From an optimization exercise on the open Yosys and OpenROAD flow, aimed at a short achievable clock period and few clock cycles; shortcuts taken in it are not production practice.
Where RTL was checked, it was by simulation tests only, not by an equivalence proof against the original.
The series may have gaps, and a smaller design here may also do less where the tests do not look.
The RTL of run 2 was laid out without a check of its function.
Power figures rest on the tool's default switching activity, not on a simulated workload.

run_1/clock_map.png
(1 px per um)
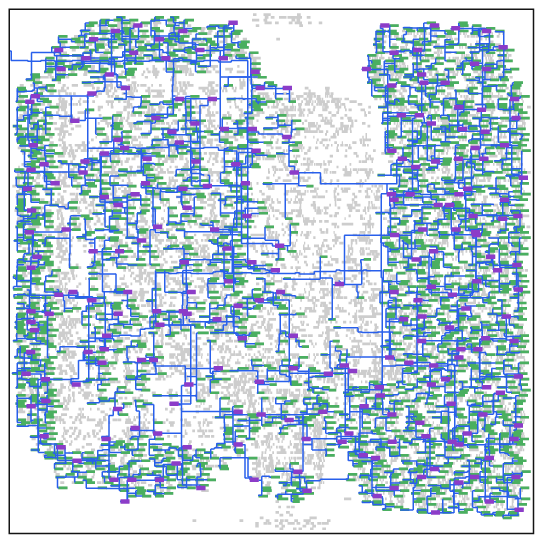
run_1/final_placement.png
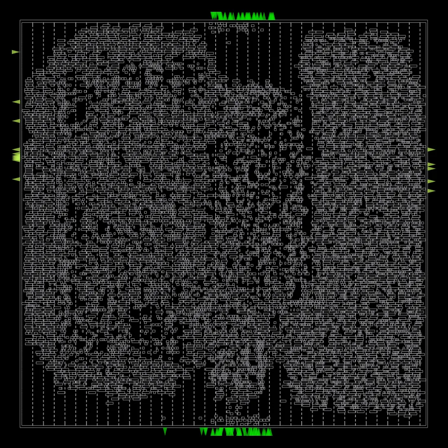
run_1/registers.png
(1 px per um)
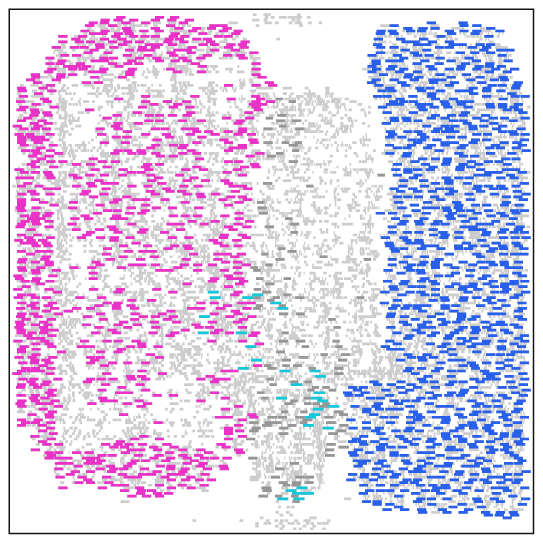
## constraint.sdc

```tcl
create_clock -name core_clock -period 11.0 [get_ports {clk}]
set_input_delay 2.2000 -clock core_clock [delete_from_list [all_inputs] [get_ports {clk}]]
set_output_delay 2.2000 -clock core_clock [all_outputs]
set_load 0.01 [all_outputs]
```

## design.v

```verilog
module GND(output G);
  assign G = 1'b0;
endmodule
module VCC(output P);
  assign P = 1'b1;
endmodule
module INV(input I, output O);
  assign O = ~I;
endmodule
module AND2(input I0, input I1, output O);
  assign O = I0 & I1;
endmodule
module OR2(input I0, input I1, output O);
  assign O = I0 | I1;
endmodule
module XOR2(input I0, input I1, output O);
  assign O = I0 ^ I1;
endmodule
`timescale 1ns / 1ps
module ADC32(
	input [31:0] A,
	input [31:0] B,
	input C0,
	output [32:0] S
    );
	assign S = A + B + C0;
endmodule
`timescale 1ns / 1ps
module xor32(
input [31:0]A,
input [31:0]B,
output [31:0]res 
    );
assign res = A^B;
endmodule
`timescale 1ns / 1ps
module nor32(
input [31:0]A,
input [31:0]B,
output [31:0]res 
    );
assign res = ~(A|B);
endmodule
`timescale 1ns / 1ps
module srl32(
input [31:0]A,
input [31:0]B,
output [31:0]res 
    );
	 assign res = A >> 1;
endmodule
`timescale 1ns / 1ps
module or_bit_32(
	input [31:0] A,
	output o
    );
	assign o = ~|A;
endmodule
`timescale 1ns / 1ps
module   SignalExt_32 (input S, 
							  output [31:0]So 
							  ); 
			assign So = {32{S}}; 
endmodule
`timescale 1ns / 1ps
module or32(
input [31:0]A,
input [31:0]B,
output [31:0]res 
    );
assign res = A | B;
endmodule
`timescale 1ns / 1ps
module and32(
input [31:0]A,
input [31:0]B,
output [31:0]res    );
assign	 res = A & B;
endmodule
`timescale 1ns / 1ps
module mux8to1_32(
 input [31:0] x0,
 input [31:0] x1,
 input [31:0] x2,
 input [31:0] x3,
 input [31:0] x4,
 input [31:0] x5,
 input [31:0] x6,
 input [31:0] x7,
 input [2:0] sel,
 output reg [31:0] o 
    );
	always @(*)
		case(sel)
		3'h0: o = x0;
		3'h1: o = x1;
		3'h2: o = x2;
		3'h3: o = x3;
		3'h4: o = x4;
		3'h5: o = x5;
		3'h6: o = x6;
		3'h7: o = x7;
		endcase
endmodule
`timescale 1ns / 1ps
module mux4to1_5(
	input [1:0] sel,
	input [4:0] a,
	input [4:0] b,
	input [4:0] c,
	input [4:0] d,
	output reg [4:0] o
    );
	 always @(*) begin
	 case (sel)
	 2'b00: o = a;
	 2'b01: o = b;
	 2'b10: o = c;
	 2'b11: o = d;
	 endcase
	 end
endmodule
`timescale 1ns / 1ps
module mux4to1_32(
	input [1:0] sel,
	input [31:0] a,
	input [31:0] b,
	input [31:0] c,
	input [31:0] d,
	output reg [31:0] o
    );
	 always @(*) begin
	 case (sel)
	 2'b00: o = a;
	 2'b01: o = b;
	 2'b10: o = c;
	 2'b11: o = d;
	 endcase
	 end
endmodule
`timescale 1ns / 1ps
module mux2to1_32(
	input [31:0] a,
	input [31:0] b,
	input sel,
	output [31:0] o
    );
	 assign o = sel ? b : a;
endmodule
`timescale 1ns / 1ps
module Ext_32(imm_16, Imm_32);
input [15:0] imm_16;
output [31:0] Imm_32;
assign Imm_32 = {{16{imm_16[15]}}, imm_16};
endmodule
`timescale 1ns / 1ps
module Ext_32_Unsigned(imm_16,imm_32);
input [15:0] imm_16;
output [31:0] imm_32;
assign imm_32 = {{16{1'b0}}, imm_16};
endmodule
`timescale 1ns / 1ps
module PC_Minus_4(input [31:0] PC_Next, output [31:0] PC_Previous
    );
assign PC_Previous=PC_Next-32'h4;
endmodule
`timescale 1ns / 1ps
module REG32(input clk,
             input rst,
             input CE,
				 input [31:0]D,
             output reg[31:0]Q
);
  always @(posedge clk or posedge rst)
   if (rst==1) Q<=0;
   else if (CE) Q<=D;
endmodule
`timescale 1ns / 1ps
module Regs(input clk, rst, L_S,
input [4:0] R_addr_A, R_addr_B, Wt_addr,
input [31:0] Wt_data,
output [31:0] rdata_A, rdata_B
);
reg[31:0] register [1:31];  
integer i;
assign rdata_A= (R_addr_A== 0) ? 0 : register[R_addr_A]; 
assign rdata_B= (R_addr_B== 0) ? 0 : register[R_addr_B];  
always @(posedge clk or posedge rst)
begin if (rst==1) for (i=1; i<32; i=i+1) register[i] <= 0; 
else if ((Wt_addr!= 0) && (L_S == 1))
register[Wt_addr] <= Wt_data;  
end
endmodule
`timescale 1ns / 1ps
module CoPorcessor0(input clk, rst, we,
input [4:0] R_addr,Wt_addr,
input [31:0] Wt_data,
output [31:0] rdata
);
reg[31:0] register [0:31];  
integer i;
assign rdata=register[R_addr]; 
always @(posedge clk or posedge rst)
begin if (rst==1) for (i=0; i<32; i=i+1) register[i] <= 0; 
else if (we == 1)
register[Wt_addr] <= Wt_data;  
end
endmodule
`timescale 1ns / 1ps
module ctrl(input INT_KBD,
				input INT_CNT,
				input clk,
            input reset,
				input zero,
				input overflow,
				input MIO_ready,
				input [31:0] Inst_in,
				output reg MemRead,
				output reg MemWrite,
				output reg CPU_MIO,
				output reg IorD,
				output reg IRWrite,
				output reg RegWrite,
				output reg ALUSrcA,
				output reg PCWrite,
				output reg PCWriteCond,
				output reg Branch,
				output reg Unsigned,
				output reg CP0Write,
				output reg [1:0] CP0Dst,
				output reg [2:0] Cause,
				output reg [2:0] DatatoCP0,
				output reg [1:0] RegDst,
				output reg [2:0] MemtoReg,
				output reg [1:0] ALUSrcB,
				output reg [1:0] CP0Src,
				output reg [2:0] PCSource,
				output reg [2:0] ALU_operation,
				output reg [4:0] state_out,
				output reg Intr,
				output reg Int_status
    );
	 parameter IF = 5'b00000, ID=5'b00001, EX_R= 5'b00010, EX_Mem=5'b00011, EX_I= 5'b00100,
    WB_Lui=5'b00101, EX_beq=5'b00110, EX_bne= 5'b00111, EX_jr= 5'b01000, EX_jal=5'b01001,
    EX_j= 5'b01010, MEM_RD=5'b01011, MEM_WD= 5'b01100, WB_R= 5'b01101, WB_I=5'b01110, WB_LW=5'b01111, 
	 CP0_RD=5'b10000,CP0_WD=5'b10001,INT_WEPC=5'b10010,INT_WCAUSE=5'b10011,INT_WSHIFT=5'b10100,INT_JHANDLER=5'b10101,INT_RET=5'b10110,Error=5'b11111;
    parameter AND=3'b000, OR=3'b001, ADD=3'b010, SUB=3'b110, NOR=3'b100, SLT=3'b111, XOR=3'b011, SRL=3'b101;
    wire [5:0] opcode;
	 wire [4:0] rs;
	 wire [5:0] funct;
	 reg INT_SYS;
	 reg INT_UNIMPL;
	 assign opcode[5:0]=Inst_in[31:26];
	 assign rs[4:0]=Inst_in[25:21];
	 assign funct[5:0]=Inst_in[5:0];
    always @ (posedge clk or posedge reset)
    if (reset==1) 
	  begin  
		{PCWrite, PCWriteCond, IorD, MemRead, MemWrite, IRWrite, MemtoReg, PCSource, ALUSrcB, ALUSrcA, RegWrite, RegDst, CPU_MIO}<=19'h4A021; {CP0Write, CP0Dst, Cause, DatatoCP0}<=9'h000; Branch<=0; Unsigned<=0; ALU_operation<=ADD; state_out<= IF; Int_status=0; INT_SYS<=0; INT_UNIMPL<=0; Intr<=1;
	  end 
    else if((INT_KBD|INT_CNT)&&state_out==IF&&Int_status==0)
	  begin
		 {PCWrite, PCWriteCond, IorD, MemRead, MemWrite, IRWrite, MemtoReg, PCSource, ALUSrcB, ALUSrcA, RegWrite, RegDst, CPU_MIO}<=19'h00000; {CP0Write, CP0Dst, Cause, DatatoCP0}<=9'h145; Branch<=0; Unsigned<=0; ALU_operation<=ADD; state_out<=INT_WEPC; Int_status=1; Intr<=1; 
	  end
	 else
     case(state_out)
      IF: begin 
		     if(MIO_ready) 
			   begin
             {PCWrite, PCWriteCond, IorD, MemRead, MemWrite, IRWrite, MemtoReg, PCSource, ALUSrcB, ALUSrcA, RegWrite, RegDst, CPU_MIO}<=19'h00060; {CP0Write, CP0Dst, Cause, DatatoCP0}<=9'h000; Branch<=0; Unsigned<=0; ALU_operation<=ADD; state_out<= ID; INT_SYS<=1'b0; INT_UNIMPL<=1'b0; Intr<=1;end
           else 
			   begin 
				 {PCWrite, PCWriteCond, IorD, MemRead, MemWrite, IRWrite, MemtoReg, PCSource, ALUSrcB, ALUSrcA, RegWrite, RegDst, CPU_MIO}<=19'h4A021; {CP0Write, CP0Dst, Cause, DatatoCP0}<=9'h000; Branch<=0; Unsigned<=0; ALU_operation<=ADD; state_out<=IF; Intr<=1;
				end
          end
      ID: begin
				   case(opcode)
					  6'h0: 
					   begin 
					    case(funct)
							6'h8: begin {PCWrite, PCWriteCond, IorD, MemRead, MemWrite, IRWrite, MemtoReg, PCSource, ALUSrcB, ALUSrcA, RegWrite, RegDst, CPU_MIO}<=19'h40010; {CP0Write, CP0Dst, Cause, DatatoCP0}<=9'h000; Branch<=0; Unsigned<=0; ALU_operation<=ADD;state_out<=EX_jr; end  
							6'hc: begin {PCWrite, PCWriteCond, IorD, MemRead, MemWrite, IRWrite, MemtoReg, PCSource, ALUSrcB, ALUSrcA, RegWrite, RegDst, CPU_MIO}<=19'h00000; {CP0Write, CP0Dst, Cause, DatatoCP0}<=9'h144; Branch<=0; Unsigned<=0; ALU_operation<=ADD;state_out<=INT_WEPC; Int_status=1;INT_SYS<=1'b1; end  
						   default:
							 begin
							 {PCWrite, PCWriteCond, IorD, MemRead, MemWrite, IRWrite, MemtoReg, PCSource, ALUSrcB, ALUSrcA, RegWrite, RegDst, CPU_MIO}<=19'h00010; {CP0Write, CP0Dst, Cause, DatatoCP0}<=9'h000; Unsigned<=0; Branch<=0; 
							   case(funct)
							    6'b100000:	 ALU_operation<= ADD; 
                         6'b100010:  ALU_operation<= SUB; 
                         6'b100100:  ALU_operation<= AND; 
                         6'b100101:  ALU_operation<= OR; 
                         6'b101010:  ALU_operation<= SLT; 
                         6'b100111:  ALU_operation<= NOR; 
                         6'b000010:  ALU_operation<= SRL; 
                         6'b010110:  ALU_operation<= XOR; 
							  endcase
							  state_out<=EX_R;    
							 end
						 endcase
						end
					  6'h23: begin
							{PCWrite, PCWriteCond, IorD, MemRead, MemWrite, IRWrite, MemtoReg, PCSource, ALUSrcB, ALUSrcA, RegWrite, RegDst, CPU_MIO}<=19'h00050; {CP0Write, CP0Dst, Cause, DatatoCP0}<=9'h000; Branch<=0; Unsigned<=0; ALU_operation<=ADD;state_out<=EX_Mem; 
								end
					  6'h2b: begin
							{PCWrite, PCWriteCond, IorD, MemRead, MemWrite, IRWrite, MemtoReg, PCSource, ALUSrcB, ALUSrcA, RegWrite, RegDst, CPU_MIO}<=19'h00050; {CP0Write, CP0Dst, Cause, DatatoCP0}<=9'h000; Branch<=0; Unsigned<=0; ALU_operation<=ADD;state_out<=EX_Mem; 
								end
					  6'h4: begin 
							{PCWrite, PCWriteCond, IorD, MemRead, MemWrite, IRWrite, MemtoReg, PCSource, ALUSrcB, ALUSrcA, RegWrite, RegDst, CPU_MIO}<=19'h20090; {CP0Write, CP0Dst, Cause, DatatoCP0}<=9'h000; Branch<=1; Unsigned<=0; ALU_operation<=SUB;state_out<=EX_beq;  
								end
					  6'h5: begin 
							{PCWrite, PCWriteCond, IorD, MemRead, MemWrite, IRWrite, MemtoReg, PCSource, ALUSrcB, ALUSrcA, RegWrite, RegDst, CPU_MIO}<=19'h20090; {CP0Write, CP0Dst, Cause, DatatoCP0}<=9'h000; Branch<=0; Unsigned<=0; ALU_operation<=SUB;state_out<=EX_bne;  
								end
					  6'h2: begin 
							{PCWrite, PCWriteCond, IorD, MemRead, MemWrite, IRWrite, MemtoReg, PCSource, ALUSrcB, ALUSrcA, RegWrite, RegDst, CPU_MIO}<=19'h40160; {CP0Write, CP0Dst, Cause, DatatoCP0}<=9'h000; Branch<=0; Unsigned<=0; ALU_operation<=ADD; state_out<=EX_j;   
								end
					  6'h3:  begin 
							{PCWrite, PCWriteCond, IorD, MemRead, MemWrite, IRWrite, MemtoReg, PCSource, ALUSrcB, ALUSrcA, RegWrite, RegDst, CPU_MIO}<=19'h40d6c; {CP0Write, CP0Dst, Cause, DatatoCP0}<=9'h000; Branch<=0; Unsigned<=0; ALU_operation<=ADD;state_out<=EX_jal;  
								end
					  6'ha: begin 
							{PCWrite, PCWriteCond, IorD, MemRead, MemWrite, IRWrite, MemtoReg, PCSource, ALUSrcB, ALUSrcA, RegWrite, RegDst, CPU_MIO}<=19'h00050; {CP0Write, CP0Dst, Cause, DatatoCP0}<=9'h000; Branch<=0; Unsigned<=0; ALU_operation<= SLT;state_out<=EX_I;    
								end
					  6'h8:  begin 
							{PCWrite, PCWriteCond, IorD, MemRead, MemWrite, IRWrite, MemtoReg, PCSource, ALUSrcB, ALUSrcA, RegWrite, RegDst, CPU_MIO}<=19'h00050; {CP0Write, CP0Dst, Cause, DatatoCP0}<=9'h000; Branch<=0; Unsigned<=0; ALU_operation<= ADD;state_out<=EX_I;    
								end
					  6'h9:  begin 
							{PCWrite, PCWriteCond, IorD, MemRead, MemWrite, IRWrite, MemtoReg, PCSource, ALUSrcB, ALUSrcA, RegWrite, RegDst, CPU_MIO}<=19'h00050; {CP0Write, CP0Dst, Cause, DatatoCP0}<=9'h000; Branch<=0; Unsigned<=1; ALU_operation<= ADD;state_out<=EX_I;    
								end
					  6'h10: case(rs)
									5'h0:begin 
										{PCWrite, PCWriteCond, IorD, MemRead, MemWrite, IRWrite, MemtoReg, PCSource, ALUSrcB, ALUSrcA, RegWrite, RegDst, CPU_MIO}<=19'h01008; {CP0Write, CP0Dst, Cause, DatatoCP0}<=9'h000; Unsigned<=0; Branch<=0; ALU_operation<= ADD;state_out<=CP0_RD;  
											end
									5'h4:begin 
										{PCWrite, PCWriteCond, IorD, MemRead, MemWrite, IRWrite, MemtoReg, PCSource, ALUSrcB, ALUSrcA, RegWrite, RegDst, CPU_MIO}<=19'h00000; {CP0Write, CP0Dst, Cause, DatatoCP0}<=9'h100; Unsigned<=0; Branch<=0; ALU_operation<= ADD;state_out<=CP0_WD;  
											end
									default:
									   case(funct)
											6'h18:begin
											{PCWrite, PCWriteCond, IorD, MemRead, MemWrite, IRWrite, MemtoReg, PCSource, ALUSrcB, ALUSrcA, RegWrite, RegDst, CPU_MIO}<=19'h40200; {CP0Write, CP0Dst, Cause, DatatoCP0}<=9'h040; Unsigned<=0; Branch<=0; ALU_operation<= ADD;state_out<=INT_RET; Intr<=0;  
													 end
											default:begin
											{PCWrite, PCWriteCond, IorD, MemRead, MemWrite, IRWrite, MemtoReg, PCSource, ALUSrcB, ALUSrcA, RegWrite, RegDst, CPU_MIO}<=19'h00000; {CP0Write, CP0Dst, Cause, DatatoCP0}<=9'h144; Branch<=0; Unsigned<=0; ALU_operation<=ADD;state_out<=INT_WEPC; INT_UNIMPL<=1'b1;
														end
										endcase							
								endcase
					  6'hc: begin 
							{PCWrite, PCWriteCond, IorD, MemRead, MemWrite, IRWrite, MemtoReg, PCSource, ALUSrcB, ALUSrcA, RegWrite, RegDst, CPU_MIO}<=19'h00050; {CP0Write, CP0Dst, Cause, DatatoCP0}<=9'h000; Branch<=0; Unsigned<=0; ALU_operation<= AND;state_out<=EX_I;    
								end
					  6'hd: begin 
							{PCWrite, PCWriteCond, IorD, MemRead, MemWrite, IRWrite, MemtoReg, PCSource, ALUSrcB, ALUSrcA, RegWrite, RegDst, CPU_MIO}<=19'h00050; {CP0Write, CP0Dst, Cause, DatatoCP0}<=9'h000; Branch<=0; Unsigned<=0; ALU_operation<= OR;state_out<=EX_I;    
								end
					  6'he: begin 
							{PCWrite, PCWriteCond, IorD, MemRead, MemWrite, IRWrite, MemtoReg, PCSource, ALUSrcB, ALUSrcA, RegWrite, RegDst, CPU_MIO}<=19'h00050; {CP0Write, CP0Dst, Cause, DatatoCP0}<=9'h000; Branch<=0; Unsigned<=0; ALU_operation<= XOR;state_out<=EX_I;    
								end
					  6'hf: begin 
							{PCWrite, PCWriteCond, IorD, MemRead, MemWrite, IRWrite, MemtoReg, PCSource, ALUSrcB, ALUSrcA, RegWrite, RegDst, CPU_MIO}<=19'h00050; {CP0Write, CP0Dst, Cause, DatatoCP0}<=9'h000; Branch<=0; Unsigned<=0; ALU_operation<= ADD;state_out<=EX_I; 
								end
					  default: state_out<=IF;  
					  endcase        						
		    end
		EX_R: begin
				   {PCWrite, PCWriteCond, IorD, MemRead, MemWrite, IRWrite, MemtoReg, PCSource, ALUSrcB, ALUSrcA, RegWrite, RegDst, CPU_MIO}<=19'h0001a; {CP0Write, CP0Dst, Cause, DatatoCP0}<=9'h000; Branch<=0; Unsigned<=0; ALU_operation<=ADD; state_out<=WB_R;
		      end
	   EX_Mem: begin
					 case(opcode)
					 6'h23:  begin 
								{PCWrite, PCWriteCond, IorD, MemRead, MemWrite, IRWrite, MemtoReg, PCSource, ALUSrcB, ALUSrcA, RegWrite, RegDst, CPU_MIO}<=19'h18051; {CP0Write, CP0Dst, Cause, DatatoCP0}<=9'h000; Branch<=0; Unsigned<=0; ALU_operation<=ADD;state_out<=MEM_RD; 
								end
					 6'h2b:  begin
								{PCWrite, PCWriteCond, IorD, MemRead, MemWrite, IRWrite, MemtoReg, PCSource, ALUSrcB, ALUSrcA, RegWrite, RegDst, CPU_MIO}<=19'h14051; {CP0Write, CP0Dst, Cause, DatatoCP0}<=9'h000; Branch<=0; Unsigned<=0; ALU_operation<=ADD;state_out<=MEM_WD; 
								end
					 endcase
					end
		EX_I: begin 
		       case(opcode)
				 6'hf:begin {PCWrite, PCWriteCond, IorD, MemRead, MemWrite, IRWrite, MemtoReg, PCSource, ALUSrcB, ALUSrcA, RegWrite, RegDst, CPU_MIO}<=19'h00868; {CP0Write, CP0Dst, Cause, DatatoCP0}<=9'h000; Branch<=0; Unsigned<=0; ALU_operation<= ADD;state_out<=WB_Lui; end
				 default:begin{PCWrite, PCWriteCond, IorD, MemRead, MemWrite, IRWrite, MemtoReg, PCSource, ALUSrcB, ALUSrcA, RegWrite, RegDst, CPU_MIO}<=19'h00058; {CP0Write, CP0Dst, Cause, DatatoCP0}<=9'h000; Branch<=0; Unsigned<=0; ALU_operation<=ADD;state_out<=WB_I; end
				 endcase
				end
	   EX_beq: begin {PCWrite, PCWriteCond, IorD, MemRead, MemWrite, IRWrite, MemtoReg, PCSource, ALUSrcB, ALUSrcA, RegWrite, RegDst, CPU_MIO}<=19'h4A021; {CP0Write, CP0Dst, Cause, DatatoCP0}<=9'h000; Branch<=0; Unsigned<=0; ALU_operation<=ADD; state_out<=IF; end
		EX_bne: begin {PCWrite, PCWriteCond, IorD, MemRead, MemWrite, IRWrite, MemtoReg, PCSource, ALUSrcB, ALUSrcA, RegWrite, RegDst, CPU_MIO}<=19'h4A021; {CP0Write, CP0Dst, Cause, DatatoCP0}<=9'h000; Branch<=0; Unsigned<=0; ALU_operation<=ADD; state_out<=IF; end
		EX_jr: begin {PCWrite, PCWriteCond, IorD, MemRead, MemWrite, IRWrite, MemtoReg, PCSource, ALUSrcB, ALUSrcA, RegWrite, RegDst, CPU_MIO}<=19'h4A021; {CP0Write, CP0Dst, Cause, DatatoCP0}<=9'h000; Branch<=0; Unsigned<=0; ALU_operation<=ADD; state_out<=IF; end
		EX_jal: begin {PCWrite, PCWriteCond, IorD, MemRead, MemWrite, IRWrite, MemtoReg, PCSource, ALUSrcB, ALUSrcA, RegWrite, RegDst, CPU_MIO}<=19'h4A021; {CP0Write, CP0Dst, Cause, DatatoCP0}<=9'h000; Branch<=0; Unsigned<=0; ALU_operation<=ADD; state_out<=IF; end
		EX_j: begin {PCWrite, PCWriteCond, IorD, MemRead, MemWrite, IRWrite, MemtoReg, PCSource, ALUSrcB, ALUSrcA, RegWrite, RegDst, CPU_MIO}<=19'h4A021; {CP0Write, CP0Dst, Cause, DatatoCP0}<=9'h000; Branch<=0; Unsigned<=0; ALU_operation<=ADD; state_out<=IF; end
		MEM_RD: begin {PCWrite, PCWriteCond, IorD, MemRead, MemWrite, IRWrite, MemtoReg, PCSource, ALUSrcB, ALUSrcA, RegWrite, RegDst, CPU_MIO}<=19'h00408; {CP0Write, CP0Dst, Cause, DatatoCP0}<=9'h000; Branch<=0; Unsigned<=0; ALU_operation<=ADD; state_out<=WB_LW; end 
		MEM_WD: begin {PCWrite, PCWriteCond, IorD, MemRead, MemWrite, IRWrite, MemtoReg, PCSource, ALUSrcB, ALUSrcA, RegWrite, RegDst, CPU_MIO}<=19'h4A021; {CP0Write, CP0Dst, Cause, DatatoCP0}<=9'h000; Branch<=0; Unsigned<=0; ALU_operation<=ADD; state_out<=IF; end
		CP0_RD: begin {PCWrite, PCWriteCond, IorD, MemRead, MemWrite, IRWrite, MemtoReg, PCSource, ALUSrcB, ALUSrcA, RegWrite, RegDst, CPU_MIO}<=19'h4A021; {CP0Write, CP0Dst, Cause, DatatoCP0}<=9'h000; Branch<=0; Unsigned<=0; ALU_operation<=ADD; state_out<=IF; end
		CP0_WD: begin {PCWrite, PCWriteCond, IorD, MemRead, MemWrite, IRWrite, MemtoReg, PCSource, ALUSrcB, ALUSrcA, RegWrite, RegDst, CPU_MIO}<=19'h4A021; {CP0Write, CP0Dst, Cause, DatatoCP0}<=9'h000; Branch<=0; Unsigned<=0; ALU_operation<=ADD; state_out<=IF; end
		WB_LW: begin {PCWrite, PCWriteCond, IorD, MemRead, MemWrite, IRWrite, MemtoReg, PCSource, ALUSrcB, ALUSrcA, RegWrite, RegDst, CPU_MIO}<=19'h4A021; {CP0Write, CP0Dst, Cause, DatatoCP0}<=9'h000; Branch<=0; Unsigned<=0; ALU_operation<=ADD; state_out<=IF; end
		WB_R: begin {PCWrite, PCWriteCond, IorD, MemRead, MemWrite, IRWrite, MemtoReg, PCSource, ALUSrcB, ALUSrcA, RegWrite, RegDst, CPU_MIO}<=19'h4A021; {CP0Write, CP0Dst, Cause, DatatoCP0}<=9'h000; Branch<=0; Unsigned<=0; ALU_operation<=ADD; state_out<=IF; end
		WB_I: begin {PCWrite, PCWriteCond, IorD, MemRead, MemWrite, IRWrite, MemtoReg, PCSource, ALUSrcB, ALUSrcA, RegWrite, RegDst, CPU_MIO}<=19'h4A021; {CP0Write, CP0Dst, Cause, DatatoCP0}<=9'h000; Branch<=0; Unsigned<=0; ALU_operation<=ADD; state_out<=IF; end
		WB_Lui: begin {PCWrite, PCWriteCond, IorD, MemRead, MemWrite, IRWrite, MemtoReg, PCSource, ALUSrcB, ALUSrcA, RegWrite, RegDst, CPU_MIO}<=19'h4A021; {CP0Write, CP0Dst, Cause, DatatoCP0}<=9'h000; Branch<=0; Unsigned<=0; ALU_operation<=ADD; state_out<=IF; end
		INT_WEPC: begin 
						{PCWrite, PCWriteCond, IorD, MemRead, MemWrite, IRWrite, MemtoReg, PCSource, ALUSrcB, ALUSrcA, RegWrite, RegDst, CPU_MIO}<=19'h00000; state_out<=INT_WCAUSE;
						if(INT_KBD) {CP0Write, CP0Dst, Cause, DatatoCP0}<=9'h181;
						else if(INT_CNT) {CP0Write, CP0Dst, Cause, DatatoCP0}<=9'h1a1;
						else if(INT_SYS) begin {CP0Write, CP0Dst, Cause, DatatoCP0}<=9'h189; INT_SYS<=1'b0; end 
						else if(INT_UNIMPL) begin {CP0Write, CP0Dst, Cause, DatatoCP0}<=9'h191; INT_UNIMPL<=1'b0; end
						else if(overflow) {CP0Write, CP0Dst, Cause, DatatoCP0}<=9'h199;
						else {CP0Write, CP0Dst, Cause, DatatoCP0}<=9'h000;
				    end
		INT_WCAUSE: begin {PCWrite, PCWriteCond, IorD, MemRead, MemWrite, IRWrite, MemtoReg, PCSource, ALUSrcB, ALUSrcA, RegWrite, RegDst, CPU_MIO}<=19'h00000; {CP0Write, CP0Dst, Cause, DatatoCP0}<=9'h1c1; state_out<=INT_WSHIFT;end
		INT_WSHIFT: begin {PCWrite, PCWriteCond, IorD, MemRead, MemWrite, IRWrite, MemtoReg, PCSource, ALUSrcB, ALUSrcA, RegWrite, RegDst, CPU_MIO}<=19'h40280; {CP0Write, CP0Dst, Cause, DatatoCP0}<=9'h000; state_out<=INT_JHANDLER;end
		INT_JHANDLER: begin {PCWrite, PCWriteCond, IorD, MemRead, MemWrite, IRWrite, MemtoReg, PCSource, ALUSrcB, ALUSrcA, RegWrite, RegDst, CPU_MIO}<=19'h4A021; {CP0Write, CP0Dst, Cause, DatatoCP0}<=9'h000; Branch<=0; Unsigned<=0; ALU_operation<=ADD; state_out<=IF;end
		INT_RET: begin {PCWrite, PCWriteCond, IorD, MemRead, MemWrite, IRWrite, MemtoReg, PCSource, ALUSrcB, ALUSrcA, RegWrite, RegDst, CPU_MIO}<=19'h4A021; {CP0Write, CP0Dst, Cause, DatatoCP0}<=9'h000; Branch<=0; Unsigned<=0; ALU_operation<=ADD; state_out<=IF; Int_status=0; Intr<=1;end
		Error: begin {PCWrite, PCWriteCond, IorD, MemRead, MemWrite, IRWrite, MemtoReg, PCSource, ALUSrcB, ALUSrcA, RegWrite, RegDst, CPU_MIO}<=19'h00000; {CP0Write, CP0Dst, Cause, DatatoCP0}<=9'h144; Branch<=0; Unsigned<=0; ALU_operation<=ADD;state_out<=INT_WEPC; INT_UNIMPL<=1'b1; Intr<=1; end 
		endcase
endmodule
`timescale 1ns / 1ps
module alu_MUSER_Muliti_CPU(A, 
                            ALU_operation, 
                            B, 
                            overflow, 
                            res, 
                            zero);
    input [31:0] A;
    input [2:0] ALU_operation;
    input [31:0] B;
   output overflow;
   assign overflow = 1'b0;
   output [31:0] res;
   output zero;
   wire N0;
   wire [32:0] S;
   wire [31:0] XLXN;
   wire [31:0] XLXN_11;
   wire [31:0] XLXN_19;
   wire [31:0] XLXN_21;
   wire [31:0] XLXN_22;
   wire [31:0] XLXN_28;
   wire [31:0] XLXN_30;
   wire [31:0] res_DUMMY;
   assign res[31:0] = res_DUMMY[31:0];
   ADC32  XLXI_4 (.A(A[31:0]), 
                 .B(XLXN_11[31:0]), 
                 .C0(ALU_operation[2]), 
                 .S(S[32:0]));
   xor32  XLXI_5 (.A(A[31:0]), 
                 .B(B[31:0]), 
                 .res(XLXN_28[31:0]));
   nor32  XLXI_6 (.A(A[31:0]), 
                 .B(B[31:0]), 
                 .res(XLXN[31:0]));
   srl32  XLXI_7 (.A(A[31:0]), 
                 .B(B[31:0]), 
                 .res(XLXN_30[31:0]));
   or_bit_32  XLXI_8 (.A(res_DUMMY[31:0]), 
                     .o(zero));
   xor32  XLXI_9 (.A(XLXN_19[31:0]), 
                 .B(B[31:0]), 
                 .res(XLXN_11[31:0]));
   SignalExt_32  XLXI_10 (.S(ALU_operation[2]), 
                         .So(XLXN_19[31:0]));
   or32  XLXI_18 (.A(A[31:0]), 
                 .B(B[31:0]), 
                 .res(XLXN_22[31:0]));
   and32  XLXI_19 (.A(A[31:0]), 
                  .B(B[31:0]), 
                  .res(XLXN_21[31:0]));
   mux8to1_32  XLXI_20 (.sel(ALU_operation[2:0]), 
                       .x0(XLXN_21[31:0]), 
                       .x1(XLXN_22[31:0]), 
                       .x2(S[31:0]), 
                       .x3(XLXN_28[31:0]), 
                       .x4(XLXN[31:0]), 
                       .x5(XLXN_30[31:0]), 
                       .x6(S[31:0]), 
                       .x7({N0, N0, N0, N0, N0, N0, N0, N0, N0, N0, N0, N0, N0, 
         N0, N0, N0, N0, N0, N0, N0, N0, N0, N0, N0, N0, N0, N0, N0, N0, N0, 
         N0, S[32]}), 
                       .o(res_DUMMY[31:0]));
   GND  XLXI_21 (.G(N0));
endmodule
`timescale 1ns / 1ps
module Data_path_MUSER_Muliti_CPU(ALUSrcA, 
                                  ALUSrcB, 
                                  ALU_operation, 
                                  Branch, 
                                  Cause, 
                                  clk, 
                                  CP0Dst, 
                                  CP0Write, 
                                  DatatoCP0, 
                                  data2CPU, 
                                  IorD, 
                                  IRWrite, 
                                  MemtoReg, 
                                  MIO_ready, 
                                  PCSource, 
                                  PCWrite, 
                                  PCWriteCond, 
                                  RegDst, 
                                  RegWrite, 
                                  reset, 
                                  Unsigned, 
                                  data_out, 
                                  Inst, 
                                  M_addr, 
                                  overflow, 
                                  PC_Current, 
                                  zero);
    input ALUSrcA;
    input [1:0] ALUSrcB;
    input [2:0] ALU_operation;
    input Branch;
    input [2:0] Cause;
    input clk;
    input [1:0] CP0Dst;
    input CP0Write;
    input [2:0] DatatoCP0;
    input [31:0] data2CPU;
    input IorD;
    input IRWrite;
    input [2:0] MemtoReg;
    input MIO_ready;
    input [2:0] PCSource;
    input PCWrite;
    input PCWriteCond;
    input [1:0] RegDst;
    input RegWrite;
    input reset;
    input Unsigned;
   output [31:0] data_out;
   output [31:0] Inst;
   output [31:0] M_addr;
   output overflow;
   output [31:0] PC_Current;
   output zero;
   wire [31:0] ALU_Out;
   wire [4:0] CP0_addr;
   wire [31:0] CP0_out;
   wire [31:0] CP0_WData;
   wire [31:0] Data_in;
   wire [31:0] Imm_32;
   wire N0;
   wire [31:0] PC_Previous;
   wire V5;
   wire [4:0] Wt_addr;
   wire [31:0] Wt_data;
   wire [31:0] XLXN_41;
   wire [31:0] XLXN_42;
   wire [31:0] XLXN_48;
   wire [31:0] XLXN_49;
   wire XLXN_56;
   wire XLXN_61;
   wire XLXN_62;
   wire XLXN_65;
   wire XLXN_70;
   wire [31:0] XLXN_75;
   wire [31:0] XLXN_103;
   wire [31:0] XLXN_104;
   wire [31:0] PC_Current_DUMMY;
   wire zero_DUMMY;
   wire [31:0] Inst_DUMMY;
   wire [31:0] data_out_DUMMY;
   assign data_out[31:0] = data_out_DUMMY[31:0];
   assign Inst[31:0] = Inst_DUMMY[31:0];
   assign PC_Current[31:0] = PC_Current_DUMMY[31:0];
   assign zero = zero_DUMMY;
   REG32  ALUOut (.CE(V5), 
                 .clk(clk), 
                 .D(XLXN_42[31:0]), 
                 .rst(N0), 
                 .Q(ALU_Out[31:0]));
   Ext_32  EXT (.imm_16(Inst_DUMMY[15:0]), 
               .Imm_32(XLXN_104[31:0]));
   REG32  IR (.CE(IRWrite), 
             .clk(clk), 
             .D(data2CPU[31:0]), 
             .rst(N0), 
             .Q(Inst_DUMMY[31:0]));
   REG32  MDR (.CE(V5), 
              .clk(clk), 
              .D(data2CPU[31:0]), 
              .rst(N0), 
              .Q(Data_in[31:0]));
   mux4to1_5  mux2 (.a(Inst_DUMMY[20:16]), 
                   .b(Inst_DUMMY[15:11]), 
                   .c({V5, V5, V5, V5, V5}), 
                   .d({N0, N0, N0, N0, N0}), 
                   .sel(RegDst[1:0]), 
                   .o(Wt_addr[4:0]));
   mux4to1_32  mux3 (.a(data_out_DUMMY[31:0]), 
                    .b({N0, N0, N0, N0, N0, N0, N0, N0, N0, N0, N0, N0, N0, N0, 
         N0, N0, N0, N0, N0, N0, N0, N0, N0, N0, N0, N0, N0, N0, N0, V5, N0, 
         N0}), 
                    .c(Imm_32[31:0]), 
                    .d({Imm_32[29:0], N0, N0}), 
                    .sel(ALUSrcB[1:0]), 
                    .o(XLXN_41[31:0]));
   mux2to1_32  mux4 (.a(PC_Current_DUMMY[31:0]), 
                    .b(XLXN_48[31:0]), 
                    .sel(ALUSrcA), 
                    .o(XLXN_49[31:0]));
   mux2to1_32  mux6 (.a(PC_Current_DUMMY[31:0]), 
                    .b(ALU_Out[31:0]), 
                    .sel(IorD), 
                    .o(M_addr[31:0]));
   REG32  PC (.CE(XLXN_70), 
             .clk(clk), 
             .D(XLXN_75[31:0]), 
             .rst(reset), 
             .Q(PC_Current_DUMMY[31:0]));
   alu_MUSER_Muliti_CPU  U1 (.A(XLXN_49[31:0]), 
                            .ALU_operation(ALU_operation[2:0]), 
                            .B(XLXN_41[31:0]), 
                            .overflow(overflow), 
                            .res(XLXN_42[31:0]), 
                            .zero(zero_DUMMY));
   Regs  U2 (.clk(clk), 
            .L_S(RegWrite), 
            .rst(reset), 
            .R_addr_A(Inst_DUMMY[25:21]), 
            .R_addr_B(Inst_DUMMY[20:16]), 
            .Wt_addr(Wt_addr[4:0]), 
            .Wt_data(Wt_data[31:0]), 
            .rdata_A(XLXN_48[31:0]), 
            .rdata_B(data_out_DUMMY[31:0]));
   XOR2  XLXI_21 (.I0(zero_DUMMY), 
                 .I1(Branch), 
                 .O(XLXN_56));
   INV  XLXI_22 (.I(XLXN_56), 
                .O(XLXN_61));
   AND2  XLXI_23 (.I0(XLXN_61), 
                 .I1(PCWriteCond), 
                 .O(XLXN_62));
   OR2  XLXI_24 (.I0(XLXN_62), 
                .I1(PCWrite), 
                .O(XLXN_65));
   AND2  XLXI_25 (.I0(XLXN_65), 
                 .I1(MIO_ready), 
                 .O(XLXN_70));
   GND  XLXI_26 (.G(N0));
   VCC  XLXI_27 (.P(V5));
   Ext_32_Unsigned  XLXI_29 (.imm_16(Inst_DUMMY[15:0]), 
                            .imm_32(XLXN_103[31:0]));
   mux2to1_32  XLXI_30 (.a(XLXN_104[31:0]), 
                       .b(XLXN_103[31:0]), 
                       .sel(Unsigned), 
                       .o(Imm_32[31:0]));
   mux8to1_32  XLXI_33 (.sel(MemtoReg[2:0]), 
                       .x0(ALU_Out[31:0]), 
                       .x1(Data_in[31:0]), 
                       .x2({Inst_DUMMY[15:0], N0, N0, N0, N0, N0, N0, N0, N0, 
         N0, N0, N0, N0, N0, N0, N0, N0}), 
                       .x3(PC_Current_DUMMY[31:0]), 
                       .x4(CP0_out[31:0]), 
                       .x5(32'h0),
                       .x6(32'h0),
                       .x7(32'h0),
                       .o(Wt_data[31:0]));
   mux8to1_32  XLXI_35 (.sel(PCSource[2:0]), 
                       .x0(XLXN_42[31:0]), 
                       .x1(ALU_Out[31:0]), 
                       .x2({PC_Current_DUMMY[31:28], Inst_DUMMY[25:0], N0, 
         N0}), 
                       .x3(ALU_Out[31:0]), 
                       .x4(CP0_out[31:0]), 
                       .x5({N0, N0, N0, N0, N0, N0, N0, N0, N0, N0, N0, N0, N0, 
         N0, N0, N0, N0, N0, N0, N0, N0, N0, N0, N0, N0, N0, V5, N0, V5, N0, 
         N0, N0}), 
                       .x6(32'h0),
                       .x7(32'h0),
                       .o(XLXN_75[31:0]));
   mux4to1_5  XLXI_42 (.a(Inst_DUMMY[15:11]), 
                      .b({N0, V5, V5, N0, N0}), 
                      .c({N0, V5, V5, N0, V5}), 
                      .d({N0, V5, V5, V5, N0}), 
                      .sel(CP0Dst[1:0]), 
                      .o(CP0_addr[4:0]));
   CoPorcessor0  XLXI_57 (.clk(clk), 
                         .rst(reset), 
                         .R_addr(CP0_addr[4:0]), 
                         .we(CP0Write), 
                         .Wt_addr(CP0_addr[4:0]), 
                         .Wt_data(CP0_WData[31:0]), 
                         .rdata(CP0_out[31:0]));
   mux8to1_32  XLXI_61 (.sel(DatatoCP0[2:0]), 
                       .x0(data_out_DUMMY[31:0]), 
                       .x1({N0, N0, N0, N0, N0, N0, N0, N0, N0, N0, N0, N0, N0, 
         N0, N0, N0, N0, N0, N0, N0, N0, N0, N0, N0, N0, N0, N0, N0, N0, 
         Cause[2:0]}), 
                       .x2({CP0_out[31:1], V5}), 
                       .x3({N0, N0, N0, N0, CP0_out[31:4]}), 
                       .x4(PC_Current_DUMMY[31:0]), 
                       .x5(PC_Previous[31:0]), 
                       .x6(32'h0),
                       .x7(32'h0),
                       .o(CP0_WData[31:0]));
   PC_Minus_4  XLXI_62 (.PC_Next(PC_Current_DUMMY[31:0]), 
                       .PC_Previous(PC_Previous[31:0]));
endmodule
`timescale 1ns / 1ps
module Muliti_CPU(clk, 
                  Data_in, 
                  INT_CNT, 
                  INT_KBD, 
                  MIO_ready, 
                  reset, 
                  Addr_out, 
                  CPU_MIO, 
                  Data_out, 
                  inst_out, 
                  Intr, 
                  INT_STATE, 
                  mem_w, 
                  PC_out, 
                  state);
    input clk;
    input [31:0] Data_in;
    input INT_CNT;
    input INT_KBD;
    input MIO_ready;
    input reset;
   output [31:0] Addr_out;
   output CPU_MIO;
   output [31:0] Data_out;
   output [31:0] inst_out;
   output Intr;
   output INT_STATE;
   output mem_w;
   output [31:0] PC_out;
   output [4:0] state;
   wire ALUSrcA;
   wire [1:0] ALUSrcB;
   wire [2:0] ALU_operation;
   wire Branch;
   wire [2:0] Cause;
   wire [1:0] CP0Dst;
   wire CP0Write;
   wire [2:0] DatatoCP0;
   wire IorD;
   wire IRWrite;
   wire MemRead;
   wire [2:0] MemtoReg;
   wire MemWrite;
   wire neg_MemRead;
   wire overflow;
   wire PCWrite;
   wire PCWriteCond;
   wire [2:0] PC_Source;
   wire [1:0] RegDst;
   wire RegWrite;
   wire Unsigned;
   wire zero;
   wire [31:0] inst_out_DUMMY;
   assign inst_out[31:0] = inst_out_DUMMY[31:0];
   ctrl  U1_1 (.clk(clk), 
              .Inst_in(inst_out_DUMMY[31:0]), 
              .INT_CNT(INT_CNT), 
              .INT_KBD(INT_KBD), 
              .MIO_ready(MIO_ready), 
              .overflow(overflow), 
              .reset(reset), 
              .zero(zero), 
              .ALUSrcA(ALUSrcA), 
              .ALUSrcB(ALUSrcB[1:0]), 
              .ALU_operation(ALU_operation[2:0]), 
              .Branch(Branch), 
              .Cause(Cause[2:0]), 
              .CPU_MIO(CPU_MIO), 
              .CP0Dst(CP0Dst[1:0]), 
              .CP0Write(CP0Write), 
              .DatatoCP0(DatatoCP0[2:0]), 
              .Intr(Intr), 
              .Int_status(INT_STATE), 
              .IorD(IorD), 
              .IRWrite(IRWrite), 
              .MemRead(MemRead), 
              .MemtoReg(MemtoReg[2:0]), 
              .MemWrite(MemWrite), 
              .PCSource(PC_Source[2:0]), 
              .PCWrite(PCWrite), 
              .PCWriteCond(PCWriteCond), 
              .RegDst(RegDst[1:0]), 
              .RegWrite(RegWrite), 
              .state_out(state[4:0]), 
              .Unsigned(Unsigned));
   Data_path_MUSER_Muliti_CPU  U1_2 (.ALUSrcA(ALUSrcA), 
                   .ALUSrcB(ALUSrcB[1:0]), 
                   .ALU_operation(ALU_operation[2:0]), 
                   .Branch(Branch), 
                   .Cause(Cause[2:0]), 
                   .clk(clk), 
                   .CP0Dst(CP0Dst[1:0]), 
                   .CP0Write(CP0Write), 
                   .DatatoCP0(DatatoCP0[2:0]), 
                   .data2CPU(Data_in[31:0]), 
                   .IorD(IorD), 
                   .IRWrite(IRWrite), 
                   .MemtoReg(MemtoReg[2:0]), 
                   .MIO_ready(MIO_ready), 
                   .PCSource(PC_Source[2:0]), 
                   .PCWrite(PCWrite), 
                   .PCWriteCond(PCWriteCond), 
                   .RegDst(RegDst[1:0]), 
                   .RegWrite(RegWrite), 
                   .reset(reset), 
                   .Unsigned(Unsigned), 
                   .data_out(Data_out[31:0]), 
                   .Inst(inst_out_DUMMY[31:0]), 
                   .M_addr(Addr_out[31:0]), 
                   .overflow(overflow), 
                   .PC_Current(PC_out[31:0]), 
                   .zero(zero));
   INV  XLXI_4 (.I(MemRead), 
               .O(neg_MemRead));
   AND2  XLXI_5 (.I0(MemWrite), 
                .I1(neg_MemRead), 
                .O(mem_w));
endmodule
`timescale 1ns / 1ps
module zpc_mips(
    input         clk,
    input         reset,
    input  [31:0] Data_in,
    input         INT_KBD,
    input         INT_CNT,
    output [31:0] Addr_out,
    output [31:0] Data_out,
    output        mem_w
);
  wire [31:0] pc_unused;
  wire [31:0] inst_unused;
  wire [4:0]  state_unused;
  wire        mio_unused;
  wire        intr_unused;
  wire        ints_unused;
  Muliti_CPU core (
    .clk(clk),
    .Data_in(Data_in),
    .INT_CNT(INT_CNT),
    .INT_KBD(INT_KBD),
    .MIO_ready(1'b1),
    .reset(reset),
    .Addr_out(Addr_out),
    .CPU_MIO(mio_unused),
    .Data_out(Data_out),
    .inst_out(inst_unused),
    .Intr(intr_unused),
    .INT_STATE(ints_unused),
    .mem_w(mem_w),
    .PC_out(pc_unused),
    .state(state_unused)
  );
endmodule
```

## run.sh

```bash
#!/bin/bash
# synth_recipe.tcl (not shown) runs the flow's synth.tcl, then flattens the netlist and writes it again
# the make line also repeats each setting of config.mk as NAME=value (left out here)
make -C /OpenROAD-flow-scripts/flow DESIGN_CONFIG=/design/flow/config.mk WORK_HOME=/design/flow/orfs CLKGATE_MAP_FILE= SYNTH_SCRIPT=/design/flow/synth_recipe.tcl finish
```

## config.mk

```make
export PLATFORM = sky130hd
export DESIGN_NAME = zpc_mips
export DESIGN_NICKNAME = zpc_mips
export VERILOG_FILES = /design/flow/design.v
export SDC_FILE = /design/flow/constraint.sdc
export NUM_CORES = 4
export LEC_CHECK = 0
export CAP_MARGIN = 20
export CORE_MARGIN = 2
export CORE_UTILIZATION = 40
export SLEW_MARGIN = 20
```

==> flow_summary.ini, run 1 <==
[outcome]
outcome = complete, no violations

[clock_tree]
clk_path_buf_depth = 4
cts_tree = done
postCtsResizedCells = 0
numClockSinks = 2183
cts_setup_buffers = 0
hold_buffers = 0

[worst_setup_path]
reg2regPathDepth = 28
path_depth = 28
critPathTopFamily = compound AO/OA/AOI/OAI gates
cp_max_fo = 25
endpoint_kind = flip-flop
cp_num_buf_inv = 4
critPathSlowestCell = edfxtp_1

[logic_synthesis]
synthAdderAreaFrac = 0.01143
synth-simple-area-share = 0.1207
syn_area_mm2 = 0.1077
async_flop_share = 0.9560
synthTopCellsByCount = 2082 x dfrtp_1, 1674 x nand2_1, 1247 x o21ai_0
synth_compound_gate_area_share = 0.2081
syn-num-nets = 11000
synth_edf_count = 32
yosys-top-cells-area = dfrtp_1 48%, mux2_2 9.4%, nand2_1 5.8%

[power_and_ir_drop]
pg_comb_mw = 14.8
p_sw_mw = 16.29
static-leakage-power_nw = 53.29
total_power_mw = 35.58
vdd_drop_max_mv = 0.2044
internal_power_mw = 19.29
swShare = 0.4578
p_comb_frac = 0.417
pg_clk_mw = 8.60

[global_route]
busiest_layer = met2
grtUsageMet2 = 0.6047
grt_pass1_wl_mm = 779.6
gr-total-overflow = 0

[placement]
place_ws_ns = 1.133
port_buffers = 100
dpl.hpwl_mm = 367.0

[route]
route.met2.wl_mm = 242.0
highest_layer = met5
dr.first_iter.drc_count = 14240
via_count = 98560
wire_per_inst_um = 39.43
drc_errors = 0

[layout]
nFlopsAndLatches = 2183
reg_top3 = core.U1_2.XLXI_57.register (1024), core.U1_2.U2.register (992)
layout-drive-gt1-share = 0.1904
largest_reg_flops = 1024
largest_class = registers
final-nonclk-buf-share = 0.03899
most-common-layout-cells = 2076 x dfrtp_1, 1624 x nand2_1, 1243 x o21ai_0
buffers = 559
top_register = core.U1_2.XLXI_57.register

[run]
max_cap_violations = 0

[timing]
whs_ns = 0.4770
finalCriticalPeriod_ns = 10.51
rsz0062_at_grt = no
hold_viol_final = 0

[floorplan]
die_w_um = 522.8
Testbench counts for the RTL of run 1, summed over its fixed seeds: cycles 98,509.
Notes on clock_map.png above:
[clock wires] blue | length: 29.4 mm
[flip-flops] green | count: 2183
[cells driving clock nets] purple | count: 242
flops lie	spread over the die

Notes on final_placement.png above:
Fill cells: 25020
Post-Layout Cell Count: 14420
row cnt: 190
Layout Utilization: 0.4570
n_taps: 3552

Notes on registers.png above:
signal	color	sequential cells
core.U1_2.XLXI_57.register	blue	1024
core.U1_2.IR.Q	cyan	32
core.U1_2.U2.register	magenta	992
register area: 0.05448 mm^2
sequential cell area share: 0.4450
Seq power: 12.1 mW

## Run 2: what changed since run 1
--- a/design.v
+++ b/design.v
@@ -818,27 +818,214 @@
     output [31:0] Data_out,
     output        mem_w
 );
-  wire [31:0] pc_unused;
-  wire [31:0] inst_unused;
-  wire [4:0]  state_unused;
-  wire        mio_unused;
-  wire        intr_unused;
-  wire        ints_unused;
-  Muliti_CPU core (
-    .clk(clk),
-    .Data_in(Data_in),
-    .INT_CNT(INT_CNT),
-    .INT_KBD(INT_KBD),
-    .MIO_ready(1'b1),
-    .reset(reset),
-    .Addr_out(Addr_out),
-    .CPU_MIO(mio_unused),
-    .Data_out(Data_out),
-    .inst_out(inst_unused),
-    .Intr(intr_unused),
-    .INT_STATE(ints_unused),
-    .mem_w(mem_w),
-    .PC_out(pc_unused),
-    .state(state_unused)
-  );
+  integer k;
+  reg  [31:0] A;         
+  reg  [31:0] Dout;      
+  reg         wr;        
+  reg         bfetch;    
+  reg         bload;     
+  reg  [4:0]  ld_rd;     
+  reg  [31:0] nf;        
+  assign Addr_out = A;
+  assign Data_out = Dout;
+  assign mem_w    = wr;
+  reg  [31:0] rf   [1:31];
+  reg  [31:1] rf_ok;      
+  reg  [31:0] cp0  [0:31];
+  reg  [31:0] c0_ok;      
+  reg         inh;        
+  reg         kbd_r, cnt_r;
+  reg         vd;
+  reg  [31:0] IRd;
+  reg  [31:0] pc4d;
+  wire [5:0]  op  = IRd[31:26];
+  wire [4:0]  rs  = IRd[25:21];
+  wire [4:0]  rt  = IRd[20:16];
+  wire [4:0]  rd  = IRd[15:11];
+  wire [5:0]  fn  = IRd[5:0];
+  wire [15:0] imm = IRd[15:0];
+  wire [31:0] simm = {{16{imm[15]}}, imm};
+  wire [31:0] zimm = {16'h0, imm};
+  wire d_r     = op == 6'h00;
+  wire d_jr    = d_r && fn == 6'h08;
+  wire d_sys   = d_r && fn == 6'h0c;
+  wire d_alur  = d_r && !d_jr && !d_sys;
+  wire d_lw    = op == 6'h23;
+  wire d_sw    = op == 6'h2b;
+  wire d_beq   = op == 6'h04;
+  wire d_bne   = op == 6'h05;
+  wire d_jal   = op == 6'h03;
+  wire d_addi  = op == 6'h08;
+  wire d_addiu = op == 6'h09;
+  wire d_slti  = op == 6'h0a;
+  wire d_andi  = op == 6'h0c;
+  wire d_ori   = op == 6'h0d;
+  wire d_xori  = op == 6'h0e;
+  wire d_lui   = op == 6'h0f;
+  wire d_c0    = op == 6'h10;
+  wire d_mfc0  = d_c0 && rs == 5'd0;
+  wire d_mtc0  = d_c0 && rs == 5'd4;
+  wire d_eret  = d_c0 && rs != 5'd0 && rs != 5'd4 && fn == 6'h18;
+  wire d_unimp = d_c0 && rs != 5'd0 && rs != 5'd4 && fn != 6'h18;
+  wire        d_we = d_alur | d_addi | d_addiu | d_slti | d_andi | d_ori |
+                     d_xori | d_lui | d_mfc0 | d_jal;
+  wire [4:0]  d_wa = d_jal ? 5'd31 : (d_alur ? rd : rt);
+  wire d_s_sub = d_alur && fn == 6'h22;
+  wire d_s_and = (d_alur && fn == 6'h24) || d_andi;
+  wire d_s_or  = (d_alur && fn == 6'h25) || d_ori;
+  wire d_s_nor = d_alur && fn == 6'h27;
+  wire d_s_xor = (d_alur && fn == 6'h16) || d_xori;
+  wire d_s_slt = (d_alur && fn == 6'h2a) || d_slti;
+  wire d_s_srl = d_alur && fn == 6'h02;
+  wire d_s_x   = d_lui || d_jal || d_mfc0;
+  wire d_s_add = !(d_s_sub | d_s_and | d_s_or | d_s_nor | d_s_xor | d_s_slt |
+                   d_s_srl | d_s_x);
+  wire d_br   = d_beq | d_bne;
+  wire d_pred = d_br && (rs == rt ? d_beq : d_bne);
+  wire [31:0] d_btgt = pc4d + {simm[29:0], 2'b00};
+  reg         ve;
+  reg  [31:0] pc4e, opA, opB, opX, btgt;
+  reg  [4:0]  e_rs, e_rt, e_wa, e_rd;
+  reg         e_we, e_xr;
+  reg         e_lw, e_sw, e_mem, e_br, e_beq, e_pred, e_jr, e_sys, e_exc, e_eret, e_mtc0;
+  reg         s_add, s_sub, s_and, s_or, s_nor, s_xor, s_slt, s_srl, s_x;
+  wire stallE   = bload && ld_rd != 5'd0 && (ld_rd == e_rs || ld_rd == e_rt);
+  wire take_int = ve && (kbd_r | cnt_r) && !inh;
+  wire goE      = ve && !stallE && !take_int;
+  wire [31:0] sum  = opA + opX;
+  wire [31:0] diff = opA - opX;
+  wire        ge   = opA >= opX;
+  wire [31:0] ewd  = ({32{s_add}} & sum) |
+                     ({32{s_sub}} & diff) |
+                     ({32{s_and}} & (opA & opX)) |
+                     ({32{s_or }} & (opA | opX)) |
+                     ({32{s_nor}} & ~(opA | opX)) |
+                     ({32{s_xor}} & (opA ^ opX)) |
+                     ({32{s_slt}} & {31'h0, ge}) |
+                     ({32{s_srl}} & {1'b0, opA[31:1]}) |
+                     ({32{s_x  }} & opX);
+  wire        ewe  = goE && e_we;
+  wire eq     = opA == opB;
+  wire taken  = e_beq ? eq : !eq;
+  wire mispr  = goE && e_br && (taken != e_pred);
+  wire selSum = goE && (e_mem || e_jr);           
+  wire redirO = take_int || (goE && (e_exc || e_eret));
+  wire redirE = redirO || mispr || (goE && e_jr);
+  wire memE   = goE && e_mem;
+  wire [31:0] cp0_12 = c0_ok[12] ? cp0[12] : 32'h0;
+  wire advD   = vd && (!ve || goE);               
+  wire redirD = advD && d_pred;
+  wire takeF  = bfetch && (!vd || advD);          
+  wire accF   = takeF && !redirE && !redirD;
+  wire [31:0] a4 = A + 32'd4;
+  wire        fj = Data_in[31:27] == 5'b00001;    
+  wire [31:0] fnext = fj ? {a4[31:28], Data_in[25:0], 2'b00} : a4;
+  wire [31:0] rfA = (rs != 5'd0 && rf_ok[rs]) ? rf[rs] : 32'h0;
+  wire [31:0] rfB = (rt != 5'd0 && rf_ok[rt]) ? rf[rt] : 32'h0;
+  wire        eA  = ewe && e_wa != 5'd0 && e_wa == rs;
+  wire        eB  = ewe && e_wa != 5'd0 && e_wa == rt;
+  wire        lA  = bload && ld_rd != 5'd0 && ld_rd == rs;
+  wire        lB  = bload && ld_rd != 5'd0 && ld_rd == rt;
+  wire [31:0] vA0 = lA ? Data_in : rfA;
+  wire [31:0] vB0 = lB ? Data_in : rfB;
+  wire [31:0] vA  = eA ? ewd : vA0;
+  wire [31:0] vB  = eB ? ewd : vB0;
+  wire [31:0] c0r = (goE && e_mtc0 && e_rd == rd) ? opB :
+                    (c0_ok[rd] ? cp0[rd] : 32'h0);
+  wire [31:0] vX0 = d_r    ? vB0 :
+                    d_lui  ? {imm, 16'h0} :
+                    d_jal  ? pc4d :
+                    d_mfc0 ? c0r :
+                    d_addiu ? zimm : simm;
+  wire [31:0] vX  = (d_r && eB) ? ewd : vX0;
+  reg [31:0] nextA;
+  always @(*) begin
+    if (selSum)                   nextA = sum;
+    else if (mispr)               nextA = taken ? btgt : pc4e;
+    else if (take_int || (goE && e_exc)) nextA = 32'h28;
+    else if (goE && e_eret)       nextA = cp0_12;
+    else if (redirD)              nextA = d_btgt;
+    else if (bfetch)              nextA = takeF ? fnext : A;
+    else                          nextA = nf;
+  end
+  always @(posedge clk or posedge reset) begin
+    if (reset) begin
+      A <= 32'h0; wr <= 1'b0; bfetch <= 1'b1; bload <= 1'b0;
+      vd <= 1'b0; ve <= 1'b0;
+    end else begin
+      A <= nextA;
+      wr <= memE && e_sw;
+      bload <= memE && e_lw;
+      bfetch <= !memE;
+      vd <= !redirE && (accF || (vd && !advD));
+      ve <= !redirE && (advD || (ve && !goE));
+    end
+  end
+  always @(posedge clk) begin
+    if (memE) begin
+      ld_rd <= e_rt; Dout <= opB;
+      if (!redirD && !takeF && bfetch) nf <= A;
+      else if (redirD) nf <= d_btgt;
+      else if (bfetch) nf <= fnext;
+    end else if (!bfetch && redirD) begin
+      nf <= d_btgt;
+    end
+    if (takeF) begin IRd <= Data_in; pc4d <= a4; end
+    if (advD) begin
+      pc4e <= pc4d; opA <= vA; opB <= vB; opX <= vX; btgt <= d_btgt;
+      e_rs <= rs; e_rt <= rt; e_wa <= d_wa; e_rd <= rd; e_we <= d_we; e_xr <= d_r;
+      e_lw <= d_lw; e_sw <= d_sw; e_mem <= d_lw | d_sw; e_br <= d_br; e_beq <= d_beq;
+      e_pred <= d_pred; e_jr <= d_jr; e_sys <= d_sys; e_exc <= d_sys | d_unimp;
+      e_eret <= d_eret; e_mtc0 <= d_mtc0;
+      s_add <= d_s_add; s_sub <= d_s_sub; s_and <= d_s_and; s_or <= d_s_or;
+      s_nor <= d_s_nor; s_xor <= d_s_xor; s_slt <= d_s_slt; s_srl <= d_s_srl;
+      s_x <= d_s_x;
+    end else if (stallE) begin
+      if (ld_rd == e_rs) opA <= Data_in;
+      if (ld_rd == e_rt) opB <= Data_in;
+      if (ld_rd == e_rt && e_xr) opX <= Data_in;
+    end
+  end
+  always @(posedge clk) begin
+    for (k = 1; k < 32; k = k + 1)
+      if (ewe && e_wa == k) rf[k] <= ewd;
+      else if (bload && ld_rd == k) rf[k] <= Data_in;
+  end
+  always @(posedge clk or posedge reset) begin
+    if (reset) rf_ok <= 31'h0;
+    else
+      for (k = 1; k < 32; k = k + 1)
+        if ((ewe && e_wa == k) || (bload && ld_rd == k)) rf_ok[k] <= 1'b1;
+  end
+  wire c0exc = take_int || (goE && e_exc);
+  reg  [2:0] cause;
+  always @(*) begin
+    if (kbd_r)      cause = 3'd0;
+    else if (cnt_r) cause = 3'd4;
+    else if (e_sys) cause = 3'd1;
+    else            cause = 3'd2;
+  end
+  always @(posedge clk) begin
+    if (c0exc) begin
+      cp0[12] <= take_int ? pc4e - 32'd4 : pc4e;
+      cp0[13] <= {29'h0, cause};
+      cp0[14] <= 32'h0;
+    end else if (goE && e_mtc0) begin
+      cp0[e_rd] <= opB;
+    end
+  end
+  always @(posedge clk or posedge reset) begin
+    if (reset) begin
+      c0_ok <= 32'h0; inh <= 1'b0; kbd_r <= 1'b0; cnt_r <= 1'b0;
+    end else begin
+      kbd_r <= INT_KBD; cnt_r <= INT_CNT;
+      if (c0exc) begin
+        c0_ok[12] <= 1'b1; c0_ok[13] <= 1'b1; c0_ok[14] <= 1'b1;
+      end else if (goE && e_mtc0) begin
+        c0_ok[e_rd] <= 1'b1;
+      end
+      if (take_int || (goE && e_sys)) inh <= 1'b1;
+      else if (goE && e_eret) inh <= 1'b0;
+    end
+  end
 endmodule
==> flow/run.sh (new file) <==
#!/bin/bash
# Standard layout (standard.sh, unchanged synthesis), with a larger
# setup margin for ORFS's timing repair so that it keeps improving the
# critical paths beyond the 11 ns constraint.
set -uo pipefail
MARGIN=$(cat flow/margin.txt 2>/dev/null || echo 7)
bash standard.sh SETUP_SLACK_MARGIN=$MARGIN finish > make_finish.log 2>&1
status=$?
cp -r orfs/logs orfs_logs_copy 2>/dev/null || true
exit $status
==> flow/margin.txt (new file) <==
7.5
==> standard.sh (new file) <==
#!/bin/bash
# synth_recipe.tcl (not shown) runs the flow's synth.tcl, then flattens the netlist and writes it again
# the make line also repeats each setting of config.mk as NAME=value (left out here)
make -C /OpenROAD-flow-scripts/flow DESIGN_CONFIG=/design/flow/config.mk WORK_HOME=/design/flow/orfs CLKGATE_MAP_FILE= SYNTH_SCRIPT=/design/flow/synth_recipe.tcl "${@:-finish}"
--- a/config.mk
+++ b/config.mk
@@ -5,6 +5,7 @@
 export SDC_FILE = /design/flow/constraint.sdc
 export NUM_CORES = 4
 export LEC_CHECK = 0
+export ABC_CLOCK_PERIOD_IN_PS = 3000
 export CAP_MARGIN = 20
 export CORE_MARGIN = 2
 export CORE_UTILIZATION = 40
removed: run.sh
==> flow_summary.ini, run 2 <==
[logic_synthesis]
yosys_warnings = 34
synthCells = 10040
synth_edf_count = 2349
synthTopCellsByCount = 2349 x edfxtp_1, 1093 x nor2_1, 1014 x a21oi_1
synth_compound_gate_area_share = 0.1665
async_flop_share = 0.04192
syn_area_per_cell_um2 = 12.18
yosysMostFrequentCell = edfxtp_1
syn_area_mm2 = 0.1223
synth-simple-area-share = 0.09116
syn-num-nets = 10220
synth_top_family_by_area = compound AO/OA/AOI/OAI gates
synth.largest_area_cell = edfxtp_1
yosys-top-cells-area = edfxtp_1 58%, mux4_2 5.7%, a21oi_1 4.1%
synthAdderAreaFrac = 0.01491
synth_cell_type_count = 102

[clock_tree]
postCtsResizedCells = 2193
clk_path_buf_depth = 4
cts_setup_buffers = 634
numClockSinks = 2457
cts_root_buffer = clkbuf_16
hold_buffers = 0

[outcome]
outcome = stopped before the end
haltStage = 5_1_grt
error_line = [ERROR GRT-0232] Routing congestion too high. Check the congestion heatmap in the GUI.

[global_route]
grtUsageMet1 = 0.5185
busiest_layer = met2
gr-total-overflow = 1
met3_usage = 0.3499
grtUsageMet2 = 0.5979
grt_usage = 0.4842

[floorplan]
num_io_pins = 101
dieHeight_um = 557.0
initial_core_util = 0.4010
die_w_um = 557.0
core.rowCount = 203

[placement]
dpl.hpwl_mm = 361.0
place_ws_ns = 4.224
dpl.cell_count = 13670
place.gp.congestion = 1.047
port_buffers = 100
place_area_mm2 = 0.1295
## Run 3: what changed since run 2
--- a/design.v
+++ b/design.v
@@ -826,6 +826,9 @@
   reg         bload;     
   reg  [4:0]  ld_rd;     
   reg  [31:0] nf;        
+  reg         w_we;      
+  reg  [4:0]  w_wa;
+  reg  [31:0] w_d;
   assign Addr_out = A;
   assign Data_out = Dout;
   assign mem_w    = wr;
@@ -895,8 +898,7 @@
   wire [31:0] sum  = opA + opX;
   wire [31:0] diff = opA - opX;
   wire        ge   = opA >= opX;
-  wire [31:0] ewd  = ({32{s_add}} & sum) |
-                     ({32{s_sub}} & diff) |
+  wire [31:0] ewo  = ({32{s_sub}} & diff) |
                      ({32{s_and}} & (opA & opX)) |
                      ({32{s_or }} & (opA | opX)) |
                      ({32{s_nor}} & ~(opA | opX)) |
@@ -904,6 +906,7 @@
                      ({32{s_slt}} & {31'h0, ge}) |
                      ({32{s_srl}} & {1'b0, opA[31:1]}) |
                      ({32{s_x  }} & opX);
+  wire [31:0] ewd  = s_add ? sum : ewo;
   wire        ewe  = goE && e_we;
   wire eq     = opA == opB;
   wire taken  = e_beq ? eq : !eq;
@@ -920,41 +923,59 @@
   wire [31:0] a4 = A + 32'd4;
   wire        fj = Data_in[31:27] == 5'b00001;    
   wire [31:0] fnext = fj ? {a4[31:28], Data_in[25:0], 2'b00} : a4;
-  wire [31:0] rfA = (rs != 5'd0 && rf_ok[rs]) ? rf[rs] : 32'h0;
-  wire [31:0] rfB = (rt != 5'd0 && rf_ok[rt]) ? rf[rt] : 32'h0;
+  reg  [31:0] rsOH, rtOH, rdOH;
+  reg  [31:0] rfA, rfB, c0v;
+  always @(*) begin
+    rfA = 32'h0; rfB = 32'h0; c0v = 32'h0;
+    for (k = 1; k < 32; k = k + 1) begin
+      rfA = rfA | ({32{rsOH[k] & rf_ok[k]}} & rf[k]);
+      rfB = rfB | ({32{rtOH[k] & rf_ok[k]}} & rf[k]);
+    end
+    for (k = 0; k < 32; k = k + 1)
+      c0v = c0v | ({32{rdOH[k] & c0_ok[k]}} & cp0[k]);
+  end
   wire        eA  = ewe && e_wa != 5'd0 && e_wa == rs;
   wire        eB  = ewe && e_wa != 5'd0 && e_wa == rt;
   wire        lA  = bload && ld_rd != 5'd0 && ld_rd == rs;
   wire        lB  = bload && ld_rd != 5'd0 && ld_rd == rt;
-  wire [31:0] vA0 = lA ? Data_in : rfA;
-  wire [31:0] vB0 = lB ? Data_in : rfB;
+  wire        wA  = w_we && w_wa == rs;
+  wire        wB  = w_we && w_wa == rt;
+  wire [31:0] vA0 = lA ? Data_in : (wA ? w_d : rfA);
+  wire [31:0] vB0 = lB ? Data_in : (wB ? w_d : rfB);
   wire [31:0] vA  = eA ? ewd : vA0;
   wire [31:0] vB  = eB ? ewd : vB0;
   wire [31:0] c0r = (goE && e_mtc0 && e_rd == rd) ? opB :
-                    (c0_ok[rd] ? cp0[rd] : 32'h0);
+                    c0v;
   wire [31:0] vX0 = d_r    ? vB0 :
                     d_lui  ? {imm, 16'h0} :
                     d_jal  ? pc4d :
                     d_mfc0 ? c0r :
                     d_addiu ? zimm : simm;
   wire [31:0] vX  = (d_r && eB) ? ewd : vX0;
-  reg [31:0] nextA;
+  wire        excE  = take_int || (goE && e_exc);
+  wire        eretE = goE && e_eret;
+  reg  [31:0] restA;
   always @(*) begin
-    if (selSum)                   nextA = sum;
-    else if (mispr)               nextA = taken ? btgt : pc4e;
-    else if (take_int || (goE && e_exc)) nextA = 32'h28;
-    else if (goE && e_eret)       nextA = cp0_12;
-    else if (redirD)              nextA = d_btgt;
-    else if (bfetch)              nextA = takeF ? fnext : A;
-    else                          nextA = nf;
+    if (excE)         restA = 32'h28;
+    else if (eretE)   restA = cp0_12;
+    else if (redirD)  restA = d_btgt;
+    else if (bfetch)  restA = takeF ? a4 : A;
+    else              restA = nf;
+  end
+  wire        useJ  = bfetch && takeF && !excE && !eretE && !redirD && fj;
+  wire [31:0] fA    = useJ ? {a4[31:28], Data_in[25:0], 2'b00} : restA;
+  wire [31:0] mtgt  = taken ? btgt : pc4e;
+  wire [31:0] nextA = selSum ? sum : (mispr ? mtgt : fA);
+  always @(posedge clk) begin
+    A  <= reset ? 32'h0 : nextA;
+    wr <= !reset && memE && e_sw;
+    Dout <= opB; ld_rd <= e_rt;
   end
   always @(posedge clk or posedge reset) begin
     if (reset) begin
-      A <= 32'h0; wr <= 1'b0; bfetch <= 1'b1; bload <= 1'b0;
+      bfetch <= 1'b1; bload <= 1'b0;
       vd <= 1'b0; ve <= 1'b0;
     end else begin
-      A <= nextA;
-      wr <= memE && e_sw;
       bload <= memE && e_lw;
       bfetch <= !memE;
       vd <= !redirE && (accF || (vd && !advD));
@@ -963,14 +984,18 @@
   end
   always @(posedge clk) begin
     if (memE) begin
-      ld_rd <= e_rt; Dout <= opB;
       if (!redirD && !takeF && bfetch) nf <= A;
       else if (redirD) nf <= d_btgt;
       else if (bfetch) nf <= fnext;
     end else if (!bfetch && redirD) begin
       nf <= d_btgt;
     end
-    if (takeF) begin IRd <= Data_in; pc4d <= a4; end
+    if (takeF) begin
+      IRd <= Data_in; pc4d <= a4;
+      rsOH <= 32'h1 << Data_in[25:21];
+      rtOH <= 32'h1 << Data_in[20:16];
+      rdOH <= 32'h1 << Data_in[15:11];
+    end
     if (advD) begin
       pc4e <= pc4d; opA <= vA; opB <= vB; opX <= vX; btgt <= d_btgt;
       e_rs <= rs; e_rt <= rt; e_wa <= d_wa; e_rd <= rd; e_we <= d_we; e_xr <= d_r;
@@ -986,16 +1011,22 @@
       if (ld_rd == e_rt && e_xr) opX <= Data_in;
     end
   end
+  wire        rwe = bload || w_we;
+  wire [4:0]  rwa = bload ? ld_rd : w_wa;
+  wire [31:0] rwd = bload ? Data_in : w_d;
   always @(posedge clk) begin
+    w_d <= ewd; w_wa <= e_wa;
     for (k = 1; k < 32; k = k + 1)
-      if (ewe && e_wa == k) rf[k] <= ewd;
-      else if (bload && ld_rd == k) rf[k] <= Data_in;
+      if (rwe && rwa == k) rf[k] <= rwd;
   end
   always @(posedge clk or posedge reset) begin
-    if (reset) rf_ok <= 31'h0;
-    else
+    if (reset) begin
+      rf_ok <= 31'h0; w_we <= 1'b0;
+    end else begin
+      w_we <= ewe && e_wa != 5'd0;
       for (k = 1; k < 32; k = k + 1)
-        if ((ewe && e_wa == k) || (bload && ld_rd == k)) rf_ok[k] <= 1'b1;
+        if (rwe && rwa == k) rf_ok[k] <= 1'b1;
+    end
   end
   wire c0exc = take_int || (goE && e_exc);
   reg  [2:0] cause;
==> flow_summary.ini, run 3 <==
[power_and_ir_drop]
pg_comb_mw = 17.2
pg_seq_mw = 14.8
static-leakage-power_nw = 45.06

[global_route]
gr-total-overflow = 0
grtUsageMet2 = 0.5497
busiest_layer = met2
grt_pass1_wl_mm = 713.6
grtUsageMet1 = 0.4296

[logic_synthesis]
synth-simple-area-share = 0.08162
syn_area_per_cell_um2 = 13.76
yosys_warnings = 2
synthAdderAreaFrac = 0.01506
synth.largest_area_cell = edfxtp_1
synth_edf_count = 2406
async_flop_share = 0.02748
yosys-top-cells-area = edfxtp_1 64%, a22oi_1 5.1%, a221oi_1 2.7%
syn-num-nets = 8370
synth_compound_gate_area_share = 0.1680
synthCells = 8200

[route]
dr.first_iter.drc_count = 17590
via_count = 89570
wire_per_inst_um = 42.86
drc_errors = 0
highest_layer = met5

[timing]
hold_viol_final = 0
finalCriticalPeriod_ns = 3.833

[run]
max_cap_violations = 0

[placement]
dpl.cell_count = 11700
place.gp.congestion = 1.010
place_area_mm2 = 0.1192
dpl.hpwl_mm = 304.8
place_ws_ns = 4.905

[clock_tree]
numClockSinks = 2584
cts_root_buffer = clkbuf_16
hold_buffers = 0
cts_tree = done
clk_path_buf_depth = 4
cts_setup_buffers = 194

[layout]
layout-drive-gt1-share = 0.2081
final_cells = 12520
largest_class = registers
buffers = 698
seqCellArea_mm2 = 0.07635
top_register = cp0
final-nonclk-buf-share = 0.04747
reg_top3 = cp0 (1024), rf (992)
seq_share = 0.5708
largest_reg_flops = 1024

[floorplan]
die_w_um = 535.1
taps = 3724
dieHeight_um = 535.1
num_io_pins = 101

[worst_setup_path]
path_depth = 16
reg2regPathDepth = 16
cp_max_fo = 3
critPathTopFamily = compound AO/OA/AOI/OAI gates

[outcome]
outcome = complete, no violations
Testbench counts for the RTL of run 3, summed over its fixed seeds: cycles 35,998.
run_3/registers.png
(1 px per um)
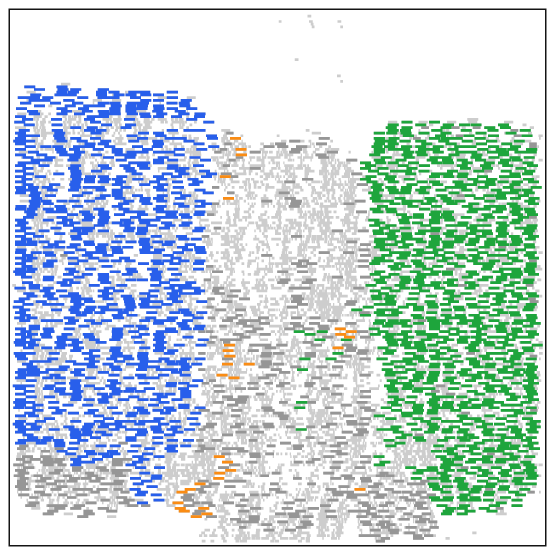
signal	color	sequential cells
IRd	orange	32
rf	blue	992
cp0	green	1024
not colored	536

run_3/clock_map.png
(1 px per um)
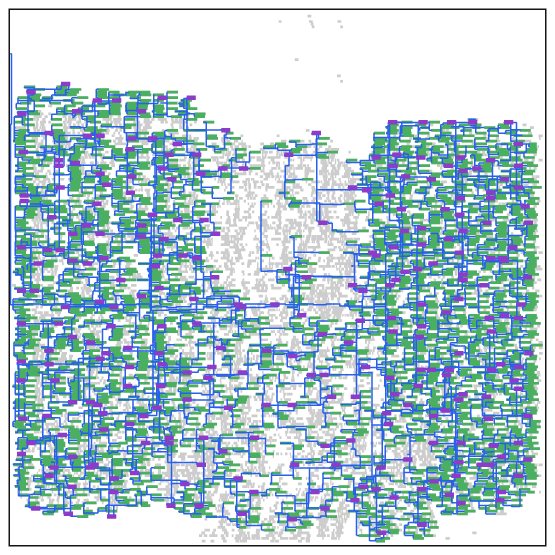
[clock wires] blue | length: 31.4 mm
[flip-flops] green | count: 2584
[cells driving clock nets] purple | count: 279
routed clock nets	280
flops lie	spread over the die
clock latency on the worst-skew pair: 0.91 ns
P_clk: 9.39 mW

## Run 4: what changed since run 3
--- a/design.v
+++ b/design.v
@@ -820,6 +820,7 @@
 );
   integer k;
   reg  [31:0] A;         
+  reg  [31:0] Aout;      
   reg  [31:0] Dout;      
   reg         wr;        
   reg         bfetch;    
@@ -829,7 +830,7 @@
   reg         w_we;      
   reg  [4:0]  w_wa;
   reg  [31:0] w_d;
-  assign Addr_out = A;
+  assign Addr_out = Aout;
   assign Data_out = Dout;
   assign mem_w    = wr;
   reg  [31:0] rf   [1:31];
@@ -839,6 +840,9 @@
   reg         inh;        
   reg         kbd_r, cnt_r;
   reg         vd;
+  reg  [31:0] rap;       
+  reg  [31:0] pcd, d_bt;
+  reg         d_bh;
   reg  [31:0] IRd;
   reg  [31:0] pc4d;
   wire [5:0]  op  = IRd[31:26];
@@ -884,10 +888,11 @@
   wire d_s_add = !(d_s_sub | d_s_and | d_s_or | d_s_nor | d_s_xor | d_s_slt |
                    d_s_srl | d_s_x);
   wire d_br   = d_beq | d_bne;
-  wire d_pred = d_br && (rs == rt ? d_beq : d_bne);
+  reg  d_pred, d_jrp, d_jmp;
   wire [31:0] d_btgt = pc4d + {simm[29:0], 2'b00};
   reg         ve;
   reg  [31:0] pc4e, opA, opB, opX, btgt;
+  reg  [31:0] cA, cB, cX;    
   reg  [4:0]  e_rs, e_rt, e_wa, e_rd;
   reg         e_we, e_xr;
   reg         e_lw, e_sw, e_mem, e_br, e_beq, e_pred, e_jr, e_sys, e_exc, e_eret, e_mtc0;
@@ -895,9 +900,11 @@
   wire stallE   = bload && ld_rd != 5'd0 && (ld_rd == e_rs || ld_rd == e_rt);
   wire take_int = ve && (kbd_r | cnt_r) && !inh;
   wire goE      = ve && !stallE && !take_int;
-  wire [31:0] sum  = opA + opX;
-  wire [31:0] diff = opA - opX;
-  wire        ge   = opA >= opX;
+  wire [31:0] sum, diff;
+  wire        ge;                                 
+  wire        sum_co;
+  ks_add32 u_sum  (.a(opA), .b(opX),  .cin(1'b0), .s(sum),  .cout(sum_co));
+  ks_add32 u_diff (.a(opA), .b(~opX), .cin(1'b1), .s(diff), .cout(ge));
   wire [31:0] ewo  = ({32{s_sub}} & diff) |
                      ({32{s_and}} & (opA & opX)) |
                      ({32{s_or }} & (opA | opX)) |
@@ -911,16 +918,37 @@
   wire eq     = opA == opB;
   wire taken  = e_beq ? eq : !eq;
   wire mispr  = goE && e_br && (taken != e_pred);
-  wire selSum = goE && (e_mem || e_jr);           
+  wire jrok   = opA == btgt && opX == 32'h0;
+  wire jrbad  = goE && e_jr && !jrok;
+  wire selSum = goE && e_mem || jrbad;            
   wire redirO = take_int || (goE && (e_exc || e_eret));
-  wire redirE = redirO || mispr || (goE && e_jr);
+  wire redirE = redirO || mispr || jrbad;
   wire memE   = goE && e_mem;
   wire [31:0] cp0_12 = c0_ok[12] ? cp0[12] : 32'h0;
   wire advD   = vd && (!ve || goE);               
-  wire redirD = advD && d_pred;
+  wire d_redir  = d_pred || d_jrp;
+  wire wrongBTB = d_bh && !d_redir;
+  wire redirD   = advD && (d_redir ? !d_bh : wrongBTB);
+  wire [31:0] d_jtgt = {pc4d[31:28], IRd[25:0], 2'b00};
+  wire [31:0] tgtD = wrongBTB ? (d_jmp ? d_jtgt : pc4d) : (d_jrp ? rap : d_btgt);
   wire takeF  = bfetch && (!vd || advD);          
   wire accF   = takeF && !redirE && !redirD;
   wire [31:0] a4 = A + 32'd4;
+  localparam NB = 8;
+  reg  [NB-1:0] bv, bjr;
+  reg  [31:2]   btag [0:NB-1];
+  reg  [31:2]   btt  [0:NB-1];
+  reg  [2:0]    bptr;
+  reg           bhit, bhjr;
+  reg  [31:2]   bt;
+  always @(*) begin
+    bhit = 1'b0; bhjr = 1'b0; bt = 30'h0;
+    for (k = 0; k < NB; k = k + 1)
+      if (bv[k] && btag[k] == A[31:2]) begin
+        bhit = 1'b1; bhjr = bhjr | bjr[k]; bt = bt | btt[k];
+      end
+  end
+  wire [31:0] bpred = bhjr ? rap : {bt, 2'b00};
   wire        fj = Data_in[31:27] == 5'b00001;    
   wire [31:0] fnext = fj ? {a4[31:28], Data_in[25:0], 2'b00} : a4;
   reg  [31:0] rsOH, rtOH, rdOH;
@@ -958,24 +986,31 @@
   always @(*) begin
     if (excE)         restA = 32'h28;
     else if (eretE)   restA = cp0_12;
-    else if (redirD)  restA = d_btgt;
+    else if (redirD)  restA = tgtD;
     else if (bfetch)  restA = takeF ? a4 : A;
     else              restA = nf;
   end
-  wire        useJ  = bfetch && takeF && !excE && !eretE && !redirD && fj;
-  wire [31:0] fA    = useJ ? {a4[31:28], Data_in[25:0], 2'b00} : restA;
+  wire        useF  = bfetch && takeF && !excE && !eretE && !redirD;
+  wire        useB  = useF && bhit;
+  wire        useJ  = useF && !bhit && fj;
+  wire [31:0] fA    = useJ ? {a4[31:28], Data_in[25:0], 2'b00} : (useB ? bpred : restA);
   wire [31:0] mtgt  = taken ? btgt : pc4e;
   wire [31:0] nextA = selSum ? sum : (mispr ? mtgt : fA);
   always @(posedge clk) begin
-    A  <= reset ? 32'h0 : nextA;
+    Aout <= reset ? 32'h0 : nextA;
     wr <= !reset && memE && e_sw;
     Dout <= opB; ld_rd <= e_rt;
   end
   always @(posedge clk or posedge reset) begin
     if (reset) begin
-      bfetch <= 1'b1; bload <= 1'b0;
-      vd <= 1'b0; ve <= 1'b0;
+      A <= 32'h0; bfetch <= 1'b1; bload <= 1'b0;
+      vd <= 1'b0; ve <= 1'b0; rap <= 32'h0; bv <= {NB{1'b0}}; bptr <= 3'd0;
     end else begin
+      if (redirD && d_redir) begin
+        bv[bptr] <= 1'b1; bv[bptr + 3'd1] <= 1'b0; bptr <= bptr + 3'd1;
+      end
+      if (advD && d_jal) rap <= pc4d;
+      A <= nextA;
       bload <= memE && e_lw;
       bfetch <= !memE;
       vd <= !redirE && (accF || (vd && !advD));
@@ -983,21 +1018,28 @@
     end
   end
   always @(posedge clk) begin
+    btag[bptr] <= pcd[31:2]; btt[bptr] <= d_btgt[31:2]; bjr[bptr] <= d_jrp;
+  end
+  always @(posedge clk) begin
     if (memE) begin
       if (!redirD && !takeF && bfetch) nf <= A;
-      else if (redirD) nf <= d_btgt;
-      else if (bfetch) nf <= fnext;
+      else if (redirD) nf <= tgtD;
+      else if (bfetch) nf <= bhit ? bpred : fnext;
     end else if (!bfetch && redirD) begin
-      nf <= d_btgt;
+      nf <= tgtD;
     end
     if (takeF) begin
-      IRd <= Data_in; pc4d <= a4;
+      IRd <= Data_in; pc4d <= a4; pcd <= A; d_bh <= bhit; d_bt <= bpred;
+      d_jrp  <= Data_in[31:26] == 6'h00 && Data_in[5:0] == 6'h08;
+      d_jmp  <= Data_in[31:27] == 5'b00001;
+      d_pred <= Data_in[31:27] == 5'b00010 &&
+                (Data_in[25:21] == Data_in[20:16] ? !Data_in[26] : Data_in[26]);
       rsOH <= 32'h1 << Data_in[25:21];
       rtOH <= 32'h1 << Data_in[20:16];
       rdOH <= 32'h1 << Data_in[15:11];
     end
     if (advD) begin
-      pc4e <= pc4d; opA <= vA; opB <= vB; opX <= vX; btgt <= d_btgt;
+      pc4e <= pc4d; cA <= vA; cB <= vB; cX <= vX; btgt <= d_jrp ? (d_bh ? d_bt : rap) : d_btgt;
       e_rs <= rs; e_rt <= rt; e_wa <= d_wa; e_rd <= rd; e_we <= d_we; e_xr <= d_r;
       e_lw <= d_lw; e_sw <= d_sw; e_mem <= d_lw | d_sw; e_br <= d_br; e_beq <= d_beq;
       e_pred <= d_pred; e_jr <= d_jr; e_sys <= d_sys; e_exc <= d_sys | d_unimp;
@@ -1005,11 +1047,10 @@
       s_add <= d_s_add; s_sub <= d_s_sub; s_and <= d_s_and; s_or <= d_s_or;
       s_nor <= d_s_nor; s_xor <= d_s_xor; s_slt <= d_s_slt; s_srl <= d_s_srl;
       s_x <= d_s_x;
-    end else if (stallE) begin
-      if (ld_rd == e_rs) opA <= Data_in;
-      if (ld_rd == e_rt) opB <= Data_in;
-      if (ld_rd == e_rt && e_xr) opX <= Data_in;
     end
+    opA <= !(stallE && ve) ? vA : (ld_rd == e_rs ? Data_in : cA);
+    opB <= !(stallE && ve) ? vB : (ld_rd == e_rt ? Data_in : cB);
+    opX <= !(stallE && ve) ? vX : (ld_rd == e_rt && e_xr ? Data_in : cX);
   end
   wire        rwe = bload || w_we;
   wire [4:0]  rwa = bload ? ld_rd : w_wa;
@@ -1060,3 +1101,31 @@
     end
   end
 endmodule
+module ks_add32(
+    input  [31:0] a,
+    input  [31:0] b,
+    input         cin,
+    output [31:0] s,
+    output        cout
+);
+  wire [31:0]  p0 = a ^ b;
+  wire [191:0] G, P;
+  assign G[31:0] = (a & b) | {31'h0, p0[0] & cin};
+  assign P[31:0] = p0;
+  genvar l, i;
+  generate
+    for (l = 0; l < 5; l = l + 1) begin : lvl
+      for (i = 0; i < 32; i = i + 1) begin : bt
+        if (i >= (1 << l)) begin : pg
+          assign G[32*(l+1)+i] = G[32*l+i] | (P[32*l+i] & G[32*l+i-(1<<l)]);
+          assign P[32*(l+1)+i] = P[32*l+i] & P[32*l+i-(1<<l)];
+        end else begin : pt
+          assign G[32*(l+1)+i] = G[32*l+i];
+          assign P[32*(l+1)+i] = P[32*l+i];
+        end
+      end
+    end
+  endgenerate
+  assign s    = p0 ^ {G[190:160], cin};
+  assign cout = G[191];
+endmodule
--- a/config.mk
+++ b/config.mk
@@ -8,5 +8,5 @@
 export ABC_CLOCK_PERIOD_IN_PS = 3000
 export CAP_MARGIN = 20
 export CORE_MARGIN = 2
-export CORE_UTILIZATION = 40
+export CORE_UTILIZATION = 55
 export SLEW_MARGIN = 20
run_4/density.png
The die is cut into 26 by 26 equal tiles; dark purple is low, yellow is high, 0 to 100% covered.
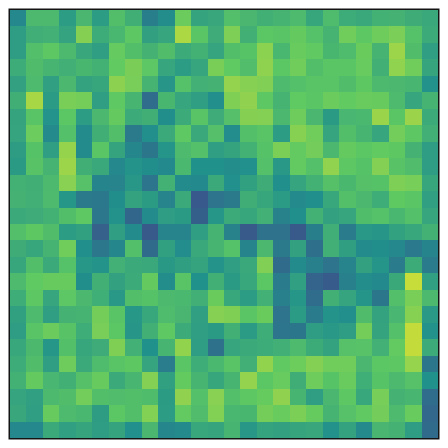
tiles over 75% full	18%
mean over tiles	63%
fullest tile	92%
Core Region: 0.2616 mm^2
Layout Utilization: 0.6597
Initial Utilization: 0.5514

run_4/final_placement.png
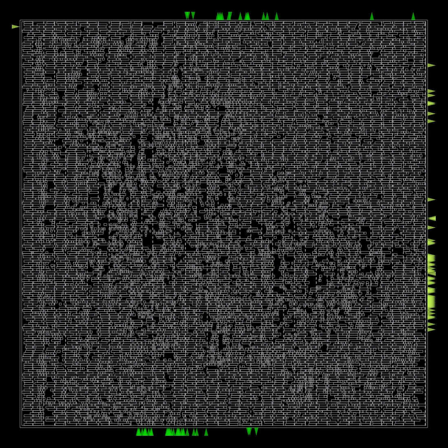
Post-Layout Cell Count: 14860
row cnt: 188
sequential cell area share: 0.5613

==> flow_summary.ini, run 4 <==
[outcome]
outcome = complete, no violations

[power_and_ir_drop]
internal_power_mw = 32.74
p_comb_frac = 0.422
static-leakage-power_nw = 59.72
pg_clk_mw = 12.1

[global_route]
grt_pass1_wl_mm = 891.6
grt_usage = 0.4900

[placement]
port_buffers = 100
dpl.hpwl_mm = 406.6
place.gp.congestion = 1.060

[layout]
largest_class = registers
layout-drive-gt1-share = 0.2312

[logic_synthesis]
syn_area_per_cell_um2 = 13.65
synth_top_family_by_area = compound AO/OA/AOI/OAI gates
synth_compound_gate_area_share = 0.1522
yosys-top-cells-area = edfxtp_1 62%, a22oi_1 3.3%, dfxtp_1 2.9%

[timing]
whs_ns = 0.3883
rsz0062_at_grt = yes

[floorplan]
taps = 3515

[route]
dr.first_iter.drc_count = 24950
via_count = 114500

[clock_tree]
clk_path_buf_depth = 4
cts_tree = done
postCtsResizedCells = 1325

[worst_setup_path]
reg2regPathDepth = 13
endpoint_kind = flip-flop
critPathSlowestCell = or4b_4
Testbench counts for the RTL of run 4, summed over its fixed seeds: cycles 34,120.
## Run 5: what changed since run 4
--- a/config.mk
+++ b/config.mk
@@ -9,4 +9,6 @@
 export CAP_MARGIN = 20
 export CORE_MARGIN = 2
 export CORE_UTILIZATION = 55
+export CTS_CLUSTER_DIAMETER = 80
+export CTS_CLUSTER_SIZE = 20
 export SLEW_MARGIN = 20
run_5/registers.png
(1 px per um)
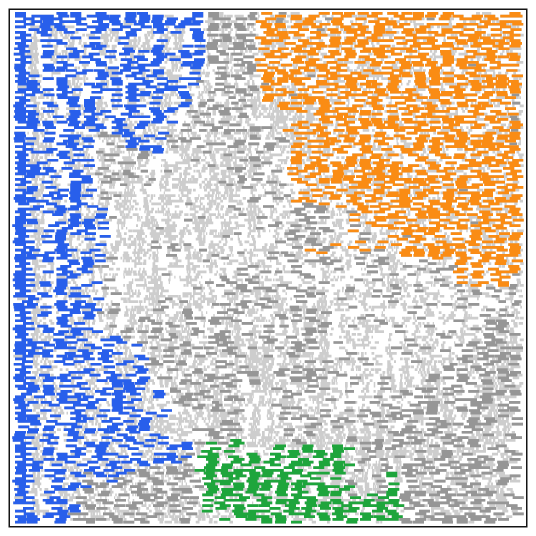
signal	color	sequential cells
btt	green	240
rf	blue	992
cp0	orange	1024
not colored	1055

run_5/density.png
The die is cut into 26 by 26 equal tiles; dark purple is low, yellow is high, 0 to 100% covered.
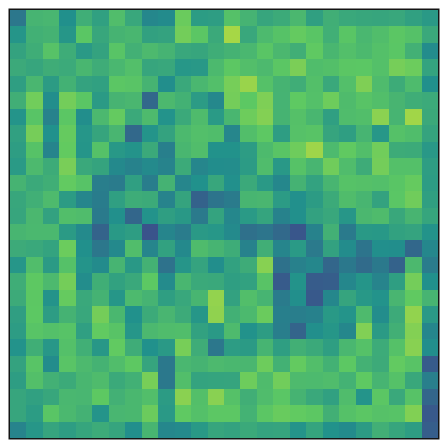
fullest tile	86%
mean over tiles	61%
tiles over 75% full	9.6%

==> flow_summary.ini, run 5 <==
[outcome]
outcome = complete, no violations

[clock_tree]
postCtsResizedCells = 1258
cts_tree = done
hold_buffers = 0
numClockSinks = 3311

[layout]
largest_reg_flops = 1024
largest_class = registers
final-nonclk-buf-share = 0.05058

[route]
route.met2.wl_mm = 277.8
highest_layer = met5
dr.first_iter.drc_count = 24750
wire_per_inst_um = 45.88

[floorplan]
die_w_um = 516.1
coreArea_mm2 = 0.2616
initial_core_util = 0.5514
core.rowCount = 188
taps = 3515

[global_route]
grt_pass1_wl_mm = 883.4
busiest_layer = met2

[placement]
dpl.cell_count = 13800
place.gp.congestion = 1.060
place_area_mm2 = 0.1506
place_ws_ns = 5.572

[logic_synthesis]
synth_compound_gate_area_share = 0.1522
yosysMostFrequentCell = edfxtp_1
synth.largest_area_cell = edfxtp_1
syn_area_mm2 = 0.1442
synth_cell_type_count = 97
synth_top_family_by_area = compound AO/OA/AOI/OAI gates
yosys_warnings = 2
synth-simple-area-share = 0.08448

[power_and_ir_drop]
pg_comb_mw = 23.5
swShare = 0.4365
pg_clk_mw = 8.13
p_sw_mw = 22.73

[worst_setup_path]
reg2regPathDepth = 13
path_depth = 13

[timing]
rsz0062_at_grt = yes
run_5/final_all.png
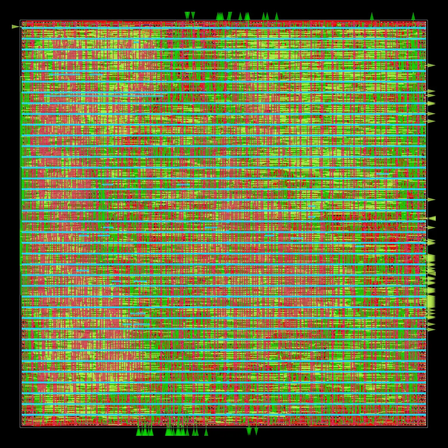

## Run 6: what changed since run 5
--- a/config.mk
+++ b/config.mk
@@ -8,7 +8,5 @@
 export ABC_CLOCK_PERIOD_IN_PS = 3000
 export CAP_MARGIN = 20
 export CORE_MARGIN = 2
-export CORE_UTILIZATION = 55
-export CTS_CLUSTER_DIAMETER = 80
-export CTS_CLUSTER_SIZE = 20
+export CORE_UTILIZATION = 40
 export SLEW_MARGIN = 20
run_6/final_all.png
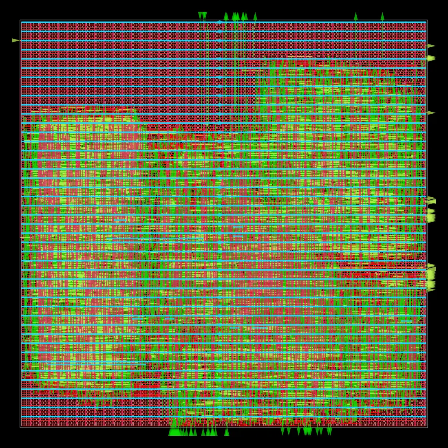
Post-Layout Cell Count: 16090
Post-Route WL: 678.2 mm
num ports: 101

run_6/registers.png
(1 px per um)
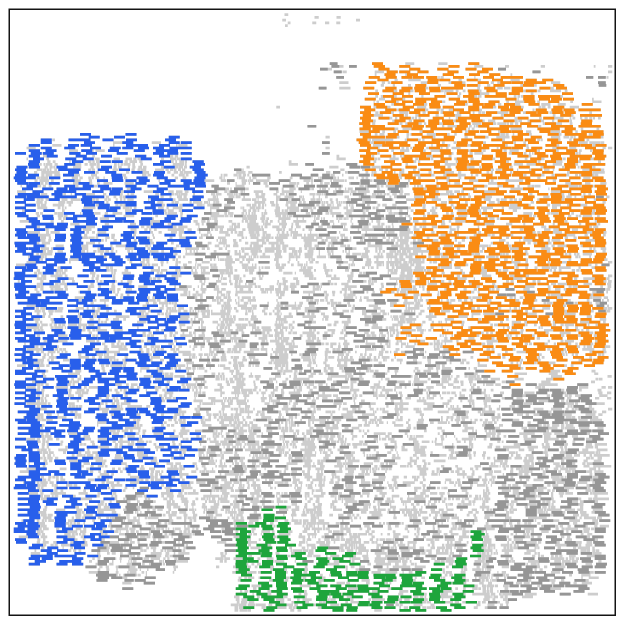
signal	color	sequential cells
btt	green	240
cp0	orange	1024
rf	blue	992
not colored	1055

==> flow_summary.ini, run 6 <==
[clock_tree]
clk_path_buf_depth = 4
cts_root_buffer = clkbuf_16
cts_setup_buffers = 206
postCtsResizedCells = 1294
clk-insertion-delay-late_ns = 0.99

[placement]
port_buffers = 100
place_ws_ns = 5.231

[worst_setup_path]
critPathSlowestCell = dfrtp_4
cp_max_fo = 16
critPathTopFamily = simple AND/OR/NAND/NOR gates
reg2regPathDepth = 13

[timing]
whs_ns = 0.3899
finalCriticalPeriod_ns = 3.780
rsz0062_at_grt = yes

[floorplan]
coreArea_mm2 = 0.3589
core.rowCount = 220

[layout]
nFlopsAndLatches = 3311
seqCellArea_mm2 = 0.09692
largest_reg_flops = 1024
buffers = 842
utilization = 0.4818

[logic_synthesis]
synthAdderAreaFrac = 0.01230
synth.largest_area_cell = edfxtp_1
synth_compound_gate_area_share = 0.1522
synth-simple-area-share = 0.08448
syn_area_per_cell_um2 = 13.65
synthCells = 10570
yosysMostFrequentCell = edfxtp_1
yosys_warnings = 2
syn-num-nets = 10740
synthTopCellsByCount = 2954 x edfxtp_1, 636 x a22oi_1, 629 x clkbuf_1

[power_and_ir_drop]
swShare = 0.4192
p_sw_mw = 23.42
static-leakage-power_nw = 59.17

[global_route]
busiest_layer = met2
grt_usage = 0.3585
grtUsageMet1 = 0.4528

[outcome]
outcome = complete, no violations

[run]
max_cap_violations = 0

[route]
dr.first_iter.drc_count = 23200

[static timing again, ports no longer ideal]
The results above use ideal ports. As a check the final layouts listed here were re-extracted and re-timed, cells and wires unchanged.
Step 1 assumes that a clkbuf_16 drives the clock port and a buf_2 every other input.
Step 2, shift: input delay + t, output delay - t, t = (earliest + latest rising clock arrival at the registers) / 2. This alone moves slack from input paths to output paths.
Three values: ideal ports, drivers, drivers and shift; two values: the first two.
| run | shift t [ns] | setup slack, ns | cell pins on the clock port's net |
|---|---|---|---|
| run 1 | 1.047 | 0.489 / 0.489 / 0.489 | 1 |
| run 3 | 0.981 | 7.167 / 7.167 / 6.390 | 1 |
| run 4 | 1.075 | 7.173 / 7.171 / 6.304 | 1 |
| run 5 | 1.070 | 7.166 / 7.154 / 6.304 | 1 |
| run 6 | 1.069 | 7.220 / 7.146 / 6.418 | 1 |
After both steps every run listed still meets setup and hold. For run 4, which loses most, drivers alone change the setup slack by -0.002 ns; drivers and shift together by -0.869 ns.
